This design comes from an exercise in tuning for small area on the open sky130 flow, not from production work.
At most, simulation tests tie the RTL to the original design; equivalence was not proved.
Some runs may be left out. An edit can pass the tests and still lose a function that they never use.
For runs 4, 5, 8 and 9, only the layout was checked, not whether the RTL still works.

==> flow/design.v, too long to show whole: its modules and the start of the top module <==
// module current_filter: 1397 lines
// module cf_fa: 6 lines
// module cf_ha: 6 lines
module current_filter (pClk, pRst, pFilterIn, pFilterOut);
  // ...
==> flow/run.sh <==
#!/bin/bash
# synth_recipe.tcl (not shown) runs the flow's synth.tcl, then flattens the netlist and writes it again
# the make line also repeats each setting of config.mk as NAME=value (left out here)
make -C /OpenROAD-flow-scripts/flow DESIGN_CONFIG=/design/flow/config.mk WORK_HOME=/design/flow/orfs CLKGATE_MAP_FILE= SYNTH_SCRIPT=/design/flow/synth_recipe.tcl finish
==> flow/config.mk <==
export PLATFORM = sky130hd
export DESIGN_NAME = current_filter
export DESIGN_NICKNAME = current_filter
export VERILOG_FILES = /design/flow/design.v
export SDC_FILE = /design/flow/constraint.sdc
export NUM_CORES = 4
export LEC_CHECK = 0
export CAP_MARGIN = 20
export CORE_MARGIN = 2
export CORE_UTILIZATION = 40
export CTS_BUF_LIST = sky130_fd_sc_hd__clkbuf_16
export CTS_CLUSTER_DIAMETER = 80
export CTS_CLUSTER_SIZE = 30
export SLEW_MARGIN = 20
export SYNTH_HIERARCHICAL = 1
==> flow/constraint.sdc <==
create_clock -name core_clock -period 7.5 [get_ports {pClk}]
set_input_delay 1.5000 -clock core_clock [delete_from_list [all_inputs] [get_ports {pClk}]]
set_output_delay 1.5000 -clock core_clock [all_outputs]
set_load 0.01 [all_outputs]
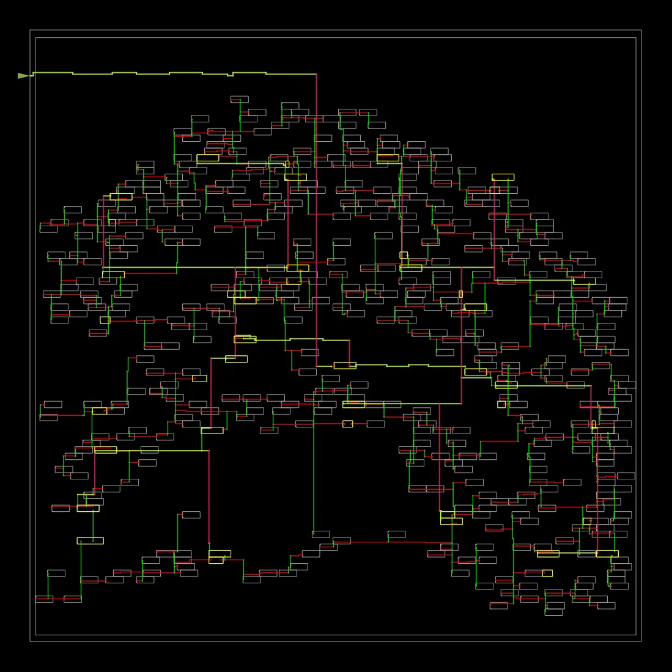
Fig. 1. Clock nets (run 1).
seq_cells: 461
Sink Count: 461
Fin Clk Skew: 0.0303 ns

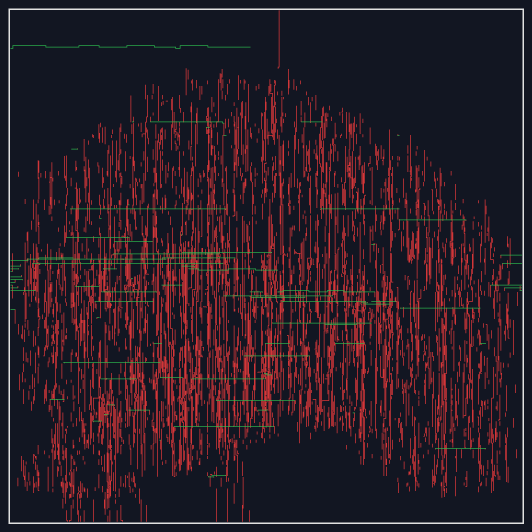
Fig. 2. Wiring by layer (run 1).
Scale: 2 px per um. Two of the layers only.
| color | layer | wire length |
|---|---|---|
| red | met2 | 23.0 mm |
| green | met3 | 1590 um |
DR vias: 12125
GRT Total Usage: 0.150
final WL: 45.6 mm
drt wl/cell: 16.6 um

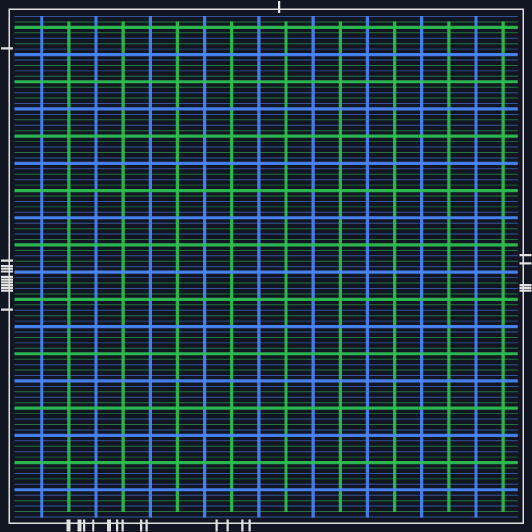
Fig. 3. PDN straps and rails (run 1).
Scale: 2 px per um. Pins as bars on the die edge.
| color | net |
|---|---|
| green | VDD |
| blue | VSS |
rows: 92
met4 straps: 18
met1 rails: 93
met5 straps: 18
Die Y-Extent: 256 um

==> results by group, run 1 <==
Run status
  – Status: no timing/DRC/antenna violations

Final layout
  – Footprint of the multi-input gates: 0.0154 mm2
  – Most common cell after layout, fill and taps aside: fa_1
  – Antenna Cells: 0
  – Layout non-clock buf frac: 0.0156
  – Synth-to-Final Area Change: 8.63%
  – Clk tree area frac: 0.0306
  – Commonest cells after routing, fill and taps aside: fa_1 (579), dfxtp_1 (461), inv_1 (187)
  – Non-clock inverters: 185
  – Largest register FFs: 32
  – Fill count: 5740
  – Sequential share of cell area: 0.334
  – Non-clock buffers: 44
  – Final Instance Area: 0.0276 mm2

GRT
  – Most Crowded Layer GR: met2
  – GR Layer Usage met3: 0.0190
  – M1 GR Usage: 0.208

Synth
  – Largest family of logic cells by synthesized area: adder cells
  – Post-Synth Adder-Cell Area: 0.485
  – Synth warn: 7
  – Top-count cell post-synth: fa_1
  – Synth area leaders: fa_1 (46%), dfxtp_1 (36%), and2_1 (3.8%), ha_1 (2.9%), nand2b_1 (2.8%)
  – Distinct cell type count after synthesis: 31
  – Post-synthesis mux area share: 0
  – Synth top area share: 0.456
  – Cell accounting for the most synthesized area: fa_1

Timing
  – Worst Tran Pin Value: 1.08 ns
  – Worst hold slack: 0.362 ns
  – Max_slew headroom: 0.279

Placement
  – GPL Wtd Cong: 0.843
  – Pre-CTS WS: 0.463 ns
  – Hpwl dp: 36.7 mm

CTS
  – CTS root buf: clkbuf_16
  – CTS tree: yes
  – Maximum buffer depth of the clock tree: 3
  – Cts bufs inserted: 24

Floorplanning
  – Rows: 92
  – IO Count: 34
  – Starting Density: 0.404

Critical path
  – Worst Path Required: 7.97 ns
  – Most Frequent Cell on Critical Path: fa_1
  – Crit. End Element: flop
  – Crit path DAT: 6.94 ns

Drt
  – Drt via density: 4.42
  – Top sig layer: met4
  – Iteration-0 DRC Markers: 566

Min path
  – WHS Path Cells: 1
  – Hold crit path type: flop to flop
==> run 1 -> run 2 <==
--- a/flow/config.mk
+++ b/flow/config.mk
@@ -9,7 +9,7 @@
 export CORE_MARGIN = 2
 export CORE_UTILIZATION = 40
-export CTS_BUF_LIST = sky130_fd_sc_hd__clkbuf_16
-export CTS_CLUSTER_DIAMETER = 80
-export CTS_CLUSTER_SIZE = 30
+export CTS_BUF_LIST = sky130_fd_sc_hd__clkbuf_8
+export CTS_CLUSTER_DIAMETER = 60
+export CTS_CLUSTER_SIZE = 18
 export SLEW_MARGIN = 20
 export SYNTH_HIERARCHICAL = 1
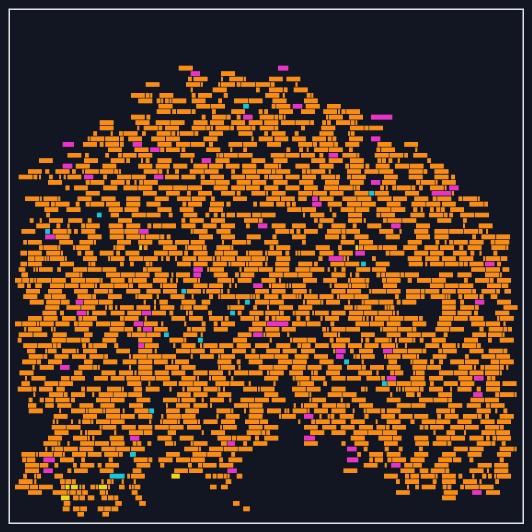
Fig. 4. Sizing map (run 2).
Scale: 2 px per um.
| color | size | cells | share |
|---|---|---|---|
| cyan | drive 3 to 4 | 15 | 0.78% |
| orange | drive 1 or less | 1841 | 96% |
| magenta | drive 6 and up | 56 | 2.9% |
| yellow | drive 2 | 7 | 0.36% |
Synth-to-Final Area Change: 8.62%
Setup WS post-layout: 1.01 ns
Final Instance Area: 0.0276 mm2

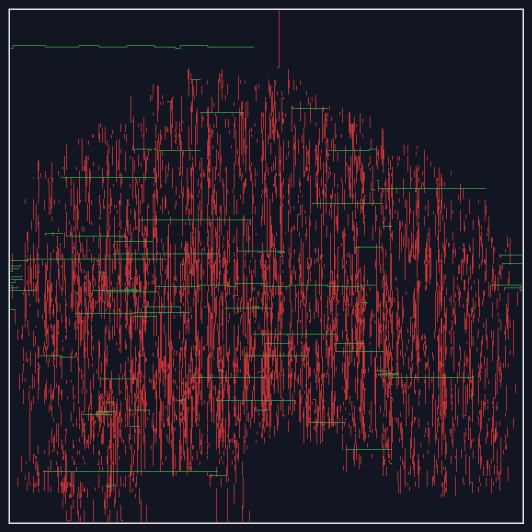
Fig. 5. Wiring by layer (run 2).
Scale: 2 px per um. Two of the layers only.
| color | layer | wire length |
|---|---|---|
| green | met3 | 1540 um |
| red | met2 | 23.1 mm |
final WL: 46.3 mm
GRT Total Usage: 0.153

==> run 2 against run 1 <==
Compared with the run above: non-clock buffer count rose by 1; hold slack worse by 0.0029 ns; global-route usage up 0.30 points; critical path depth stayed put; core utilization barely moved; die area did not move; sequential share of layout area hardly changed; still clean; wire length increased by 1.5%.
==> results by group, run 2 <==
CTS
  – CTS tree: yes
  – CTS root buf: clkbuf_8
  – Maximum buffer depth of the clock tree: 3

Critical path
  – Most Frequent Cell on Critical Path: fa_1
  – Worst Path Required: 8.04 ns
  – Crit. End Element: flop

Synth
  – Cell accounting for the most synthesized area: fa_1
  – Largest family of logic cells by synthesized area: adder cells
  – Distinct cell type count after synthesis: 31
  – Synth top area share: 0.456
  – Synth warn: 7
  – Synth area leaders: fa_1 (46%), dfxtp_1 (36%), and2_1 (3.8%), ha_1 (2.9%), nand2b_1 (2.8%)
  – Top-count cell post-synth: fa_1
  – Post-synthesis mux area share: 0

Floorplanning
  – Rows: 92
  – IO Count: 34
  – Starting Density: 0.404
  – Die Y-Extent: 256 um

Min path
  – WHS Path Cells: 1

Timing
  – Max_slew headroom: 0.289
  – Worst Tran Pin Value: 1.07 ns

Final layout
  – Layout non-clock buf frac: 0.0166
  – Footprint of the multi-input gates: 0.0154 mm2
  – Clk tree area frac: 0.0294
  – Largest register FFs: 32
  – Non-clock inverters: 185
  – Fill count: 5760
  – Sequential share of cell area: 0.334
  – Most common cell after layout, fill and taps aside: fa_1
  – Antenna Cells: 1

Drt
  – Top sig layer: met4
  – Drt wl/cell: 16.7 um
  – Iteration-0 DRC Markers: 499
  – Drt via density: 4.43
  – DR vias: 12256

GRT
  – Most Crowded Layer GR: met2
  – GR Layer Usage met3: 0.0236

Placement
  – Hpwl dp: 36.7 mm

Run status
  – Status: no timing/DRC/antenna violations
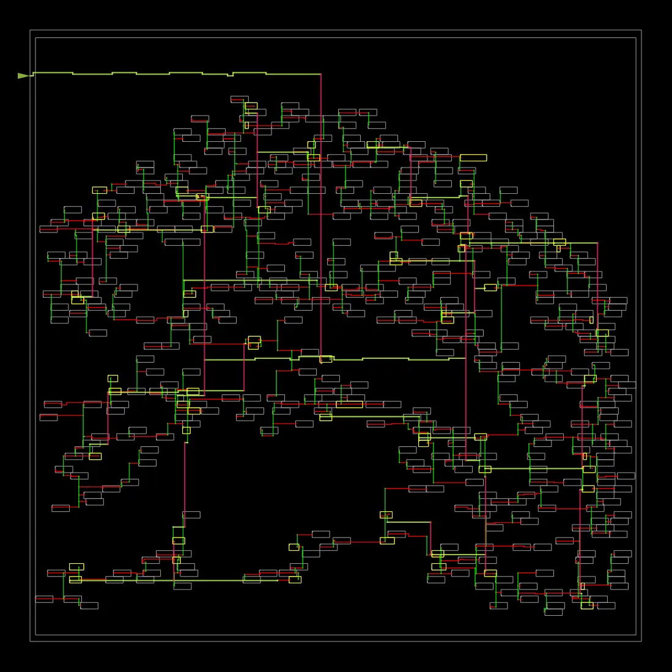
Fig. 6. Clock nets (run 2).
cts bufs inserted: 39
clkbuf count: 41

==> run 2 -> run 3 <==
--- a/flow/config.mk
+++ b/flow/config.mk
@@ -8,5 +8,5 @@
 export CAP_MARGIN = 20
 export CORE_MARGIN = 2
-export CORE_UTILIZATION = 40
+export CORE_UTILIZATION = 65
 export CTS_BUF_LIST = sky130_fd_sc_hd__clkbuf_8
 export CTS_CLUSTER_DIAMETER = 60
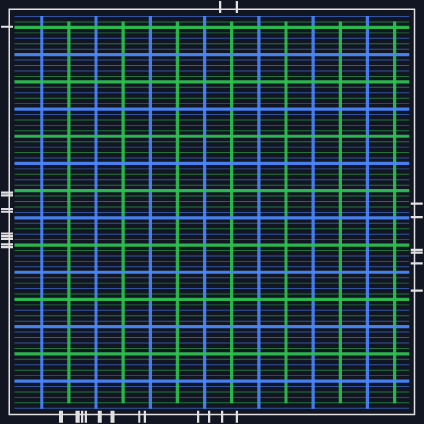
Fig. 7. PDN straps and rails (run 3).
Scale: 2 px per um. Pins as bars on the die edge.
Die Width: 202 um

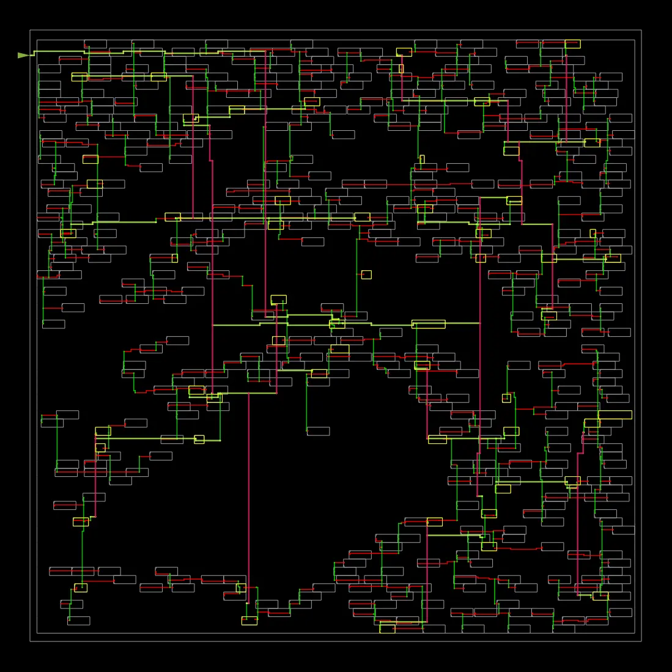
Fig. 8. Clock nets (run 3).
Clock Latency Late Sink: 0.63 ns
cts bufs inserted: 36
Fin Clk Skew: 0.0262 ns

==> run 3 against run 2 <==
Compared with the run above: global-route usage rose by 9.9 points; fmax fell by 2.8%; count of clock-buffer cells in the layout did not move; core utilization rose by 26 points; first-iteration DRC count fell by 9.2%; critical path depth fell by 1; die area fell by 38%; setup slack got worse by 0.19 ns; critical endpoint unchanged.
==> results by group, run 3 <==
Final layout
  – Fill count: 2766
  – Layout non-clock buf frac: 0.0157
  – Sequential share of cell area: 0.340
  – Seq_cells: 461
  – Antenna Cells: 0
  – Final Instance Area: 0.0271 mm2
  – Footprint of the multi-input gates: 0.0154 mm2
  – Non-clock inverters: 185
  – Non-clock buffers: 45
  – Synth-to-Final Area Change: 6.61%
  – Largest register FFs: 32
  – Multi-In Gates: 1164
  – Commonest cells after routing, fill and taps aside: fa_1 (579), dfxtp_1 (461), inv_1 (187)
  – Clkbuf count: 41
  – Most common cell after layout, fill and taps aside: fa_1

Drt
  – Drt via density: 5.04
  – Drt wl/cell: 18.8 um
  – Iteration-0 DRC Markers: 453
  – Top sig layer: met4

Synth
  – Top-count cell post-synth: fa_1
  – Synth top area share: 0.456
  – Synth warn: 7
  – Cell accounting for the most synthesized area: fa_1
  – Distinct cell type count after synthesis: 31
  – Largest family of logic cells by synthesized area: adder cells
  – Post-synthesis mux area share: 0
  – Synth area leaders: fa_1 (46%), dfxtp_1 (36%), and2_1 (3.8%), ha_1 (2.9%), nand2b_1 (2.8%)
  – Post-Synth Adder-Cell Area: 0.485

Floorplanning
  – IO Count: 34
  – Rows: 72

GRT
  – M1 GR Usage: 0.337
  – GRT Total Usage: 0.252
  – Most Crowded Layer GR: met2

Placement
  – Hpwl dp: 37.1 mm
  – Pre-CTS WS: 0.398 ns
  – GPL Wtd Cong: 0.892

Critical path
  – Crit path DAT: 7.20 ns
  – Worst Path Required: 8.01 ns
  – Most Frequent Cell on Critical Path: fa_1
  – Crit. End Element: flop

CTS
  – Maximum buffer depth of the clock tree: 3
  – CTS tree: yes
  – Sink Count: 461
  – CTS root buf: clkbuf_8

Timing
  – Max_slew headroom: 0.388
  – Worst hold slack: 0.358 ns
  – Worst Tran Pin Value: 0.918 ns
  – Final setup viols: 0
  – Setup WS post-layout: 0.817 ns

Min path
  – WHS Path Cells: 1
  – Hold crit path type: flop to flop

Run status
  – Status: no timing/DRC/antenna violations
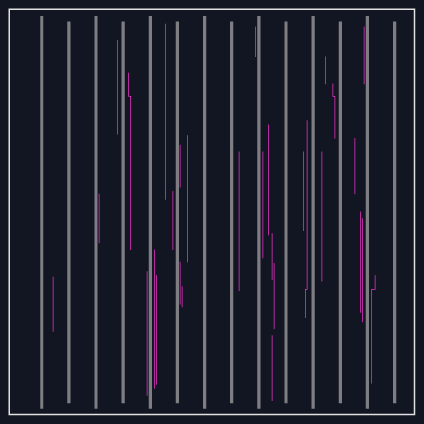
Fig. 9. M4 wires (run 3).
Scale: 2 px per um. Supply wires on this layer in gray.
wire length on this layer: 1350 um
main direction: vertical
final WL: 45.8 mm
DR vias: 12239

## Run 4: large edit since run 3, in outline
flow/design.v: 1409 -> 1387 lines; modules unchanged: 2
  current_filter: edited, 1397 -> 1370 lines
  cf_inv: new, 5 lines
==> module cf_inv as of run 4 <==
module cf_inv (a, y);
  input a;
  output y;
  assign y = ~a;
endmodule
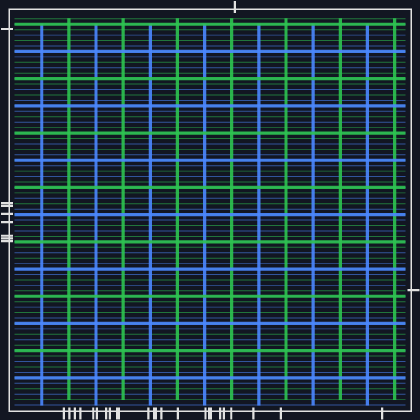
Fig. 10. PDN straps and rails (run 4).
Scale: 2 px per um. Pins as bars on the die edge.
| color | net |
|---|---|
| green | VDD |
| blue | VSS |
rows: 71
met5 straps: 14
met1 rails: 72

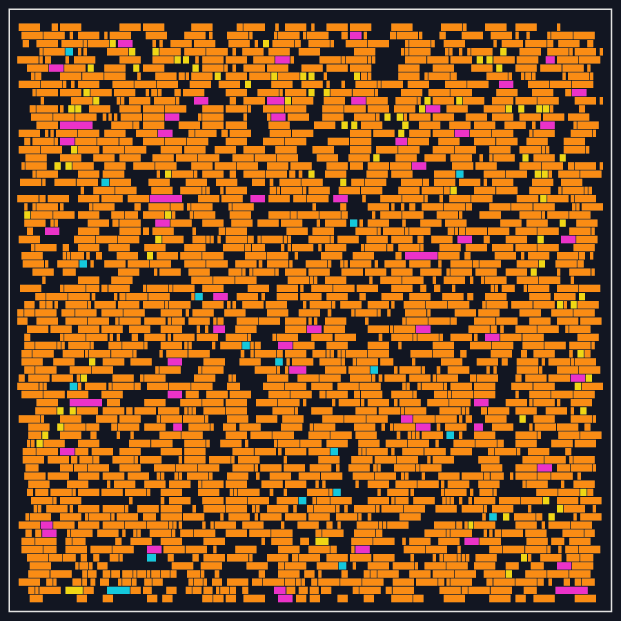
Fig. 11. Sizing map (run 4).
Scale: 3 px per um.
Non-clock buffers: 49
Setup WS post-layout: 0.941 ns
Final Instance Area: 0.0268 mm2
Synth-to-Final Area Change: 7.10%

==> run 4 against run 3 <==
Compared with the run above: hold slack better by 0.00093 ns; setup slack gained 0.12 ns.
==> results by group, run 4 <==
Synth
  – Largest family of logic cells by synthesized area: adder cells
  – Top-count cell post-synth: fa_1
  – Synth top area share: 0.463
  – Post-Synth Adder-Cell Area: 0.493
  – Post-synthesis mux area share: 0
  – Synth area leaders: fa_1 (46%), dfxtp_1 (37%), and2_1 (3.2%), ha_1 (2.9%), inv_1 (2.8%)
  – Synth warn: 7
  – Cell accounting for the most synthesized area: fa_1

Floorplanning
  – Starting Density: 0.663
  – Rows: 71
  – Die Width: 200 um
  – IO Count: 34
  – Die Y-Extent: 200 um

CTS
  – Cts bufs inserted: 38
  – CTS root buf: clkbuf_8
  – CTS tree: yes
  – Clock Latency Late Sink: 0.63 ns
  – Maximum buffer depth of the clock tree: 3

Final layout
  – Sequential share of cell area: 0.344
  – Multi-In Gates: 1159
  – Footprint of the multi-input gates: 0.0150 mm2
  – Antenna Cells: 0
  – Clkbuf count: 39
  – Most common cell after layout, fill and taps aside: fa_1
  – Seq_cells: 461
  – Non-clock inverters: 184
  – Clk tree area frac: 0.0307
  – Fill count: 2670
  – Largest register FFs: 32
  – Layout non-clock buf frac: 0.0168

Timing
  – Max_slew headroom: 0.420
  – Fin Clk Skew: 0.0312 ns
  – Worst Tran Pin Value: 0.870 ns

Drt
  – Top sig layer: met4
  – Iteration-0 DRC Markers: 502

Placement
  – GPL Wtd Cong: 0.958
  – Hpwl dp: 38.1 mm
  – Pre-CTS WS: 0.322 ns

Run status
  – Status: no timing/DRC/antenna violations

Critical path
  – Most Frequent Cell on Critical Path: fa_1
  – Crit path DAT: 7.07 ns

GRT
  – GR Layer Usage met3: 0.0317
  – M1 GR Usage: 0.338
  – Most Crowded Layer GR: met2

Min path
  – WHS Path Cells: 1
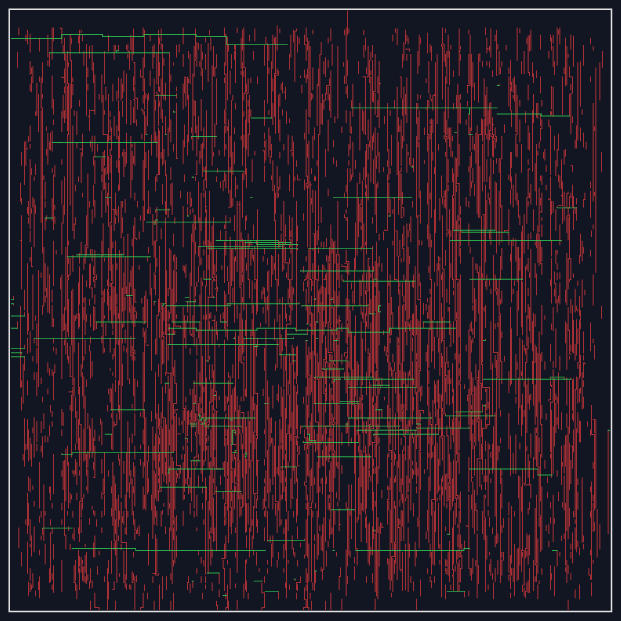
Fig. 12. Wiring by layer (run 4).
Scale: 3 px per um. Two of the layers only.
drt wl/cell: 19.7 um
GRT Total Usage: 0.266
DR vias: 12352
final WL: 47.8 mm

==> run 4 -> run 5 <==
--- a/flow/config.mk
+++ b/flow/config.mk
@@ -8,5 +8,5 @@
 export CAP_MARGIN = 20
 export CORE_MARGIN = 2
-export CORE_UTILIZATION = 65
+export CORE_UTILIZATION = 80
 export CTS_BUF_LIST = sky130_fd_sc_hd__clkbuf_8
 export CTS_CLUSTER_DIAMETER = 60
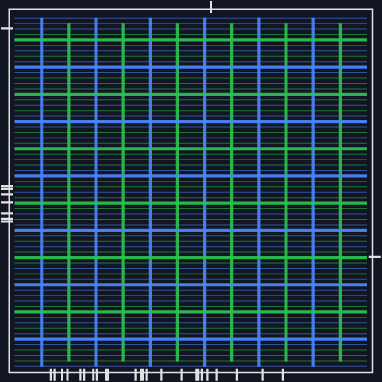
Fig. 13. PDN straps and rails (run 5).
Scale: 2 px per um. Pins as bars on the die edge.
Die Y-Extent: 181 um
Core Region: 0.0307 mm2

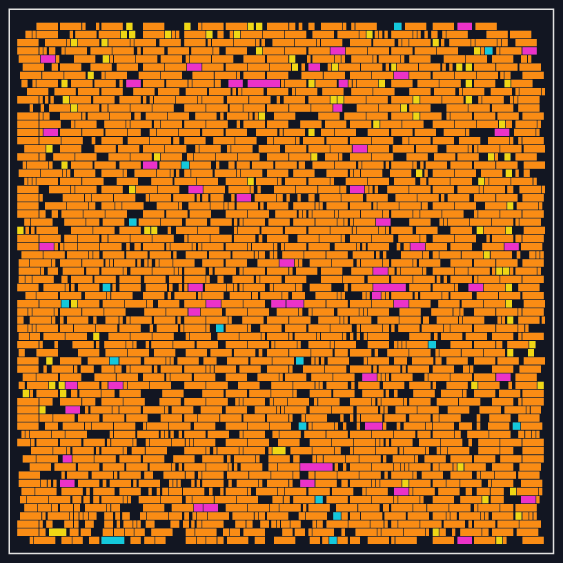
Fig. 14. Sizing map (run 5).
Scale: 3 px per um.
| color | size | cells | share |
|---|---|---|---|
| orange | drive 1 or less | 1754 | 92% |
| cyan | drive 3 to 4 | 16 | 0.84% |
| yellow | drive 2 | 85 | 4.5% |
| magenta | drive 6 and up | 49 | 2.6% |

==> run 5 against run 4 <==
Compared with the run above: flip-flop and latch count stayed put; final cell count fell by 5.1%; core utilization increased by 16 points; critical endpoint is now wm[26]; still clean on timing, DRC and antenna; critical path depth up 1; synthesized area stayed put; die area fell by 18%; setup slack lost 0.18 ns.
==> results by group, run 5 <==
Run status
  – Status: no timing/DRC/antenna violations

Floorplanning
  – Die Width: 181 um
  – Rows: 64

Synth
  – Post-Synth Adder-Cell Area: 0.493
  – Synth warn: 7
  – Post-synthesis mux area share: 0

CTS
  – CTS tree: yes
  – Clock Latency Late Sink: 0.60 ns

Final layout
  – Antenna Cells: 0
  – Sequential share of cell area: 0.348
  – Synth-to-Final Area Change: 6.00%
  – Layout non-clock buf frac: 0.0156
  – Non-clock inverters: 184
  – Commonest cells after routing, fill and taps aside: fa_1 (579), dfxtp_1 (461), inv_1 (187)
  – Non-clock buffers: 44
  – Largest register FFs: 32
  – Seq_cells: 461
  – Multi-In Gates: 1159

Drt
  – Drt wl/cell: 21.5 um
  – Final WL: 49.5 mm
  – Top sig layer: met4
  – DR vias: 12816
  – Drt via density: 5.57

Placement
  – GPL Wtd Cong: 0.936

GRT
  – GR Layer Usage met3: 0.0462
  – Most Crowded Layer GR: met2

Timing
  – Final setup viols: 0

Critical path
  – Crit path DAT: 7.18 ns
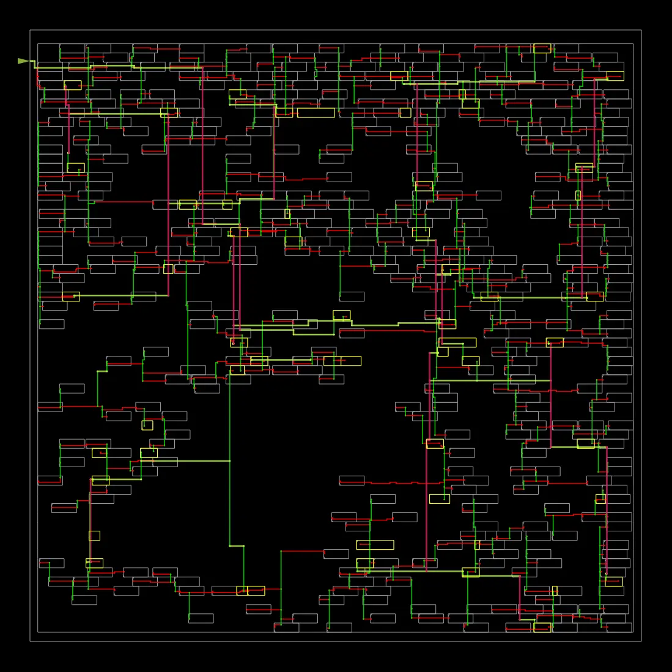
Fig. 15. Clock nets (run 5).
Fin Clk Skew: 0.0551 ns
clkbuf count: 36

--- run 6: outline of the changes from run 5 ---
flow/design.v: 1387 -> 1387 lines; modules unchanged: 3
  current_filter: edited, 1370 -> 1370 lines
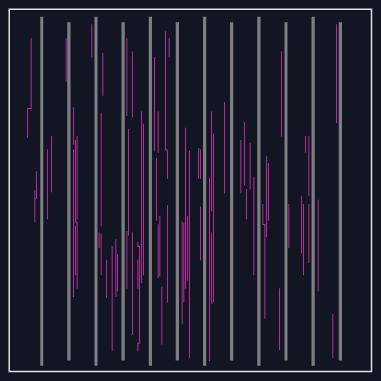
Fig. 16. M4 wires (run 6).
Scale: 2 px per um. Supply wires on this layer in gray.
share of all routed wire: 5.5%
wire length on this layer: 2670 um
nets with wire on the layer: 57
main direction: vertical

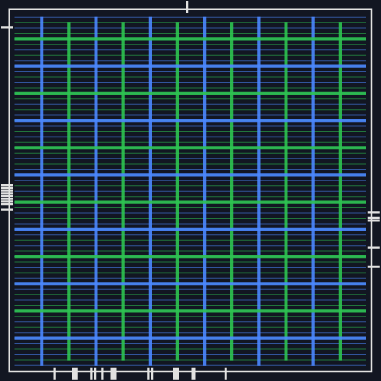
Fig. 17. PDN straps and rails (run 6).
Scale: 2 px per um. Pins as bars on the die edge.
Die Y-Extent: 180 um
Core Region: 0.0306 mm2
Die Width: 180 um

==> run 6 against run 5 <==
Compared with the run above: critical path depth stayed put; via count shrank 0.74%; fmax grew 0.34%; clock skew fell by 0.017 ns; hold slack hardly changed; final cell count decreased by 1.5%; still clean; die area down 0.55%; register-to-register slack worse by 0.02 ns.
==> results by group, run 6 <==
Final layout
  – Fill count: 1442
  – Seq_cells: 461
  – Commonest cells after routing, fill and taps aside: fa_1 (579), dfxtp_1 (461), inv_1 (144)
  – Footprint of the multi-input gates: 0.0150 mm2
  – Non-clock buffers: 53
  – Largest register FFs: 32
  – Synth-to-Final Area Change: 6.44%
  – Non-clock inverters: 144
  – Final Instance Area: 0.0265 mm2
  – Clk tree area frac: 0.0287
  – Most common cell after layout, fill and taps aside: fa_1
  – Multi-In Gates: 1158
  – Layout non-clock buf frac: 0.0182

Critical path
  – Most Frequent Cell on Critical Path: fa_1
  – Crit path DAT: 7.18 ns
  – Crit. End Element: flop

Run status
  – Status: no timing/DRC/antenna violations

Synth
  – Largest family of logic cells by synthesized area: adder cells
  – Post-synthesis mux area share: 0
  – Synth area leaders: fa_1 (47%), dfxtp_1 (37%), and2_1 (3.5%), ha_1 (3.0%), inv_1 (2.2%)
  – Synth top area share: 0.466
  – Top-count cell post-synth: fa_1
  – Post-Synth Adder-Cell Area: 0.495

Placement
  – Hpwl dp: 37.3 mm
  – GPL Wtd Cong: 0.908
  – Pre-CTS WS: 0.217 ns

GRT
  – GRT Total Usage: 0.330
  – Most Crowded Layer GR: met2
  – GR Layer Usage met3: 0.0475
  – M1 GR Usage: 0.425

Timing
  – Worst Tran Pin Value: 0.998 ns
  – Final setup viols: 0
  – Worst hold slack: 0.376 ns
  – Max_slew headroom: 0.335

CTS
  – CTS tree: yes
  – Maximum buffer depth of the clock tree: 3
  – Sink Count: 461
  – CTS root buf: clkbuf_8

Drt
  – Iteration-0 DRC Markers: 664
  – Final WL: 48.6 mm

Floorplanning
  – IO Count: 34
  – Starting Density: 0.814

Min path
  – Hold crit path type: flop to flop
  – WHS Path Cells: 1
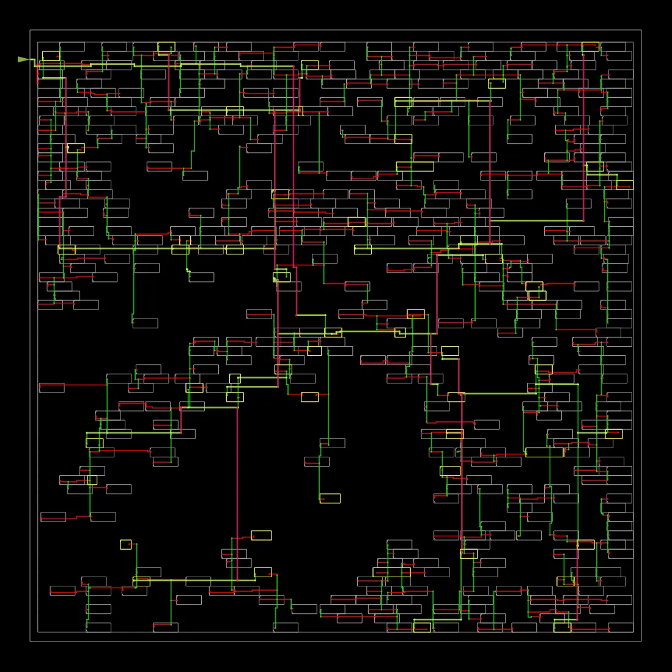
Fig. 18. Clock nets (run 6).
Clock Latency Late Sink: 0.58 ns
clkbuf count: 41
Fin Clk Skew: 0.0376 ns

==> run 6 -> run 7 <==
--- a/flow/config.mk
+++ b/flow/config.mk
@@ -8,8 +8,9 @@
 export CAP_MARGIN = 20
 export CORE_MARGIN = 2
-export CORE_UTILIZATION = 80
-export CTS_BUF_LIST = sky130_fd_sc_hd__clkbuf_8
+export CORE_UTILIZATION = 85
+export CTS_BUF_LIST = sky130_fd_sc_hd__clkbuf_16
 export CTS_CLUSTER_DIAMETER = 60
-export CTS_CLUSTER_SIZE = 18
+export CTS_CLUSTER_SIZE = 32
+export GPL_TIMING_DRIVEN = 0
 export SLEW_MARGIN = 20
 export SYNTH_HIERARCHICAL = 1
==> run 7 against run 6 <==
Compared with the run above: the flow now stops in clock tree synthesis; synthesized area did not move; synthesized cell count did not move.
==> results by group, run 7 <==
Synth
  – Post-Synth Adder-Cell Area: 0.495
  – Largest family of logic cells by synthesized area: adder cells
  – Synth Area per Inst: 13.8 um2
  – Post-synth top cells: fa_1 (579), dfxtp_1 (461), inv_1 (144)
  – Cell accounting for the most synthesized area: fa_1
  – XOR/XNOR share of the synthesized area: 0.00563
  – Asr flop ratio synth: 0
  – Synth area leaders: fa_1 (47%), dfxtp_1 (37%), and2_1 (3.5%), ha_1 (3.0%), inv_1 (2.2%)
  – Post-synthesis mux area share: 0
  – Distinct cell type count after synthesis: 24
  – Top-count cell post-synth: fa_1
  – Simple-Gate Fraction of Synth Area: 0.0967
  – Synth top area share: 0.466
  – #FFs+latches synth: 461
  – Synth warn: 7

Floorplanning
  – IO Count: 34
  – Starting Density: 0.865
  – Die Y-Extent: 175 um
  – Rows: 62
  – Die Width: 175 um

CTS
  – Post-CTS Setup Bufs: 0
  – Sink Count: 461
  – Cts bufs inserted: 30
  – Post-CTS sizing: 0
  – CTS root buf: clkbuf_16
  – Maximum buffer depth of the clock tree: 3

Run status
  – Stop Error: [ERROR DPL-0033] detailed placement checks failed during check placement.
  – Failed at: clock tree synthesis
  – Status: stopped before the end

Placement
  – GPL Wtd Cong: 0.930
  – Pre-CTS WS: 0.249 ns
  – Hpwl dp: 49.4 mm
## Run 8: large edit since run 7, in outline
flow/design.v: 1387 -> 1339 lines; modules unchanged: 3
  current_filter: edited, 1370 -> 1322 lines
==> flow/config.mk (replaced) <==
export PLATFORM = sky130hd
export DESIGN_NAME = current_filter
export DESIGN_NICKNAME = current_filter
export VERILOG_FILES = /design/flow/design.v
export SDC_FILE = /design/flow/constraint.sdc
export NUM_CORES = 4
export LEC_CHECK = 0
export CAP_MARGIN = 20
export CORE_MARGIN = 2
export CORE_UTILIZATION = 80
export CTS_BUF_LIST = sky130_fd_sc_hd__clkbuf_8
export CTS_CLUSTER_DIAMETER = 45
export CTS_CLUSTER_SIZE = 24
export SLEW_MARGIN = 20
export SYNTH_HIERARCHICAL = 1
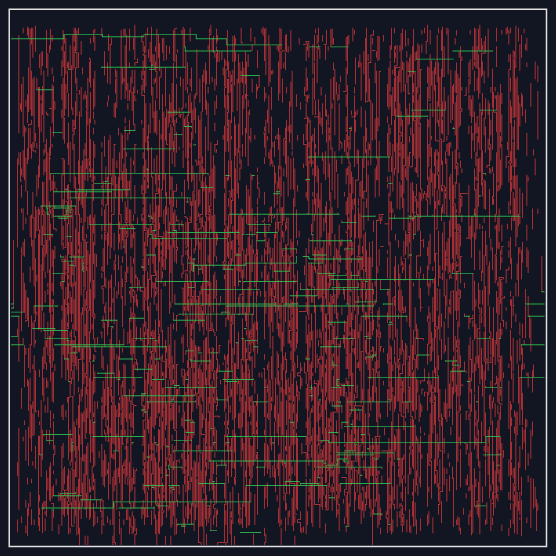
Fig. 19. Wiring by layer (run 8).
Scale: 3 px per um. Two of the layers only.
| color | layer | wire length |
|---|---|---|
| red | met2 | 26.9 mm |
| green | met3 | 2040 um |
final WL: 50.5 mm
DR vias: 12675
GRT Total Usage: 0.356

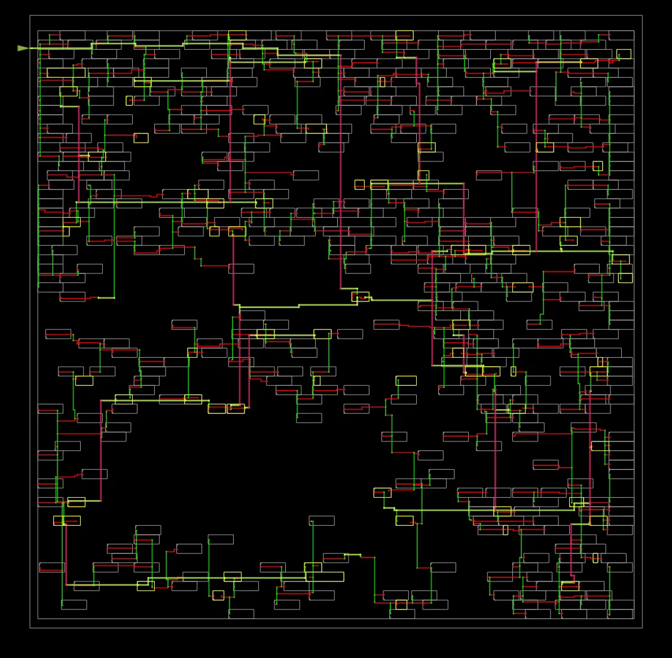
Fig. 20. Clock nets (run 8).
clkbuf count: 44
Clock Latency Late Sink: 0.60 ns

==> run 8 against run 7 <==
Compared with the run above: synthesized area is 2.1% lower; synthesized cell count is 3.3% lower; now clean on timing, DRC and antenna.
==> results by group, run 8 <==
Final layout
  – Antenna Cells: 0
  – Final Instance Area: 0.0260 mm2
  – Sequential share of cell area: 0.354
  – Non-clock inverters: 115
  – Non-clock buffers: 43
  – Most common cell after layout, fill and taps aside: fa_1
  – Commonest cells after routing, fill and taps aside: fa_1 (578), dfxtp_1 (460), nand2_1 (148)
  – Layout non-clock buf frac: 0.0156
  – Largest register FFs: 32
  – Clk tree area frac: 0.0349

Timing
  – Max_slew headroom: 0.272
  – Worst Tran Pin Value: 1.09 ns
  – Final setup viols: 0
  – Fin Clk Skew: 0.0469 ns
  – Setup WS post-layout: 1.17 ns

Synth
  – Distinct cell type count after synthesis: 24
  – Synth top area share: 0.475
  – Synth area leaders: fa_1 (47%), dfxtp_1 (38%), and2_1 (2.6%), nand2_1 (2.3%), or2_2 (2.1%)
  – Post-Synth Adder-Cell Area: 0.493
  – Post-synthesis mux area share: 0
  – Synth Area per Inst: 14.0 um2
  – Simple-Gate Fraction of Synth Area: 0.0957
  – Largest family of logic cells by synthesized area: adder cells
  – #FFs+latches synth: 460
  – XOR/XNOR share of the synthesized area: 0.00575

CTS
  – Post-CTS sizing: 0
  – CTS root buf: clkbuf_8
  – Maximum buffer depth of the clock tree: 3
  – CTS tree: yes
  – Post-CTS Setup Bufs: 0
  – Sink Count: 460

Drt
  – Top sig layer: met4
  – Iteration-0 DRC Markers: 793

Critical path
  – Most Frequent Cell on Critical Path: fa_1
  – Crit path DAT: 6.79 ns
  – Worst Path Required: 7.96 ns

Floorplanning
  – IO Count: 34

GRT
  – GR Layer Usage met3: 0.0480

Placement
  – GPL Wtd Cong: 0.929
  – Hpwl dp: 38.3 mm
  – Pre-CTS WS: 1.18 ns

Run status
  – Status: no timing/DRC/antenna violations
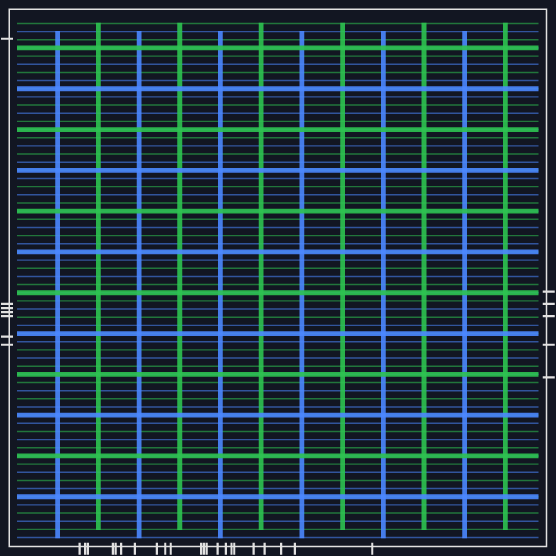
Fig. 21. PDN straps and rails (run 8).
Scale: 3 px per um. Pins as bars on the die edge.
| color | net |
|---|---|
| blue | VSS |
| green | VDD |
rows: 63
met1 rails: 64
met5 straps: 12
Die Y-Extent: 179 um
Die Width: 179 um
Core Region: 0.0298 mm2

==> run 8 -> run 9 <==
--- a/flow/config.mk
+++ b/flow/config.mk
@@ -9,7 +9,7 @@
 export CORE_MARGIN = 2
 export CORE_UTILIZATION = 80
-export CTS_BUF_LIST = sky130_fd_sc_hd__clkbuf_8
-export CTS_CLUSTER_DIAMETER = 45
-export CTS_CLUSTER_SIZE = 24
+export CTS_BUF_LIST = sky130_fd_sc_hd__clkbuf_16
+export CTS_CLUSTER_DIAMETER = 60
+export CTS_CLUSTER_SIZE = 32
 export SLEW_MARGIN = 20
 export SYNTH_HIERARCHICAL = 1
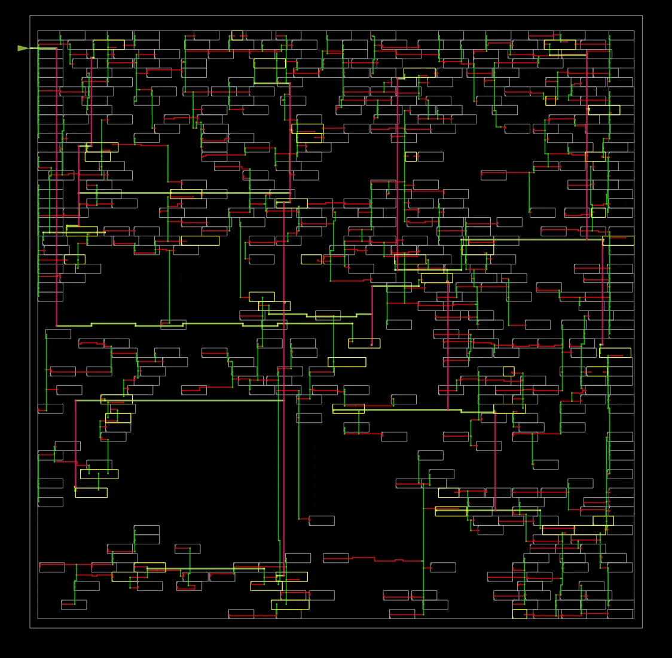
Fig. 22. Clock nets (run 9).
cts bufs inserted: 27
seq_cells: 460

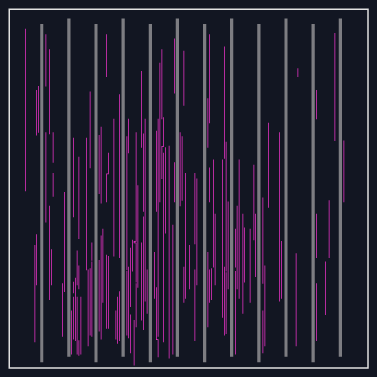
Fig. 23. M4 wires (run 9).
Scale: 2 px per um. Supply wires on this layer in gray.
nets with wire on the layer: 105
longest straight run: 109 um
wire length on this layer: 4590 um
share of all routed wire: 8.3%
DR vias: 12962
final WL: 55.6 mm

==> run 9 against run 8 <==
Compared with the run above: synthesized cell count did not move; clock skew fell by 0.023 ns; global-route usage rose by 3.1 points; critical path depth rose by 1; critical path type unchanged; largest cell class unchanged; highest routed layer unchanged.
==> results by group, run 9 <==
Run status
  – Status: no timing/DRC/antenna violations

Critical path
  – Most Frequent Cell on Critical Path: fa_1
  – Worst Path Required: 7.98 ns
  – Crit. End Element: flop

CTS
  – Post-CTS sizing: 0
  – CTS root buf: clkbuf_16
  – Sink Count: 460
  – Post-CTS Setup Bufs: 0
  – CTS tree: yes

Synth
  – Post-Synth Adder-Cell Area: 0.493
  – Largest family of logic cells by synthesized area: adder cells
  – Cell accounting for the most synthesized area: fa_1
  – Synth top area share: 0.475
  – Synth warn: 7
  – Synth Area per Inst: 14.0 um2
  – Post-synth top cells: fa_1 (578), dfxtp_1 (460), nand2_1 (148)
  – Asr flop ratio synth: 0
  – XOR/XNOR share of the synthesized area: 0.00575
  – Post-synthesis mux area share: 0
  – Simple-Gate Fraction of Synth Area: 0.0957
  – Top-count cell post-synth: fa_1
  – Distinct cell type count after synthesis: 24
  – #FFs+latches synth: 460

Final layout
  – Clkbuf count: 27
  – Clk tree area frac: 0.0401
  – Commonest cells after routing, fill and taps aside: fa_1 (578), dfxtp_1 (460), nand2_1 (148)
  – Final Instance Area: 0.0262 mm2
  – Multi-In Gates: 1130
  – Largest register FFs: 32
  – Layout non-clock buf frac: 0.0155
  – Non-clock buffers: 43
  – Synth-to-Final Area Change: 7.35%
  – Sequential share of cell area: 0.352

Drt
  – Drt wl/cell: 25.4 um
  – Top sig layer: met4

Floorplanning
  – Die Y-Extent: 179 um
  – IO Count: 34
  – Starting Density: 0.818
  – Core Region: 0.0298 mm2

Placement
  – Pre-CTS WS: 1.18 ns
  – Hpwl dp: 38.3 mm
  – GPL Wtd Cong: 0.929

Timing
  – Final setup viols: 0
  – Worst hold slack: 0.381 ns
  – Max_slew headroom: 0.244
  – Worst Tran Pin Value: 1.13 ns
  – Fin Clk Skew: 0.0243 ns

GRT
  – Most Crowded Layer GR: met2
  – GR Layer Usage met3: 0.0552
  – M1 GR Usage: 0.451

Min path
  – Hold crit path type: flop to flop
  – WHS Path Cells: 1
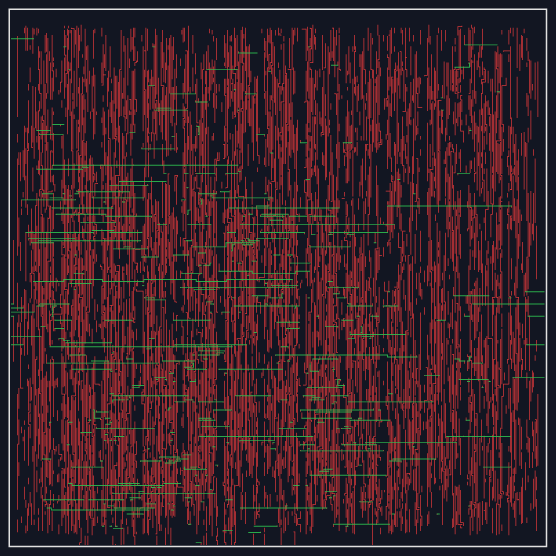
Fig. 24. Wiring by layer (run 9).
Scale: 3 px per um. Two of the layers only.
| color | layer | wire length |
|---|---|---|
| green | met3 | 2440 um |
| red | met2 | 29.7 mm |

--- run 10: outline of the changes from run 9 ---
flow/design.v: 1339 -> 1333 lines; modules unchanged: 3
  current_filter: edited, 1322 -> 1316 lines
--- a/flow/config.mk
+++ b/flow/config.mk
@@ -9,7 +9,7 @@
 export CORE_MARGIN = 2
 export CORE_UTILIZATION = 80
-export CTS_BUF_LIST = sky130_fd_sc_hd__clkbuf_16
-export CTS_CLUSTER_DIAMETER = 60
-export CTS_CLUSTER_SIZE = 32
+export CTS_BUF_LIST = sky130_fd_sc_hd__clkbuf_8
+export CTS_CLUSTER_DIAMETER = 70
+export CTS_CLUSTER_SIZE = 13
 export SLEW_MARGIN = 20
 export SYNTH_HIERARCHICAL = 1
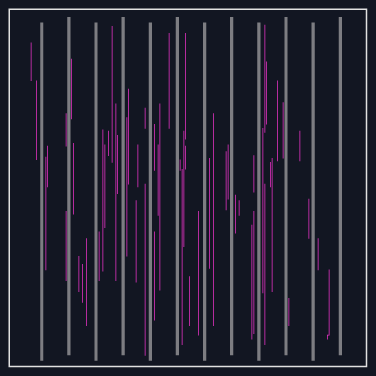
Fig. 25. M4 wires (run 10).
Scale: 2 px per um. Supply wires on this layer in gray.
final WL: 46.2 mm
DR vias: 12143

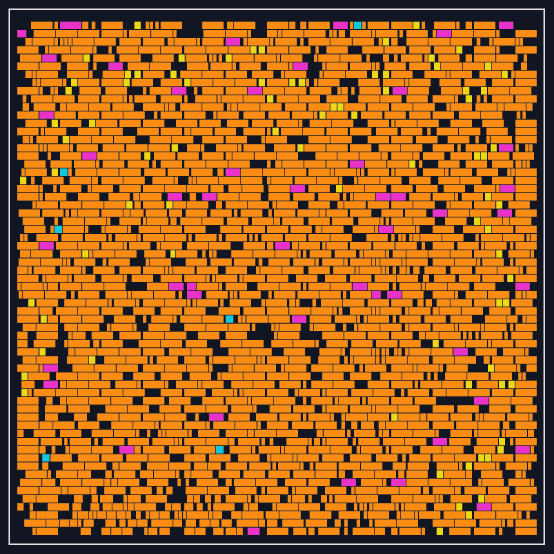
Fig. 26. Sizing map (run 10).
Scale: 3 px per um.
| color | size | cells | share |
|---|---|---|---|
| yellow | drive 2 | 82 | 4.6% |
| cyan | drive 3 to 4 | 6 | 0.34% |
| orange | drive 1 or less | 1646 | 92% |
| magenta | drive 6 and up | 48 | 2.7% |
Setup WS post-layout: 1.24 ns
Final Instance Area: 0.0256 mm2
Synth-to-Final Area Change: 5.69%
Non-clock buffers: 38

==> run 10 against run 9 <==
Compared with the run above: register-to-register slack improved by 0.12 ns; global-route usage is 5.9 points lower; fmax grew 1.9%; critical path type unchanged; largest cell class unchanged; highest routed layer unchanged.
==> results by group, run 10 <==
Floorplanning
  – Rows: 63
  – Core Region: 0.0297 mm2
  – Die Width: 178 um
  – Starting Density: 0.814
  – IO Count: 34

Critical path
  – Crit. End Element: flop

Final layout
  – Antenna Cells: 0
  – Largest register FFs: 32
  – Most common cell after layout, fill and taps aside: fa_1
  – Non-clock inverters: 113
  – Clk tree area frac: 0.0248
  – Clkbuf count: 43
  – Fill count: 1407
  – Commonest cells after routing, fill and taps aside: fa_1 (576), dfxtp_1 (458), nand2_1 (149)
  – Footprint of the multi-input gates: 0.0145 mm2
  – Layout non-clock buf frac: 0.0149
  – Sequential share of cell area: 0.359

CTS
  – Maximum buffer depth of the clock tree: 3
  – CTS root buf: clkbuf_8
  – Post-CTS Setup Bufs: 0
  – Post-CTS sizing: 0
  – Sink Count: 458
  – Cts bufs inserted: 42

Placement
  – GPL Wtd Cong: 0.909
  – Hpwl dp: 37.0 mm
  – Pre-CTS WS: 1.20 ns

Drt
  – Drt wl/cell: 21.3 um
  – Top sig layer: met4
  – Iteration-0 DRC Markers: 633

Synth
  – Simple-Gate Fraction of Synth Area: 0.0941
  – XOR/XNOR share of the synthesized area: 0.00580
  – Cell accounting for the most synthesized area: fa_1
  – Post-synthesis mux area share: 0
  – Asr flop ratio synth: 0
  – #FFs+latches synth: 458
  – Top-count cell post-synth: fa_1
  – Synth warn: 7
  – Post-Synth Adder-Cell Area: 0.494
  – Synth Area per Inst: 14.0 um2

Timing
  – Worst Tran Pin Value: 0.969 ns
  – Worst hold slack: 0.362 ns
  – Fin Clk Skew: 0.0314 ns
  – Max_slew headroom: 0.354

Min path
  – WHS Path Cells: 1

GRT
  – Most Crowded Layer GR: met2

Run status
  – Status: no timing/DRC/antenna violations
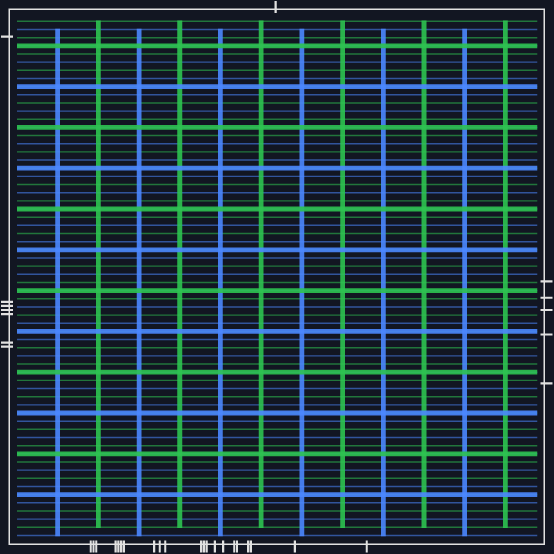
Fig. 27. PDN straps and rails (run 10).
Scale: 3 px per um. Pins as bars on the die edge.
| color | net |
|---|---|
| green | VDD |
| blue | VSS |
rows: 63
met5 straps: 12

==> run 10 -> run 11 <==
--- a/flow/config.mk
+++ b/flow/config.mk
@@ -11,5 +11,5 @@
 export CTS_BUF_LIST = sky130_fd_sc_hd__clkbuf_8
 export CTS_CLUSTER_DIAMETER = 70
-export CTS_CLUSTER_SIZE = 13
+export CTS_CLUSTER_SIZE = 16
 export SLEW_MARGIN = 20
 export SYNTH_HIERARCHICAL = 1
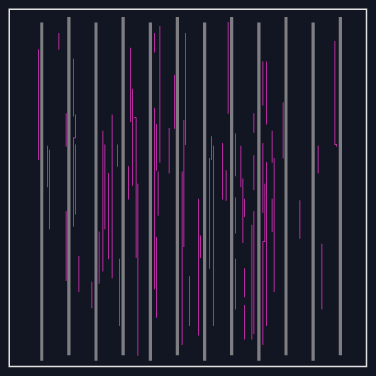
Fig. 28. M4 wires (run 11).
Scale: 2 px per um. Supply wires on this layer in gray.
nets with wire on the layer: 50
main direction: vertical
longest straight run: 90.4 um
share of all routed wire: 5.5%
DR vias: 12100
final WL: 46.3 mm

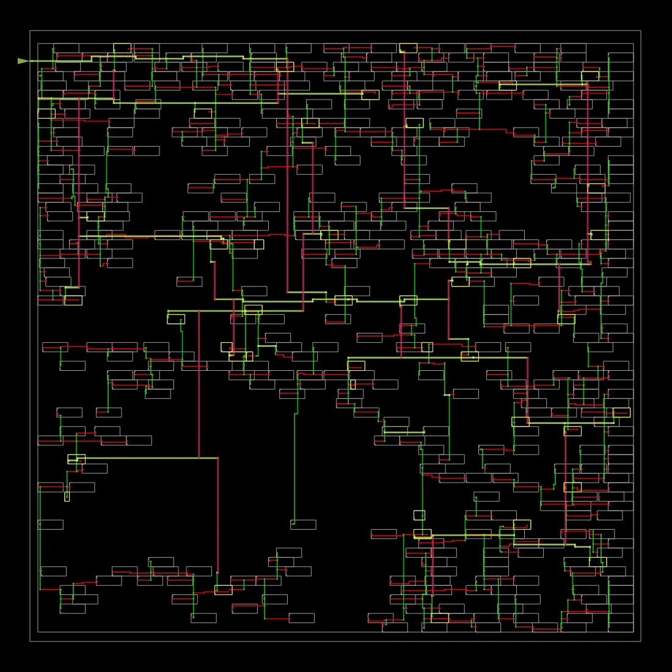
Fig. 29. Clock nets (run 11).
cts bufs inserted: 35
clkbuf count: 37
Fin Clk Skew: 0.0212 ns
seq_cells: 458

==> run 11 against run 10 <==
Compared with the run above: register-to-register slack is essentially flat; core utilization shrank 0.26 points; global-route usage grew 0.063 points; non-clock buffer count is the same; first-iteration DRC count grew 4.7%; final area shrank 0.30%; critical endpoint unchanged.
==> results by group, run 11 <==
Timing
  – Max_slew headroom: 0.437
  – Setup WS post-layout: 1.25 ns

CTS
  – Clock Latency Late Sink: 0.57 ns
  – Post-CTS Setup Bufs: 0
  – CTS root buf: clkbuf_8

Synth
  – Synth area leaders: fa_1 (48%), dfxtp_1 (38%), and2_1 (2.6%), nand2_1 (2.3%), nor2_1 (2.1%)
  – XOR/XNOR share of the synthesized area: 0.00580
  – Distinct cell type count after synthesis: 20

Final layout
  – Layout non-clock buf frac: 0.0150
  – Most common cell after layout, fill and taps aside: fa_1
  – Non-clock inverters: 113
  – Fill count: 1432
  – Sequential share of cell area: 0.360

Floorplanning
  – Starting Density: 0.814

Critical path
  – Crit path DAT: 6.73 ns
  – Worst Path Required: 7.97 ns

Placement
  – Pre-CTS WS: 1.20 ns

Run status
  – Status: no timing/DRC/antenna violations

Drt
  – Drt via density: 5.58
  – Iteration-0 DRC Markers: 663

GRT
  – Most Crowded Layer GR: met2
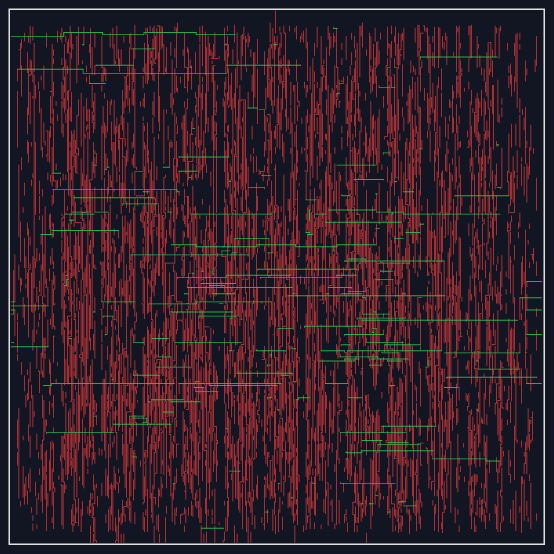
Fig. 30. Wiring by layer (run 11).
Scale: 3 px per um. Two of the layers only.
| color | layer | wire length |
|---|---|---|
| green | met3 | 1940 um |
| red | met2 | 24.7 mm |
GRT Total Usage: 0.329
drt wl/cell: 21.4 um

==> run 11 -> run 12 <==
--- a/flow/config.mk
+++ b/flow/config.mk
@@ -10,5 +10,5 @@
 export CORE_UTILIZATION = 80
 export CTS_BUF_LIST = sky130_fd_sc_hd__clkbuf_8
-export CTS_CLUSTER_DIAMETER = 70
+export CTS_CLUSTER_DIAMETER = 150
 export CTS_CLUSTER_SIZE = 16
 export SLEW_MARGIN = 20
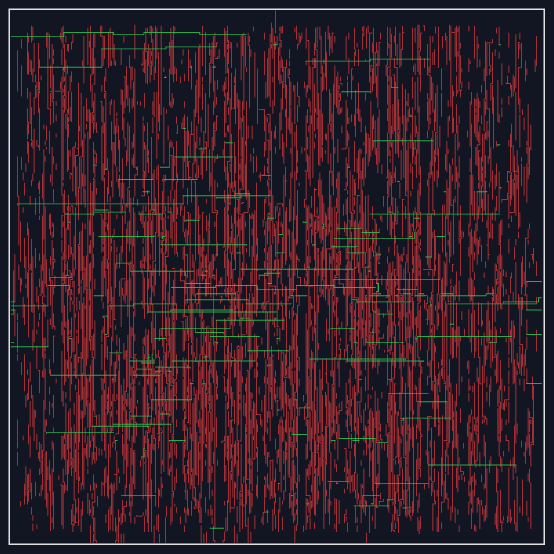
Fig. 31. Wiring by layer (run 12).
Scale: 3 px per um. Two of the layers only.
| color | layer | wire length |
|---|---|---|
| red | met2 | 24.5 mm |
| green | met3 | 1670 um |

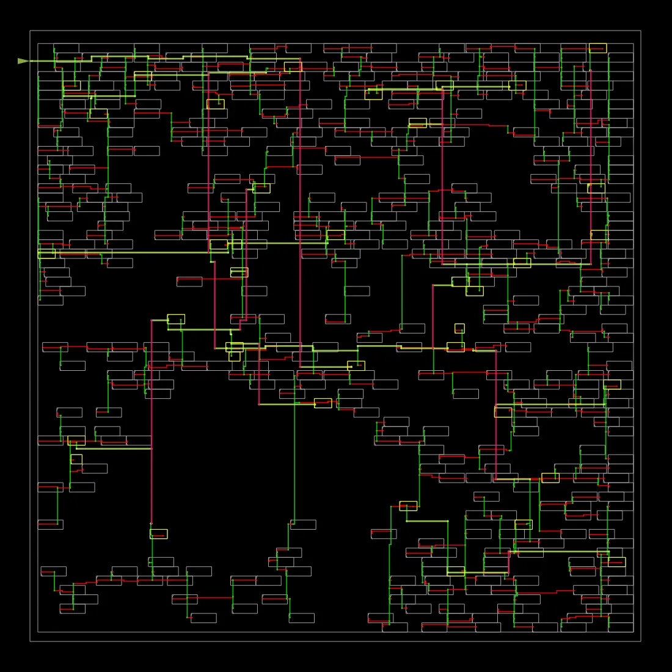
Fig. 32. Clock nets (run 12).
clkbuf count: 34
Clock Latency Late Sink: 0.57 ns

==> run 12 against run 11 <==
Compared with the run above: still clean on timing, DRC and antenna; via count shrank 0.44%; global-route usage decreased by 0.094 points; die area is the same; fmax is essentially flat; setup slack about the same; hold slack better by 0.0063 ns; sequential share of layout area increased by 0.078 points; critical path depth rose by 2; largest cell class unchanged.
==> results by group, run 12 <==
Final layout
  – Non-clock inverters: 113
  – Synth-to-Final Area Change: 5.14%
  – Layout non-clock buf frac: 0.0150
  – Footprint of the multi-input gates: 0.0145 mm2
  – Multi-In Gates: 1124
  – Seq_cells: 458
  – Largest register FFs: 32
  – Final Instance Area: 0.0254 mm2
  – Non-clock buffers: 38
  – Commonest cells after routing, fill and taps aside: fa_1 (576), dfxtp_1 (458), nand2_1 (149)
  – Fill count: 1439
  – Antenna Cells: 0
  – Sequential share of cell area: 0.361
  – Clk tree area frac: 0.0197

Synth
  – Synth top area share: 0.477
  – Top-count cell post-synth: fa_1
  – Synth area leaders: fa_1 (48%), dfxtp_1 (38%), and2_1 (2.6%), nand2_1 (2.3%), nor2_1 (2.1%)
  – Post-synth top cells: fa_1 (576), dfxtp_1 (458), nand2_1 (149)
  – Cell accounting for the most synthesized area: fa_1
  – Asr flop ratio synth: 0
  – Post-Synth Adder-Cell Area: 0.494
  – #FFs+latches synth: 458
  – Distinct cell type count after synthesis: 20
  – Synth Area per Inst: 14.0 um2
  – Post-synthesis mux area share: 0
  – Synth warn: 7

Placement
  – Pre-CTS WS: 1.20 ns
  – Hpwl dp: 37.0 mm

Critical path
  – Crit. End Element: flop
  – Most Frequent Cell on Critical Path: fa_1
  – Crit path DAT: 6.72 ns
  – Worst Path Required: 7.96 ns

CTS
  – CTS root buf: clkbuf_8
  – Cts bufs inserted: 34
  – CTS tree: yes
  – Post-CTS Setup Bufs: 0
  – Sink Count: 458

Timing
  – Worst Tran Pin Value: 0.949 ns
  – Setup WS post-layout: 1.25 ns
  – Max_slew headroom: 0.367
  – Fin Clk Skew: 0.0171 ns

Run status
  – Status: no timing/DRC/antenna violations

Floorplanning
  – IO Count: 34
  – Starting Density: 0.814
  – Die Y-Extent: 178 um
  – Core Region: 0.0297 mm2

Drt
  – Drt via density: 5.57
  – Iteration-0 DRC Markers: 696
  – Top sig layer: met4

GRT
  – GRT Total Usage: 0.328
  – M1 GR Usage: 0.412

Min path
  – Hold crit path type: flop to flop
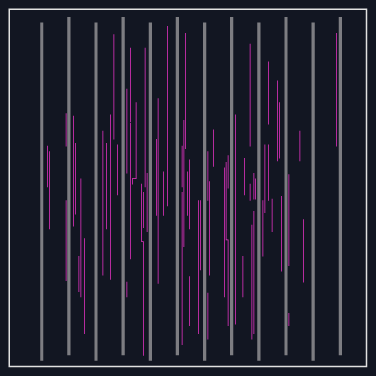
Fig. 33. M4 wires (run 12).
Scale: 2 px per um. Supply wires on this layer in gray.
nets with wire on the layer: 55
share of all routed wire: 5.8%
wire length on this layer: 2660 um
main direction: vertical
final WL: 45.9 mm
DR vias: 12047

==> run 12 -> run 13 <==
--- a/flow/config.mk
+++ b/flow/config.mk
@@ -10,5 +10,5 @@
 export CORE_UTILIZATION = 80
 export CTS_BUF_LIST = sky130_fd_sc_hd__clkbuf_8
-export CTS_CLUSTER_DIAMETER = 150
+export CTS_CLUSTER_DIAMETER = 100
 export CTS_CLUSTER_SIZE = 16
 export SLEW_MARGIN = 20
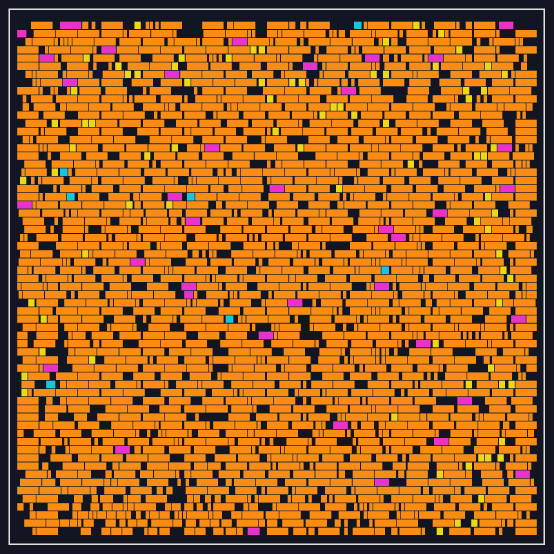
Fig. 34. Sizing map (run 13).
Scale: 3 px per um.
Final Instance Area: 0.0254 mm2
Setup WS post-layout: 1.25 ns
Synth-to-Final Area Change: 5.14%

==> run 13 against run 12 <==
Compared with the run above: sequential share of layout area unchanged; non-clock buffer count is the same; register-to-register slack about the same; via count unchanged; flip-flop and latch count is the same; largest cell class unchanged.
==> results by group, run 13 <==
Synth
  – Top-count cell post-synth: fa_1
  – Synth area leaders: fa_1 (48%), dfxtp_1 (38%), and2_1 (2.6%), nand2_1 (2.3%), nor2_1 (2.1%)
  – XOR/XNOR share of the synthesized area: 0.00580
  – Synth top area share: 0.477
  – Post-Synth Adder-Cell Area: 0.494
  – Synth warn: 7
  – Synth Area per Inst: 14.0 um2
  – Largest family of logic cells by synthesized area: adder cells
  – #FFs+latches synth: 458

Critical path
  – Crit path DAT: 6.72 ns

Final layout
  – Clk tree area frac: 0.0197
  – Multi-In Gates: 1124
  – Seq_cells: 458
  – Non-clock buffers: 38
  – Fill count: 1439
  – Footprint of the multi-input gates: 0.0145 mm2
  – Antenna Cells: 0
  – Most common cell after layout, fill and taps aside: fa_1

CTS
  – Post-CTS Setup Bufs: 0
  – Cts bufs inserted: 34
  – CTS tree: yes
  – CTS root buf: clkbuf_8
  – Sink Count: 458

GRT
  – M1 GR Usage: 0.412
  – GR Layer Usage met3: 0.0437

Placement
  – Hpwl dp: 37.0 mm
  – Pre-CTS WS: 1.20 ns
  – GPL Wtd Cong: 0.909

Floorplanning
  – Starting Density: 0.814
  – Die Width: 178 um
  – Core Region: 0.0297 mm2

Timing
  – Worst hold slack: 0.373 ns
  – Fin Clk Skew: 0.0171 ns

Run status
  – Status: no timing/DRC/antenna violations
==> run 13 -> run 14 <==
--- a/flow/config.mk
+++ b/flow/config.mk
@@ -10,6 +10,6 @@
 export CORE_UTILIZATION = 80
 export CTS_BUF_LIST = sky130_fd_sc_hd__clkbuf_8
-export CTS_CLUSTER_DIAMETER = 100
-export CTS_CLUSTER_SIZE = 16
+export CTS_CLUSTER_DIAMETER = 60
+export CTS_CLUSTER_SIZE = 18
 export SLEW_MARGIN = 20
 export SYNTH_HIERARCHICAL = 1
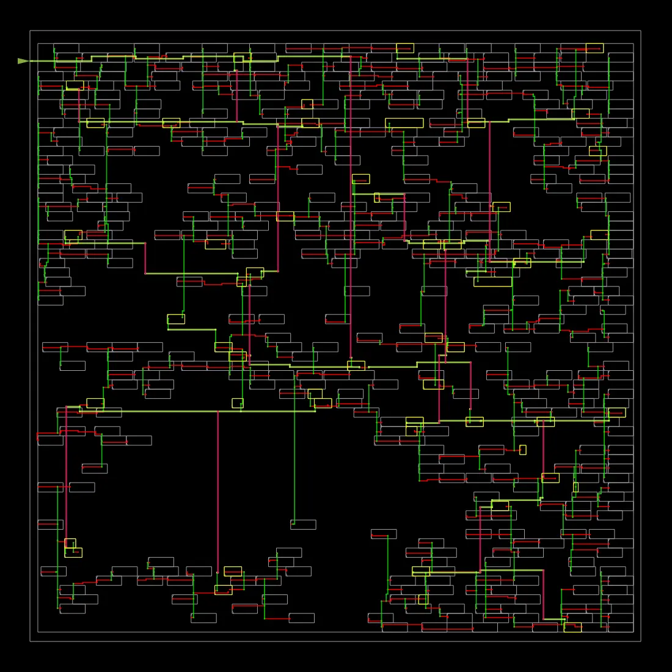
Fig. 35. Clock nets (run 14).
Clock Latency Late Sink: 0.58 ns
clkbuf count: 38

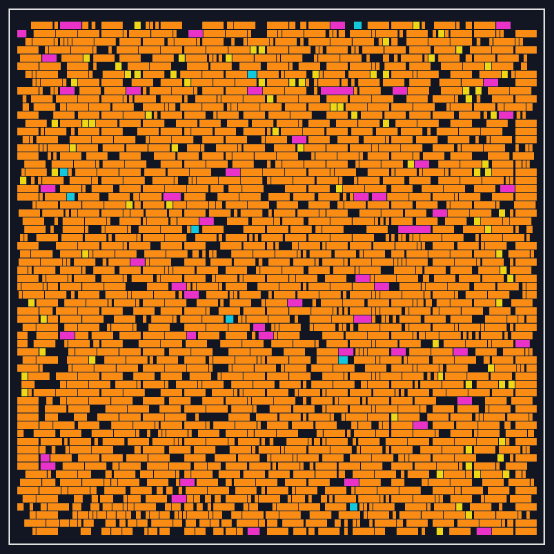
Fig. 36. Sizing map (run 14).
Scale: 3 px per um.
| color | size | cells | share |
|---|---|---|---|
| magenta | drive 6 and up | 48 | 2.7% |
| yellow | drive 2 | 82 | 4.6% |
| cyan | drive 3 to 4 | 8 | 0.45% |
| orange | drive 1 or less | 1647 | 92% |

==> run 14 against run 13 <==
Compared with the run above: still clean; register-to-register slack barely moved; non-clock buffer count did not move; synthesized cell count is the same; final area is 0.74% higher; first-iteration DRC count is 6.2% lower; highest routed layer unchanged.
==> results by group, run 14 <==
Final layout
  – Most common cell after layout, fill and taps aside: fa_1
  – Antenna Cells: 0
  – Seq_cells: 458
  – Multi-In Gates: 1124
  – Largest register FFs: 32
  – Clk tree area frac: 0.0269
  – Non-clock buffers: 38
  – Synth-to-Final Area Change: 5.92%
  – Commonest cells after routing, fill and taps aside: fa_1 (576), dfxtp_1 (458), nand2_1 (149)

Synth
  – Asr flop ratio synth: 0
  – #FFs+latches synth: 458
  – Largest family of logic cells by synthesized area: adder cells
  – Top-count cell post-synth: fa_1
  – XOR/XNOR share of the synthesized area: 0.00580
  – Post-synth top cells: fa_1 (576), dfxtp_1 (458), nand2_1 (149)

CTS
  – Sink Count: 458
  – Post-CTS Setup Bufs: 0
  – Post-CTS sizing: 0

Timing
  – Final setup viols: 0
  – Worst hold slack: 0.362 ns
  – Max_slew headroom: 0.436
  – Setup WS post-layout: 1.24 ns
  – Fin Clk Skew: 0.0238 ns

Drt
  – Top sig layer: met4

Floorplanning
  – Starting Density: 0.814
  – Rows: 63

Min path
  – Hold crit path type: flop to flop

GRT
  – GRT Total Usage: 0.333

Run status
  – Status: no timing/DRC/antenna violations

Critical path
  – Most Frequent Cell on Critical Path: fa_1
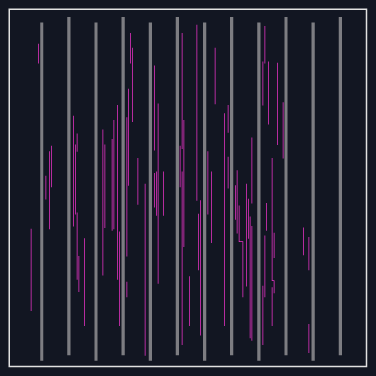
Fig. 37. M4 wires (run 14).
Scale: 2 px per um. Supply wires on this layer in gray.
share of all routed wire: 5.3%
nets with wire on the layer: 50

==> run 14 -> run 15 <==
==> flow/flow/run.sh (new file) <==
#!/bin/bash
# The standard layout (standard.sh, all ORFS steps), with the port buffers that
# ORFS's buffer_ports inserts made of the smallest buffer cell instead of its default choice.
set -euo pipefail
bash standard.sh "BUFFER_PORTS_ARGS=-buffer_cell sky130_fd_sc_hd__buf_1" finish > standard.log 2>&1
==> flow/standard.sh (new file) <==
#!/bin/bash
# synth_recipe.tcl (not shown) runs the flow's synth.tcl, then flattens the netlist and writes it again
# the make line also repeats each setting of config.mk as NAME=value (left out here)
make -C /OpenROAD-flow-scripts/flow DESIGN_CONFIG=/design/flow/config.mk WORK_HOME=/design/flow/orfs CLKGATE_MAP_FILE= SYNTH_SCRIPT=/design/flow/synth_recipe.tcl "${@:-finish}"
--- a/flow/config.mk
+++ b/flow/config.mk
@@ -10,6 +10,6 @@
 export CORE_UTILIZATION = 80
 export CTS_BUF_LIST = sky130_fd_sc_hd__clkbuf_8
-export CTS_CLUSTER_DIAMETER = 60
-export CTS_CLUSTER_SIZE = 18
+export CTS_CLUSTER_DIAMETER = 100
+export CTS_CLUSTER_SIZE = 16
 export SLEW_MARGIN = 20
 export SYNTH_HIERARCHICAL = 1
removed: flow/run.sh
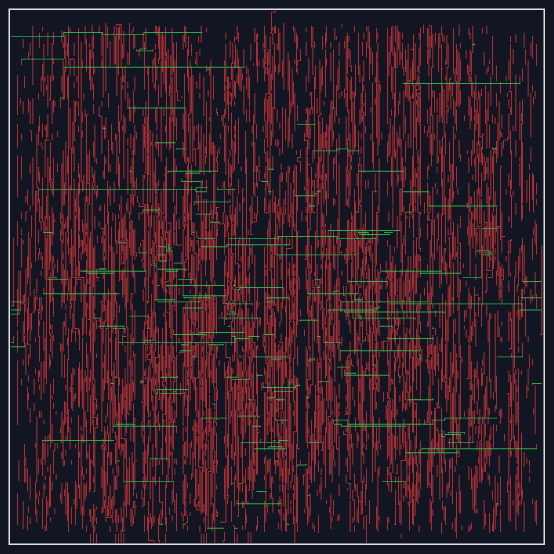
Fig. 38. Wiring by layer (run 15).
Scale: 3 px per um. Two of the layers only.
| color | layer | wire length |
|---|---|---|
| red | met2 | 24.4 mm |
| green | met3 | 1710 um |

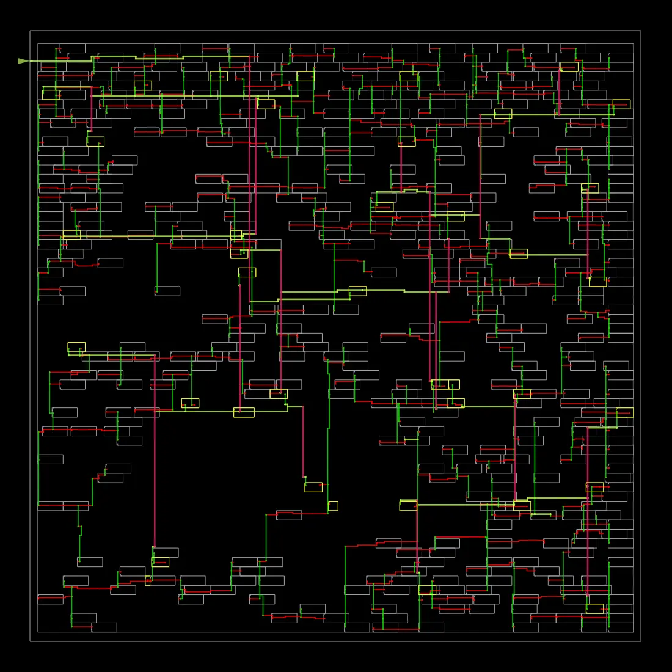
Fig. 39. Clock nets (run 15).
Sink Count: 458
Clock Latency Late Sink: 0.59 ns

==> run 15 against run 14 <==
Compared with the run above: still clean; fmax shrank 3.5%; count of clock-buffer cells in the layout shrank 4; non-clock buffer count grew 1; critical path depth grew 2; flip-flop and latch count is the same; global-route usage shrank 0.76 points; final area shrank 1.5%; final cell count shrank 0.55%; critical path type unchanged; largest cell class unchanged.
==> results by group, run 15 <==
Drt
  – Drt via density: 5.57
  – Iteration-0 DRC Markers: 617

Timing
  – Worst hold slack: 0.369 ns
  – Final setup viols: 0

Placement
  – Hpwl dp: 35.7 mm

Synth
  – Synth top area share: 0.477
  – #FFs+latches synth: 458
  – Distinct cell type count after synthesis: 20

Min path
  – Hold crit path type: flop to flop

CTS
  – Cts bufs inserted: 34
  – Post-CTS Setup Bufs: 0

Final layout
  – Antenna Cells: 0
  – Multi-In Gates: 1124
  – Largest register FFs: 32
  – Most common cell after layout, fill and taps aside: fa_1
  – Sequential share of cell area: 0.363
  – Non-clock buffers: 39

GRT
  – GR Layer Usage met3: 0.0407

Critical path
  – Most Frequent Cell on Critical Path: fa_1
  – Crit. End Element: flop

Run status
  – Status: no timing/DRC/antenna violations
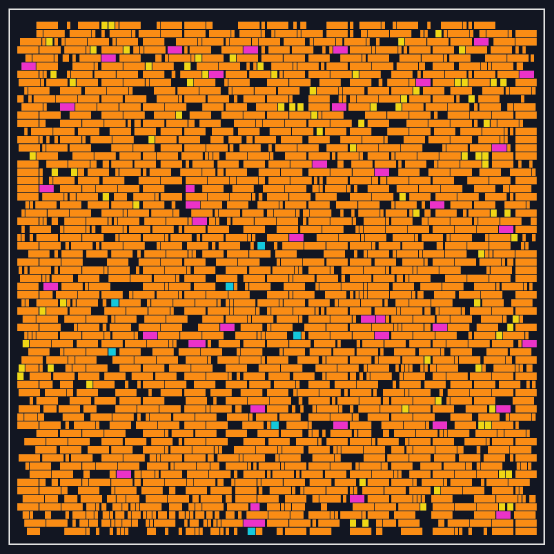
Fig. 40. Sizing map (run 15).
Scale: 3 px per um.
| color | size | cells | share |
|---|---|---|---|
| yellow | drive 2 | 81 | 4.6% |
| cyan | drive 3 to 4 | 7 | 0.39% |
| magenta | drive 6 and up | 39 | 2.2% |
| orange | drive 1 or less | 1646 | 93% |

==> run 16: too many edits to list; what changed since run 15 <==
flow/design.v: 1333 -> 1231 lines; modules unchanged: 3
  current_filter: edited, 1316 -> 1214 lines
==> flow/run.sh (new file) <==
#!/bin/bash
# synth_recipe.tcl (not shown) runs the flow's synth.tcl, then flattens the netlist and writes it again
# the make line also repeats each setting of config.mk as NAME=value (left out here)
make -C /OpenROAD-flow-scripts/flow DESIGN_CONFIG=/design/flow/config.mk WORK_HOME=/design/flow/orfs CLKGATE_MAP_FILE= SYNTH_SCRIPT=/design/flow/synth_recipe.tcl finish
removed: flow/flow/run.sh
removed: flow/standard.sh
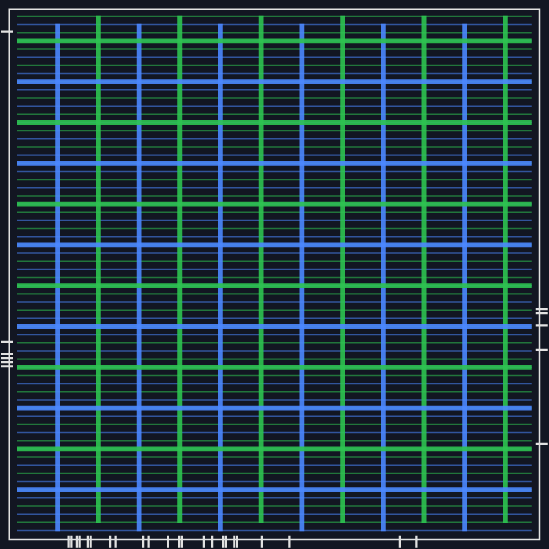
Fig. 41. PDN straps and rails (run 16).
Scale: 3 px per um. Pins as bars on the die edge.
| color | net |
|---|---|
| green | VDD |
| blue | VSS |
rows: 63
met5 straps: 12
met4 straps: 12

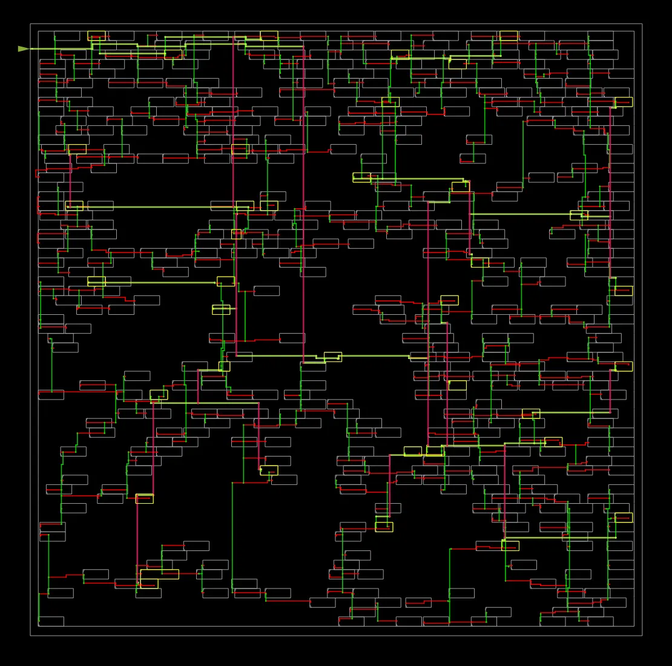
Fig. 42. Clock nets (run 16).
Fin Clk Skew: 0.0254 ns
Sink Count: 476

==> run 16 against run 15 <==
Compared with the run above: final area down 1.1%; fmax rose by 3.5%; wire length fell by 3.6%; sequential share of layout area up 1.8 points; first-iteration DRC count is 9.7% lower; clock skew is 0.0067 ns lower; register-to-register slack better by 0.22 ns; via count decreased by 4.0%; critical endpoint is now s[24]; largest cell class unchanged; highest routed layer unchanged.
==> results by group, run 16 <==
Run status
  – Status: no timing/DRC/antenna violations

Synth
  – #FFs+latches synth: 476
  – Top-count cell post-synth: fa_1
  – Distinct cell type count after synthesis: 24
  – Synth area leaders: fa_1 (44%), dfxtp_1 (40%), and2_1 (4.6%), or2_2 (2.5%), ha_1 (1.9%)
  – Simple-Gate Fraction of Synth Area: 0.109
  – Asr flop ratio synth: 0
  – Post-synthesis mux area share: 0
  – Synth Area per Inst: 14.1 um2
  – XOR/XNOR share of the synthesized area: 0.00554

Final layout
  – Commonest cells after routing, fill and taps aside: fa_1 (521), dfxtp_1 (476), and2_1 (175)
  – Footprint of the multi-input gates: 0.0137 mm2
  – Clk tree area frac: 0.0217
  – Multi-In Gates: 1089
  – Fill count: 1437
  – Final Instance Area: 0.0250 mm2
  – Non-clock inverters: 87

Floorplanning
  – IO Count: 34
  – Rows: 63
  – Die Width: 176 um
  – Starting Density: 0.807

GRT
  – GRT Total Usage: 0.317
  – Most Crowded Layer GR: met2
  – M1 GR Usage: 0.391

Timing
  – Max_slew headroom: 0.383
  – Setup WS post-layout: 1.23 ns

CTS
  – Maximum buffer depth of the clock tree: 3
  – Post-CTS Setup Bufs: 0
  – Clock Latency Late Sink: 0.59 ns
  – Cts bufs inserted: 35

Drt
  – Final WL: 43.9 mm
  – Iteration-0 DRC Markers: 557
  – Top sig layer: met4

Placement
  – Pre-CTS WS: 0.975 ns
  – GPL Wtd Cong: 0.886

Critical path
  – Worst Path Required: 7.97 ns
  – Crit path DAT: 6.74 ns
  – Crit. End Element: flop
  – Most Frequent Cell on Critical Path: fa_1
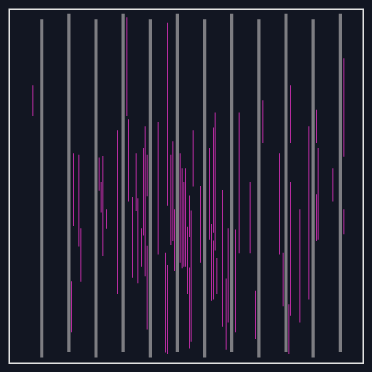
Fig. 43. M4 wires (run 16).
Scale: 2 px per um. Supply wires on this layer in gray.
main direction: vertical
nets with wire on the layer: 54
longest straight run: 91.1 um

==> run 17: too many edits to list; what changed since run 16 <==
flow/design.v: 1231 -> 1193 lines; modules unchanged: 3
  current_filter: edited, 1214 -> 1176 lines
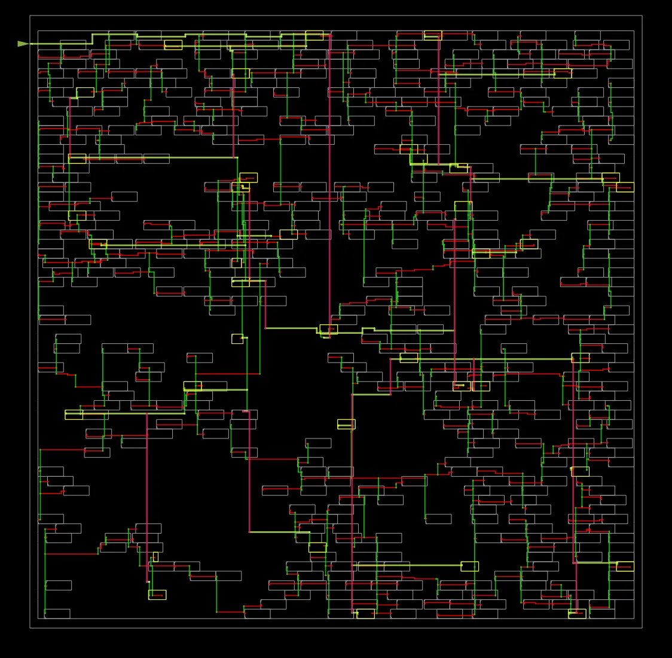
Fig. 44. Clock nets (run 17).
Fin Clk Skew: 0.0502 ns
seq_cells: 495
Sink Count: 495
cts bufs inserted: 36

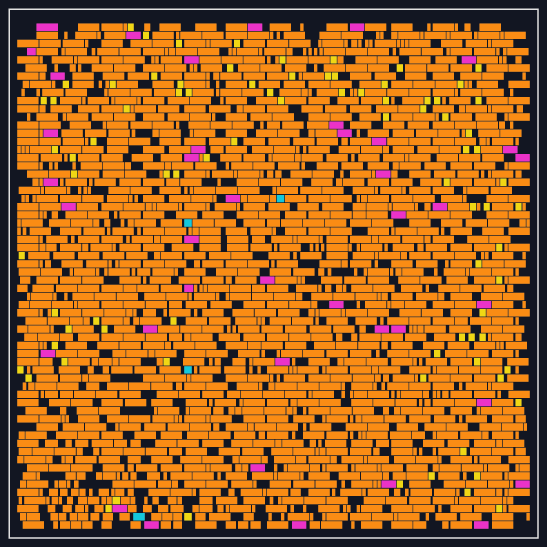
Fig. 45. Sizing map (run 17).
Scale: 3 px per um.
| color | size | cells | share |
|---|---|---|---|
| magenta | drive 6 and up | 40 | 2.3% |
| orange | drive 1 or less | 1618 | 93% |
| yellow | drive 2 | 84 | 4.8% |
| cyan | drive 3 to 4 | 4 | 0.23% |

==> run 17 against run 16 <==
Compared with the run above: setup slack better by 0.068 ns; global-route usage up 0.21 points; synthesized area decreased by 0.56%; clock skew rose by 0.025 ns; count of clock-buffer cells in the layout unchanged; non-clock buffer count is the same; highest routed layer unchanged.
==> results by group, run 17 <==
Final layout
  – Synth-to-Final Area Change: 5.06%
  – Antenna Cells: 0
  – Fill count: 1397
  – Non-clock inverters: 81
  – Most common cell after layout, fill and taps aside: dfxtp_1
  – Sequential share of cell area: 0.400
  – Footprint of the multi-input gates: 0.0132 mm2
  – Multi-In Gates: 1095
  – Layout non-clock buf frac: 0.0149
  – Clk tree area frac: 0.0208
  – Largest register FFs: 32
  – Non-clock buffers: 36
  – Final Instance Area: 0.0248 mm2

Run status
  – Status: no timing/DRC/antenna violations

Synth
  – Synth warn: 7
  – #FFs+latches synth: 495
  – XOR/XNOR share of the synthesized area: 0.00408
  – Synth top area share: 0.420
  – Post-synthesis mux area share: 0.000424
  – Simple-Gate Fraction of Synth Area: 0.109
  – Asr flop ratio synth: 0
  – Synth Area per Inst: 13.8 um2
  – Post-Synth Adder-Cell Area: 0.441
  – Largest family of logic cells by synthesized area: adder cells

Timing
  – Max_slew headroom: 0.351
  – Final setup viols: 0
  – Setup WS post-layout: 1.30 ns

GRT
  – Most Crowded Layer GR: met2
  – M1 GR Usage: 0.394
  – GR Layer Usage met3: 0.0403

Floorplanning
  – Core Region: 0.0289 mm2
  – Rows: 62
  – Die Width: 176 um
  – Die Y-Extent: 176 um

Placement
  – Hpwl dp: 34.5 mm
  – Pre-CTS WS: 0.896 ns

Drt
  – Drt via density: 5.57
  – Iteration-0 DRC Markers: 633
  – Top sig layer: met4

Critical path
  – R2R setup slack: 1.30 ns
  – Crit path DAT: 6.70 ns
  – Most Frequent Cell on Critical Path: fa_1
  – Crit. End Element: flop

CTS
  – Clock Latency Late Sink: 0.60 ns
  – Post-CTS sizing: 0
  – Post-CTS Setup Bufs: 0

Min path
  – Hold crit path type: flop to flop
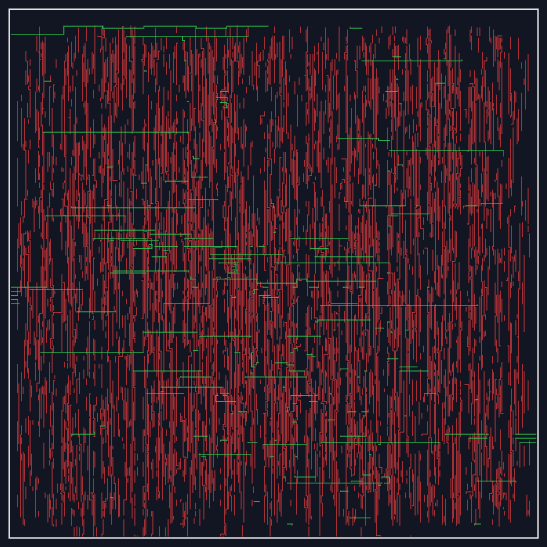
Fig. 46. Wiring by layer (run 17).
Scale: 3 px per um. Two of the layers only.
DR vias: 11855
GRT Total Usage: 0.319
drt wl/cell: 20.9 um
final WL: 44.5 mm

==> run 17 -> run 18 <==
==> flow/flow/run.sh (new file) <==
#!/bin/bash
# The standard layout (standard.sh, all ORFS steps), with the port buffers that
# ORFS's buffer_ports inserts made of the smallest buffer cell instead of its default choice.
set -euo pipefail
bash standard.sh "BUFFER_PORTS_ARGS=-buffer_cell sky130_fd_sc_hd__buf_1" finish > standard.log 2>&1
==> flow/standard.sh (new file) <==
#!/bin/bash
# synth_recipe.tcl (not shown) runs the flow's synth.tcl, then flattens the netlist and writes it again
# the make line also repeats each setting of config.mk as NAME=value (left out here)
make -C /OpenROAD-flow-scripts/flow DESIGN_CONFIG=/design/flow/config.mk WORK_HOME=/design/flow/orfs CLKGATE_MAP_FILE= SYNTH_SCRIPT=/design/flow/synth_recipe.tcl "${@:-finish}"
removed: flow/run.sh
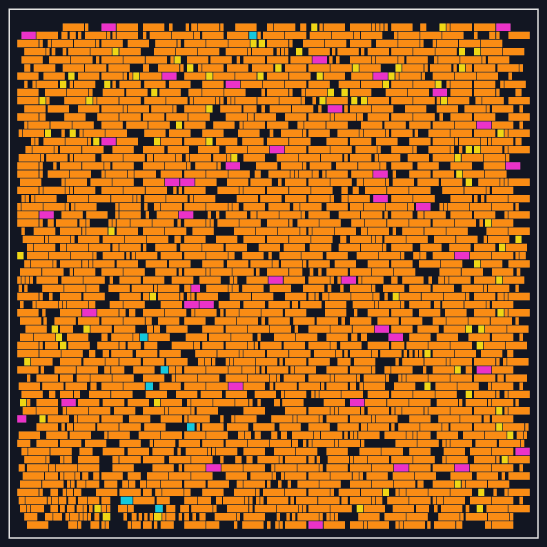
Fig. 47. Sizing map (run 18).
Scale: 3 px per um.
| color | size | cells | share |
|---|---|---|---|
| cyan | drive 3 to 4 | 7 | 0.40% |
| yellow | drive 2 | 84 | 4.8% |
| magenta | drive 6 and up | 40 | 2.3% |
| orange | drive 1 or less | 1618 | 93% |
Synth-to-Final Area Change: 4.28%
Final Instance Area: 0.0246 mm2
Setup WS post-layout: 1.31 ns

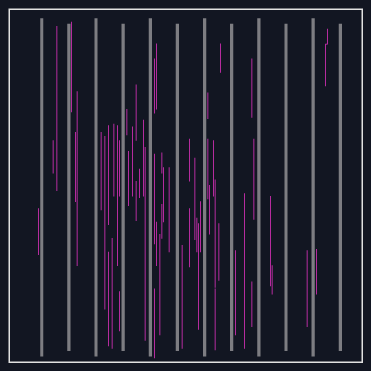
Fig. 48. M4 wires (run 18).
Scale: 2 px per um. Supply wires on this layer in gray.
share of all routed wire: 4.8%
nets with wire on the layer: 51
DR vias: 11851
final WL: 44.3 mm

==> run 18 against run 17 <==
Compared with the run above: final area is 0.74% lower; still clean; wire length shrank 0.40%; count of clock-buffer cells in the layout up 2; setup slack improved by 0.015 ns; first-iteration DRC count grew 11%; flip-flop and latch count unchanged.
==> results by group, run 18 <==
Floorplanning
  – Starting Density: 0.818
  – Die Y-Extent: 176 um
  – IO Count: 34
  – Core Region: 0.0289 mm2
  – Die Width: 176 um
  – Rows: 62

CTS
  – Maximum buffer depth of the clock tree: 3
  – Post-CTS sizing: 0
  – Cts bufs inserted: 36
  – CTS tree: yes
  – Post-CTS Setup Bufs: 0
  – Sink Count: 495
  – CTS root buf: clkbuf_8

Final layout
  – Non-clock buffers: 38
  – Largest register FFs: 32
  – Non-clock inverters: 81
  – Multi-In Gates: 1095
  – Commonest cells after routing, fill and taps aside: dfxtp_1 (495), fa_1 (491), nand2_1 (151)
  – Seq_cells: 495
  – Layout non-clock buf frac: 0.00671
  – Fill count: 1446
  – Sequential share of cell area: 0.403
  – Antenna Cells: 0

GRT
  – Most Crowded Layer GR: met2
  – M1 GR Usage: 0.403

Synth
  – Post-synthesis mux area share: 0.000424
  – Post-synth top cells: dfxtp_1 (495), fa_1 (491), nand2_1 (151)
  – Synth warn: 7
  – XOR/XNOR share of the synthesized area: 0.00408
  – Top-count cell post-synth: dfxtp_1
  – Asr flop ratio synth: 0
  – Post-Synth Adder-Cell Area: 0.441
  – Largest family of logic cells by synthesized area: adder cells
  – Simple-Gate Fraction of Synth Area: 0.109
  – Distinct cell type count after synthesis: 34
  – Synth Area per Inst: 13.8 um2
  – #FFs+latches synth: 495

Drt
  – Drt via density: 5.56
  – Top sig layer: met4
  – Drt wl/cell: 20.8 um

Critical path
  – Worst Path Required: 7.96 ns
  – Crit. End Element: flop
  – R2R setup slack: 1.31 ns
  – Crit path DAT: 6.65 ns

Timing
  – Worst Tran Pin Value: 1.09 ns
  – Worst hold slack: 0.373 ns
  – Final setup viols: 0

Placement
  – GPL Wtd Cong: 0.901

Run status
  – Status: no timing/DRC/antenna violations

Min path
  – Hold crit path type: flop to flop
  – WHS Path Cells: 1
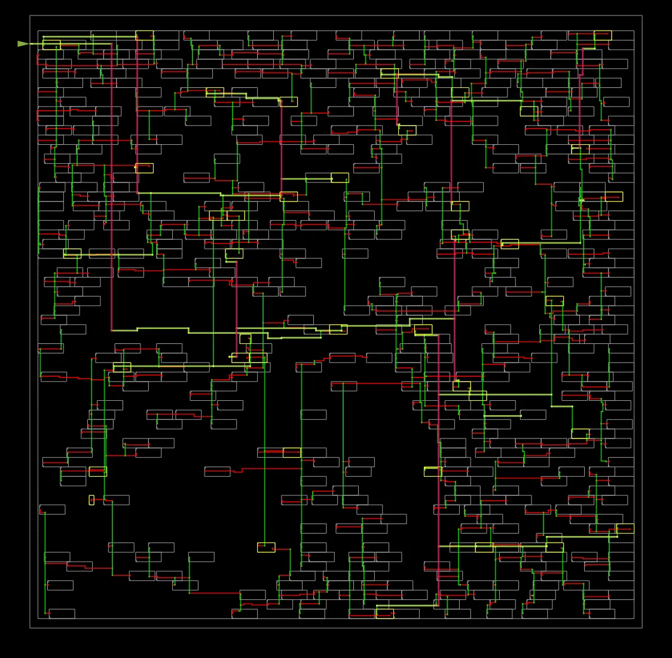
Fig. 49. Clock nets (run 18).
Fin Clk Skew: 0.0277 ns
Clock Latency Late Sink: 0.58 ns

==> run 19: too many edits to list; what changed since run 18 <==
flow/design.v: 1193 -> 1219 lines; modules unchanged: 3
  current_filter: edited, 1176 -> 1202 lines
==> flow/run.sh (new file) <==
#!/bin/bash
# synth_recipe.tcl (not shown) runs the flow's synth.tcl, then flattens the netlist and writes it again
# the make line also repeats each setting of config.mk as NAME=value (left out here)
make -C /OpenROAD-flow-scripts/flow DESIGN_CONFIG=/design/flow/config.mk WORK_HOME=/design/flow/orfs CLKGATE_MAP_FILE= SYNTH_SCRIPT=/design/flow/synth_recipe.tcl finish
removed: flow/flow/run.sh
removed: flow/standard.sh
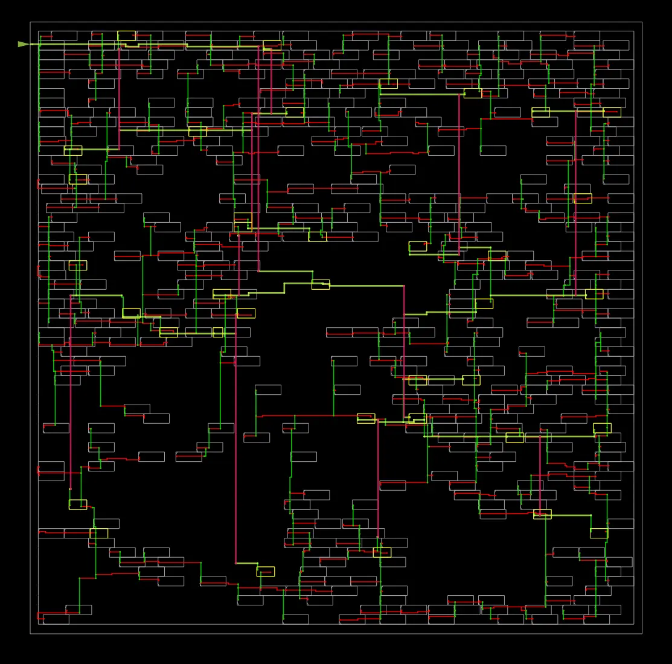
Fig. 50. Clock nets (run 19).
cts bufs inserted: 34
Fin Clk Skew: 0.0295 ns
clkbuf count: 36
Clock Latency Late Sink: 0.56 ns
seq_cells: 462

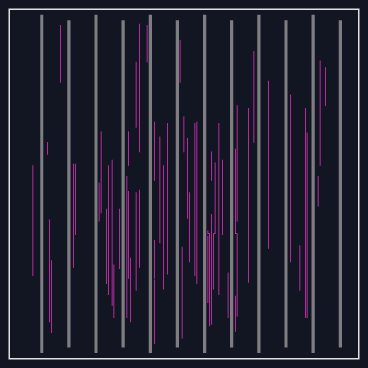
Fig. 51. M4 wires (run 19).
Scale: 2 px per um. Supply wires on this layer in gray.
longest straight run: 105 um
main direction: vertical
wire length on this layer: 2630 um
share of all routed wire: 6.2%

==> run 19 against run 18 <==
Compared with the run above: largest cell class unchanged; setup slack improved by 0.058 ns; critical path type unchanged; clock skew is 0.0018 ns higher.
==> results by group, run 19 <==
Floorplanning
  – Starting Density: 0.809
  – Die Width: 174 um
  – Die Y-Extent: 174 um

Synth
  – Largest family of logic cells by synthesized area: adder cells
  – Synth area leaders: fa_1 (44%), dfxtp_1 (40%), and2_1 (4.6%), ha_1 (2.4%), or2_2 (2.2%)
  – Simple-Gate Fraction of Synth Area: 0.107
  – XOR/XNOR share of the synthesized area: 0.00493
  – Post-Synth Adder-Cell Area: 0.464
  – Synth top area share: 0.440
  – Cell accounting for the most synthesized area: fa_1
  – Synth warn: 7
  – Distinct cell type count after synthesis: 20
  – #FFs+latches synth: 462
  – Post-synthesis mux area share: 0
  – Post-synth top cells: fa_1 (508), dfxtp_1 (462), and2_1 (171)

CTS
  – Sink Count: 462
  – Maximum buffer depth of the clock tree: 3
  – CTS tree: yes

Timing
  – Worst hold slack: 0.375 ns
  – Setup WS post-layout: 1.37 ns
  – Max_slew headroom: 0.420

GRT
  – M1 GR Usage: 0.394
  – Most Crowded Layer GR: met2

Final layout
  – Clk tree area frac: 0.0207
  – Footprint of the multi-input gates: 0.0134 mm2
  – Multi-In Gates: 1064
  – Most common cell after layout, fill and taps aside: fa_1
  – Sequential share of cell area: 0.381
  – Antenna Cells: 0
  – Non-clock buffers: 36
  – Non-clock inverters: 79
  – Synth-to-Final Area Change: 5.07%
  – Largest register FFs: 32

Placement
  – GPL Wtd Cong: 0.895
  – Hpwl dp: 33.5 mm

Drt
  – Top sig layer: met4
  – Drt via density: 5.48
  – Final WL: 42.7 mm

Critical path
  – Most Frequent Cell on Critical Path: fa_1
  – R2R setup slack: 1.37 ns
  – Crit path DAT: 6.60 ns

Min path
  – WHS Path Cells: 1
  – Hold crit path type: flop to flop

Run status
  – Status: no timing/DRC/antenna violations
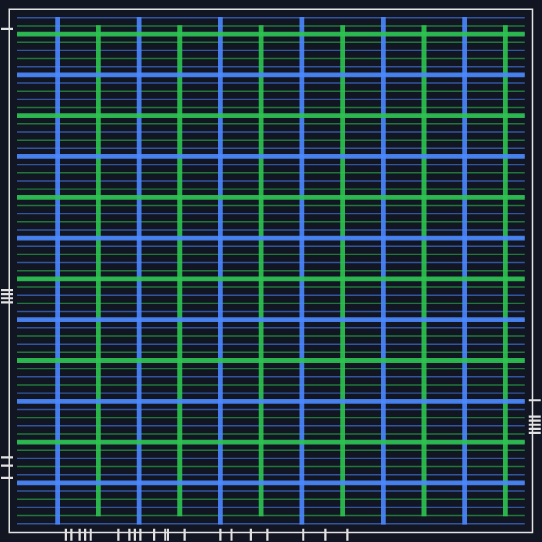
Fig. 52. PDN straps and rails (run 19).
Scale: 3 px per um. Pins as bars on the die edge.
| color | net |
|---|---|
| blue | VSS |
| green | VDD |
met1 rails: 63
signal pins: 34
rows: 62
met5 straps: 12

==> run 19 -> run 20 <==
==> flow/flow/run.sh (new file) <==
#!/bin/bash
# The standard layout (standard.sh, all ORFS steps), with the port buffers that
# ORFS's buffer_ports inserts made of the smallest buffer cell instead of its default choice.
set -euo pipefail
bash standard.sh "BUFFER_PORTS_ARGS=-buffer_cell sky130_fd_sc_hd__buf_1" finish > standard.log 2>&1
==> flow/standard.sh (new file) <==
#!/bin/bash
# synth_recipe.tcl (not shown) runs the flow's synth.tcl, then flattens the netlist and writes it again
# the make line also repeats each setting of config.mk as NAME=value (left out here)
make -C /OpenROAD-flow-scripts/flow DESIGN_CONFIG=/design/flow/config.mk WORK_HOME=/design/flow/orfs CLKGATE_MAP_FILE= SYNTH_SCRIPT=/design/flow/synth_recipe.tcl "${@:-finish}"
removed: flow/run.sh
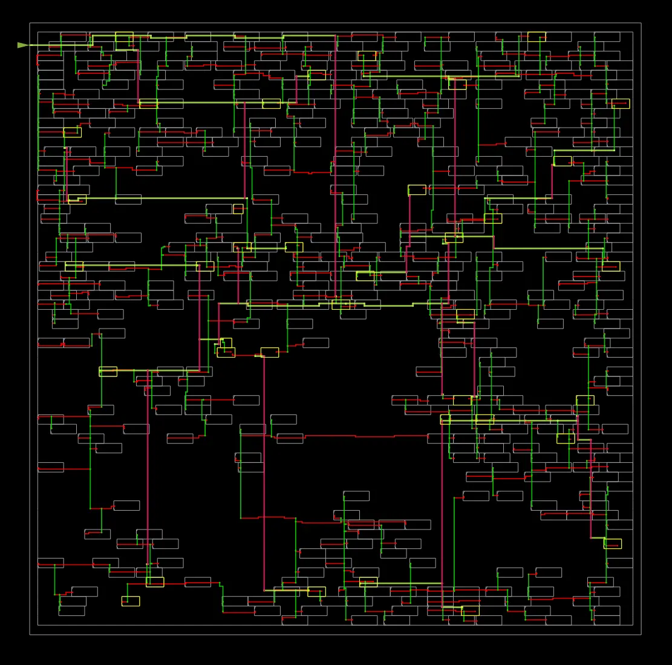
Fig. 53. Clock nets (run 20).
Clock Latency Late Sink: 0.60 ns
clkbuf count: 35

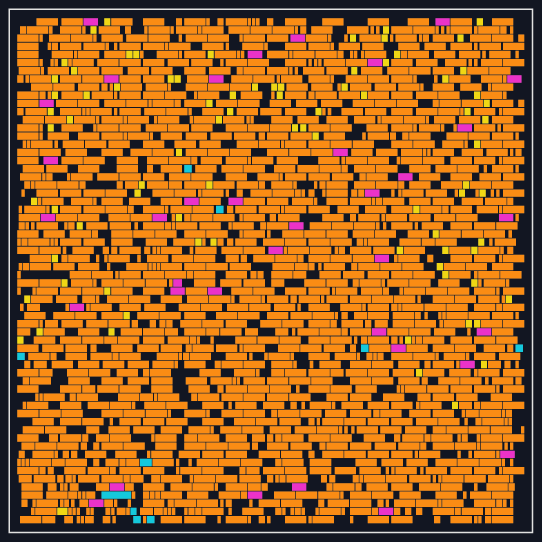
Fig. 54. Sizing map (run 20).
Scale: 3 px per um.
| color | size | cells | share |
|---|---|---|---|
| cyan | drive 3 to 4 | 10 | 0.60% |
| orange | drive 1 or less | 1551 | 92% |
| yellow | drive 2 | 83 | 4.9% |
| magenta | drive 6 and up | 36 | 2.1% |
Setup WS post-layout: 1.33 ns
Synth-to-Final Area Change: 4.23%
Final Instance Area: 0.0241 mm2

==> run 20 against run 19 <==
Compared with the run above: sequential share of layout area up 0.31 points; global-route usage about the same; final cell count about the same; hold slack lost 0.016 ns; flip-flop and latch count did not move; highest routed layer unchanged; critical endpoint unchanged.
==> results by group, run 20 <==
Final layout
  – Clk tree area frac: 0.0210
  – Fill count: 1442
  – Seq_cells: 462
  – Sequential share of cell area: 0.384
  – Non-clock inverters: 79
  – Largest register FFs: 32
  – Non-clock buffers: 37
  – Most common cell after layout, fill and taps aside: fa_1
  – Footprint of the multi-input gates: 0.0134 mm2

Min path
  – Hold crit path type: flop to flop

Synth
  – Largest family of logic cells by synthesized area: adder cells
  – XOR/XNOR share of the synthesized area: 0.00493
  – Distinct cell type count after synthesis: 20
  – Top-count cell post-synth: fa_1
  – Synth area leaders: fa_1 (44%), dfxtp_1 (40%), and2_1 (4.6%), ha_1 (2.4%), or2_2 (2.2%)
  – Post-Synth Adder-Cell Area: 0.464
  – Cell accounting for the most synthesized area: fa_1
  – Synth Area per Inst: 14.1 um2
  – Post-synthesis mux area share: 0

Drt
  – Top sig layer: met4
  – Final WL: 42.7 mm
  – Iteration-0 DRC Markers: 604
  – Drt via density: 5.50

Floorplanning
  – Starting Density: 0.809
  – Rows: 62
  – IO Count: 34
  – Core Region: 0.0285 mm2
  – Die Y-Extent: 174 um

Timing
  – Final setup viols: 0
  – Worst Tran Pin Value: 1.07 ns
  – Max_slew headroom: 0.284

Critical path
  – Crit path DAT: 6.66 ns
  – Most Frequent Cell on Critical Path: fa_1
  – R2R setup slack: 1.33 ns
  – Worst Path Required: 7.99 ns
  – Crit. End Element: flop

CTS
  – CTS tree: yes
  – Maximum buffer depth of the clock tree: 3
  – Post-CTS Setup Bufs: 0
  – Sink Count: 462
  – CTS root buf: clkbuf_8
  – Cts bufs inserted: 34

Placement
  – Hpwl dp: 34.1 mm
  – Pre-CTS WS: 1.33 ns
  – GPL Wtd Cong: 0.897

GRT
  – M1 GR Usage: 0.393
  – Most Crowded Layer GR: met2

Run status
  – Status: no timing/DRC/antenna violations
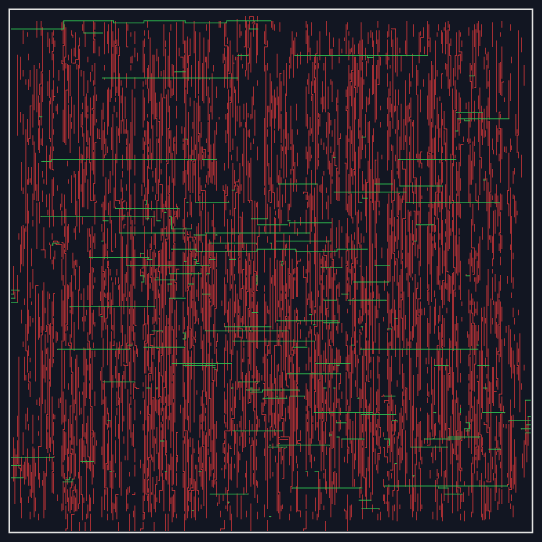
Fig. 55. Wiring by layer (run 20).
Scale: 3 px per um. Two of the layers only.
drt wl/cell: 20.7 um
GRT Total Usage: 0.316
DR vias: 11352

## Run 21: large edit since run 20, in outline
flow/design.v: 1219 -> 1219 lines; modules unchanged: 3
  current_filter: edited, 1202 -> 1202 lines
--- a/flow/config.mk
+++ b/flow/config.mk
@@ -11,5 +11,5 @@
 export CTS_BUF_LIST = sky130_fd_sc_hd__clkbuf_8
 export CTS_CLUSTER_DIAMETER = 100
-export CTS_CLUSTER_SIZE = 16
+export CTS_CLUSTER_SIZE = 14
 export SLEW_MARGIN = 20
 export SYNTH_HIERARCHICAL = 1
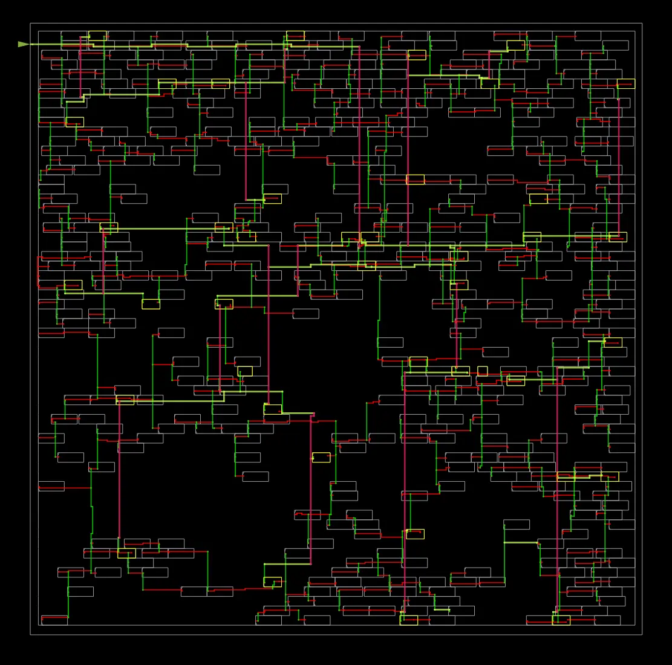
Fig. 56. Clock nets (run 21).
clkbuf count: 39
Clock Latency Late Sink: 0.59 ns
Fin Clk Skew: 0.0270 ns

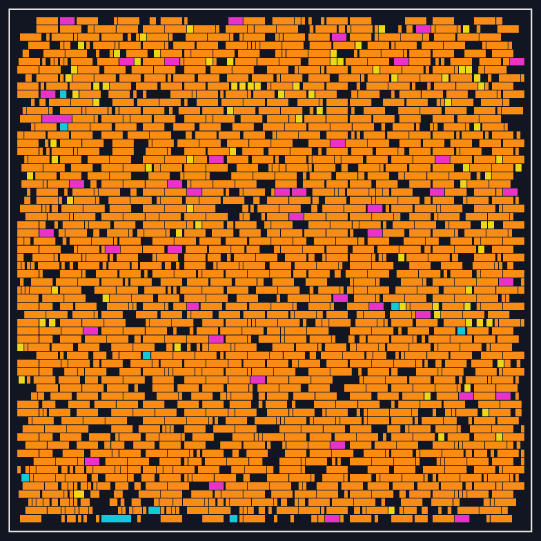
Fig. 57. Sizing map (run 21).
Scale: 3 px per um.
| color | size | cells | share |
|---|---|---|---|
| yellow | drive 2 | 81 | 4.8% |
| magenta | drive 6 and up | 41 | 2.4% |
| orange | drive 1 or less | 1551 | 92% |
| cyan | drive 3 to 4 | 9 | 0.54% |
Synth-to-Final Area Change: 4.59%
Final Instance Area: 0.0241 mm2
Setup WS post-layout: 1.39 ns

==> run 21 against run 20 <==
Compared with the run above: still clean on timing, DRC and antenna; clock skew is 0.014 ns lower; count of clock-buffer cells in the layout is 4 higher; core utilization hardly changed; register-to-register slack better by 0.06 ns; fmax is 0.95% higher; final cell count hardly changed; non-clock buffer count is 1 higher.
==> results by group, run 21 <==
Run status
  – Status: no timing/DRC/antenna violations

Final layout
  – Non-clock buffers: 38
  – Seq_cells: 462
  – Sequential share of cell area: 0.384
  – Commonest cells after routing, fill and taps aside: fa_1 (508), dfxtp_1 (462), and2_1 (140)
  – Multi-In Gates: 1064
  – Layout non-clock buf frac: 0.00769
  – Antenna Cells: 0
  – Fill count: 1442
  – Footprint of the multi-input gates: 0.0133 mm2
  – Non-clock inverters: 77

CTS
  – Post-CTS sizing: 0
  – Sink Count: 462
  – CTS tree: yes

Synth
  – Post-Synth Adder-Cell Area: 0.466
  – Cell accounting for the most synthesized area: fa_1
  – Simple-Gate Fraction of Synth Area: 0.103
  – Post-synth top cells: fa_1 (508), dfxtp_1 (462), and2_1 (140)
  – XOR/XNOR share of the synthesized area: 0.00495
  – Distinct cell type count after synthesis: 20
  – Synth area leaders: fa_1 (44%), dfxtp_1 (40%), and2_1 (3.8%), ha_1 (2.4%), nand2_1 (2.2%)

Timing
  – Max_slew headroom: 0.354
  – Worst hold slack: 0.372 ns
  – Worst Tran Pin Value: 0.969 ns
  – Final setup viols: 0

Placement
  – GPL Wtd Cong: 0.925

Critical path
  – Most Frequent Cell on Critical Path: fa_1
  – Worst Path Required: 7.99 ns
  – R2R setup slack: 1.39 ns

GRT
  – GR Layer Usage met3: 0.0478
  – M1 GR Usage: 0.401

Drt
  – Iteration-0 DRC Markers: 625

Min path
  – Hold crit path type: flop to flop
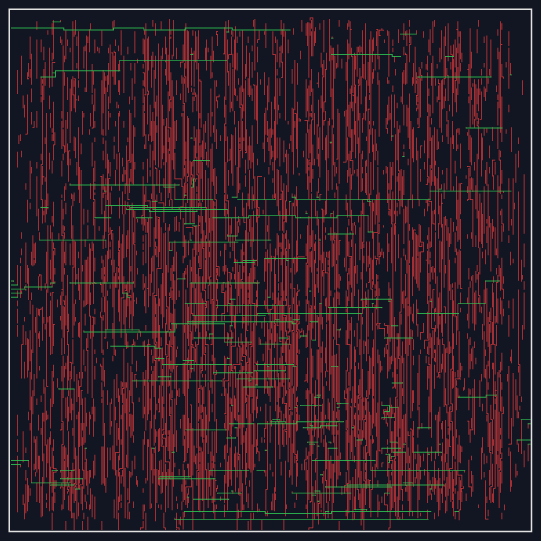
Fig. 58. Wiring by layer (run 21).
Scale: 3 px per um. Two of the layers only.
| color | layer | wire length |
|---|---|---|
| green | met3 | 1770 um |
| red | met2 | 22.9 mm |
final WL: 43.0 mm
DR vias: 11410
GRT Total Usage: 0.318
drt wl/cell: 20.8 um


==> layout pictures side by side <==
Sizing map.
image #1
Scale: 3 px per um.
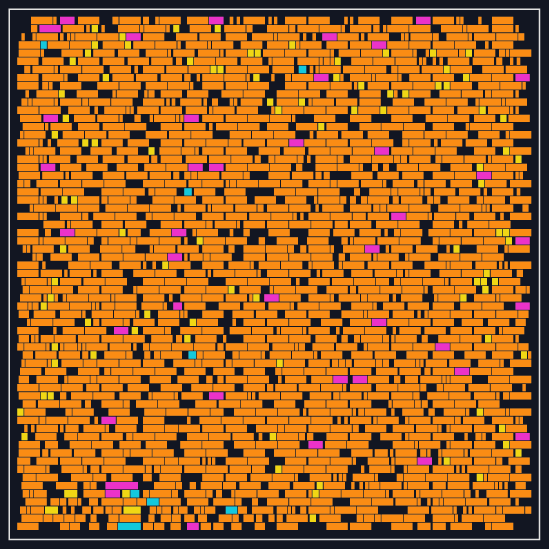
image #2
Scale: 3 px per um.
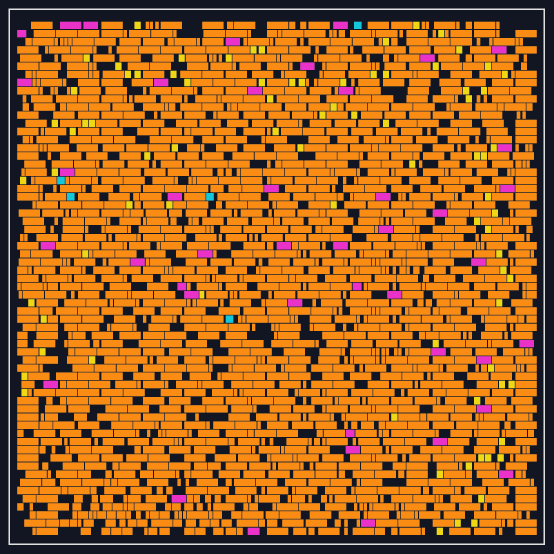
image #3
Scale: 3 px per um.
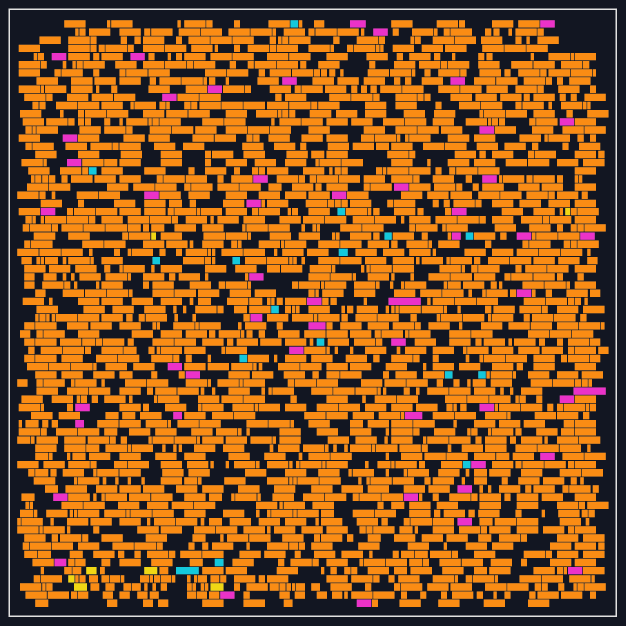
image #4
Scale: 3 px per um.
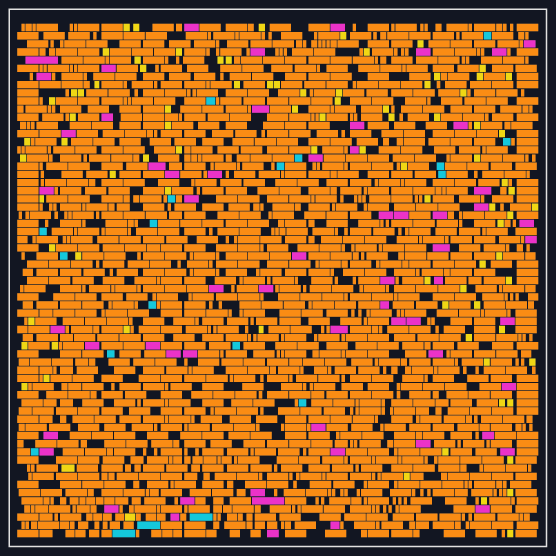
image #5
Scale: 2 px per um.
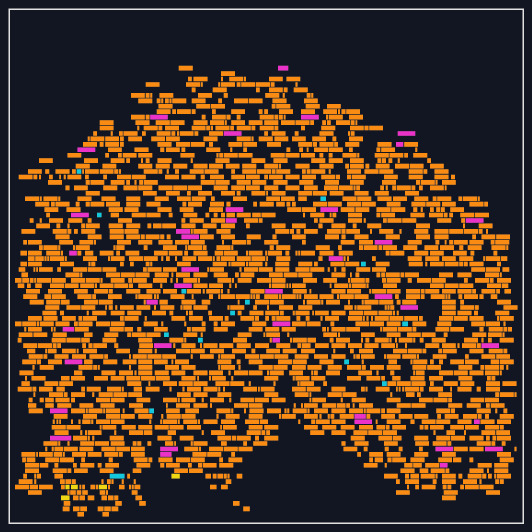
image #6
Scale: 3 px per um.
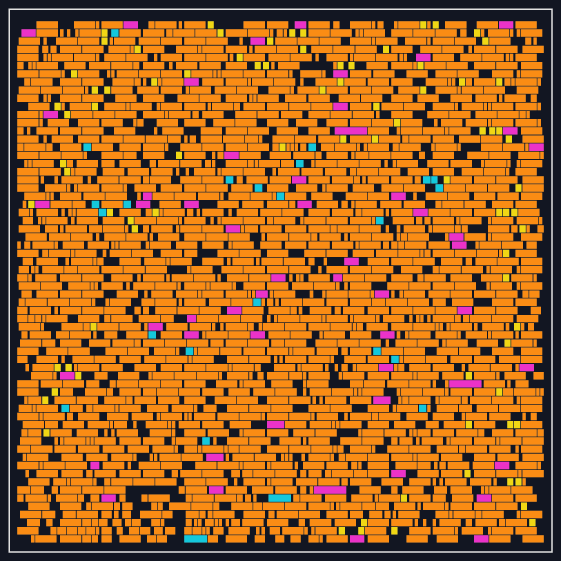
Run 3 is image #3.
Run 16 is image #1.
Run 11 is image #2.
Run 1 is image #5.
Run 8 is image #4.
Run 6 is image #6.
Of these, largest die: image #5

Key to image #1:
| color | size | cells | share |
|---|---|---|---|
| cyan | drive 3 to 4 | 8 | 0.46% |
| orange | drive 1 or less | 1582 | 92% |
| magenta | drive 6 and up | 40 | 2.3% |
| yellow | drive 2 | 97 | 5.6% |

-- afterwards: timing with drivers on the ports --
In the flow no input, the clock included, has a driving cell. The finished layouts below were timed again as built, in two steps.
Step 1 (the two cells are an assumption about what drives the block):
set clk [get_ports {pClk}]
set_driving_cell -lib_cell sky130_fd_sc_hd__clkbuf_16 $clk
set_driving_cell -lib_cell sky130_fd_sc_hd__buf_2 [delete_from_list [all_inputs] $clk]
Step 2, shift: input delay + t, output delay - t, t = (earliest + latest rising clock arrival at the registers) / 2. This alone moves slack from input paths to output paths.
Slacks: no drivers / after step 1 / after step 2; pairs: no drivers / after step 1.
run	shift t [ns]	setup WS [ns]	worst setup path at the end
run 1	0.633	1.028 / 1.028 / 0.475	input to register
run 2	0.684	1.007 / 1.007 / 0.491	input to register
run 3	0.665	0.817 / 0.817 / 0.425	input to register
run 4	0.665	0.941 / 0.941 / 0.340	input to register
run 5	0.621	0.765 / 0.791 / 0.170	input to register
run 6	0.616	0.788 / 0.805 / 0.189	input to register
run 8	0.627	1.166 / 1.166 / 1.124	input to register
run 9	0.639	1.115 / 1.115 / 1.047	input to register
run 10	0.599	1.236 / 1.236 / 1.187	input to register
run 11	0.607	1.246 / 1.246 / 1.215	input to register
run 12	0.609	1.245 / 1.245 / 1.197	input to register
run 13	0.609	1.245 / 1.245 / 1.197	input to register
run 14	0.618	1.240 / 1.240 / 1.193	input to register
run 15	0.625	1.012 / 1.012 / 1.012	register to register
run 16	0.623	1.231 / 1.231 / 0.964	input to register
run 17	0.629	1.298 / 1.298 / 0.920	input to register
run 18	0.621	1.314 / 1.314 / 1.244	input to register
run 19	0.591	1.372 / 1.372 / 1.153	input to register
run 20	0.624	1.328 / 1.328 / 1.328	register to register
run 21	0.617	1.387 / 1.387 / 1.343	input to register
After both steps setup and hold are still met in every run listed. For run 4, which loses most, drivers alone change the setup slack by 0.000 ns; drivers and shift together by -0.601 ns.
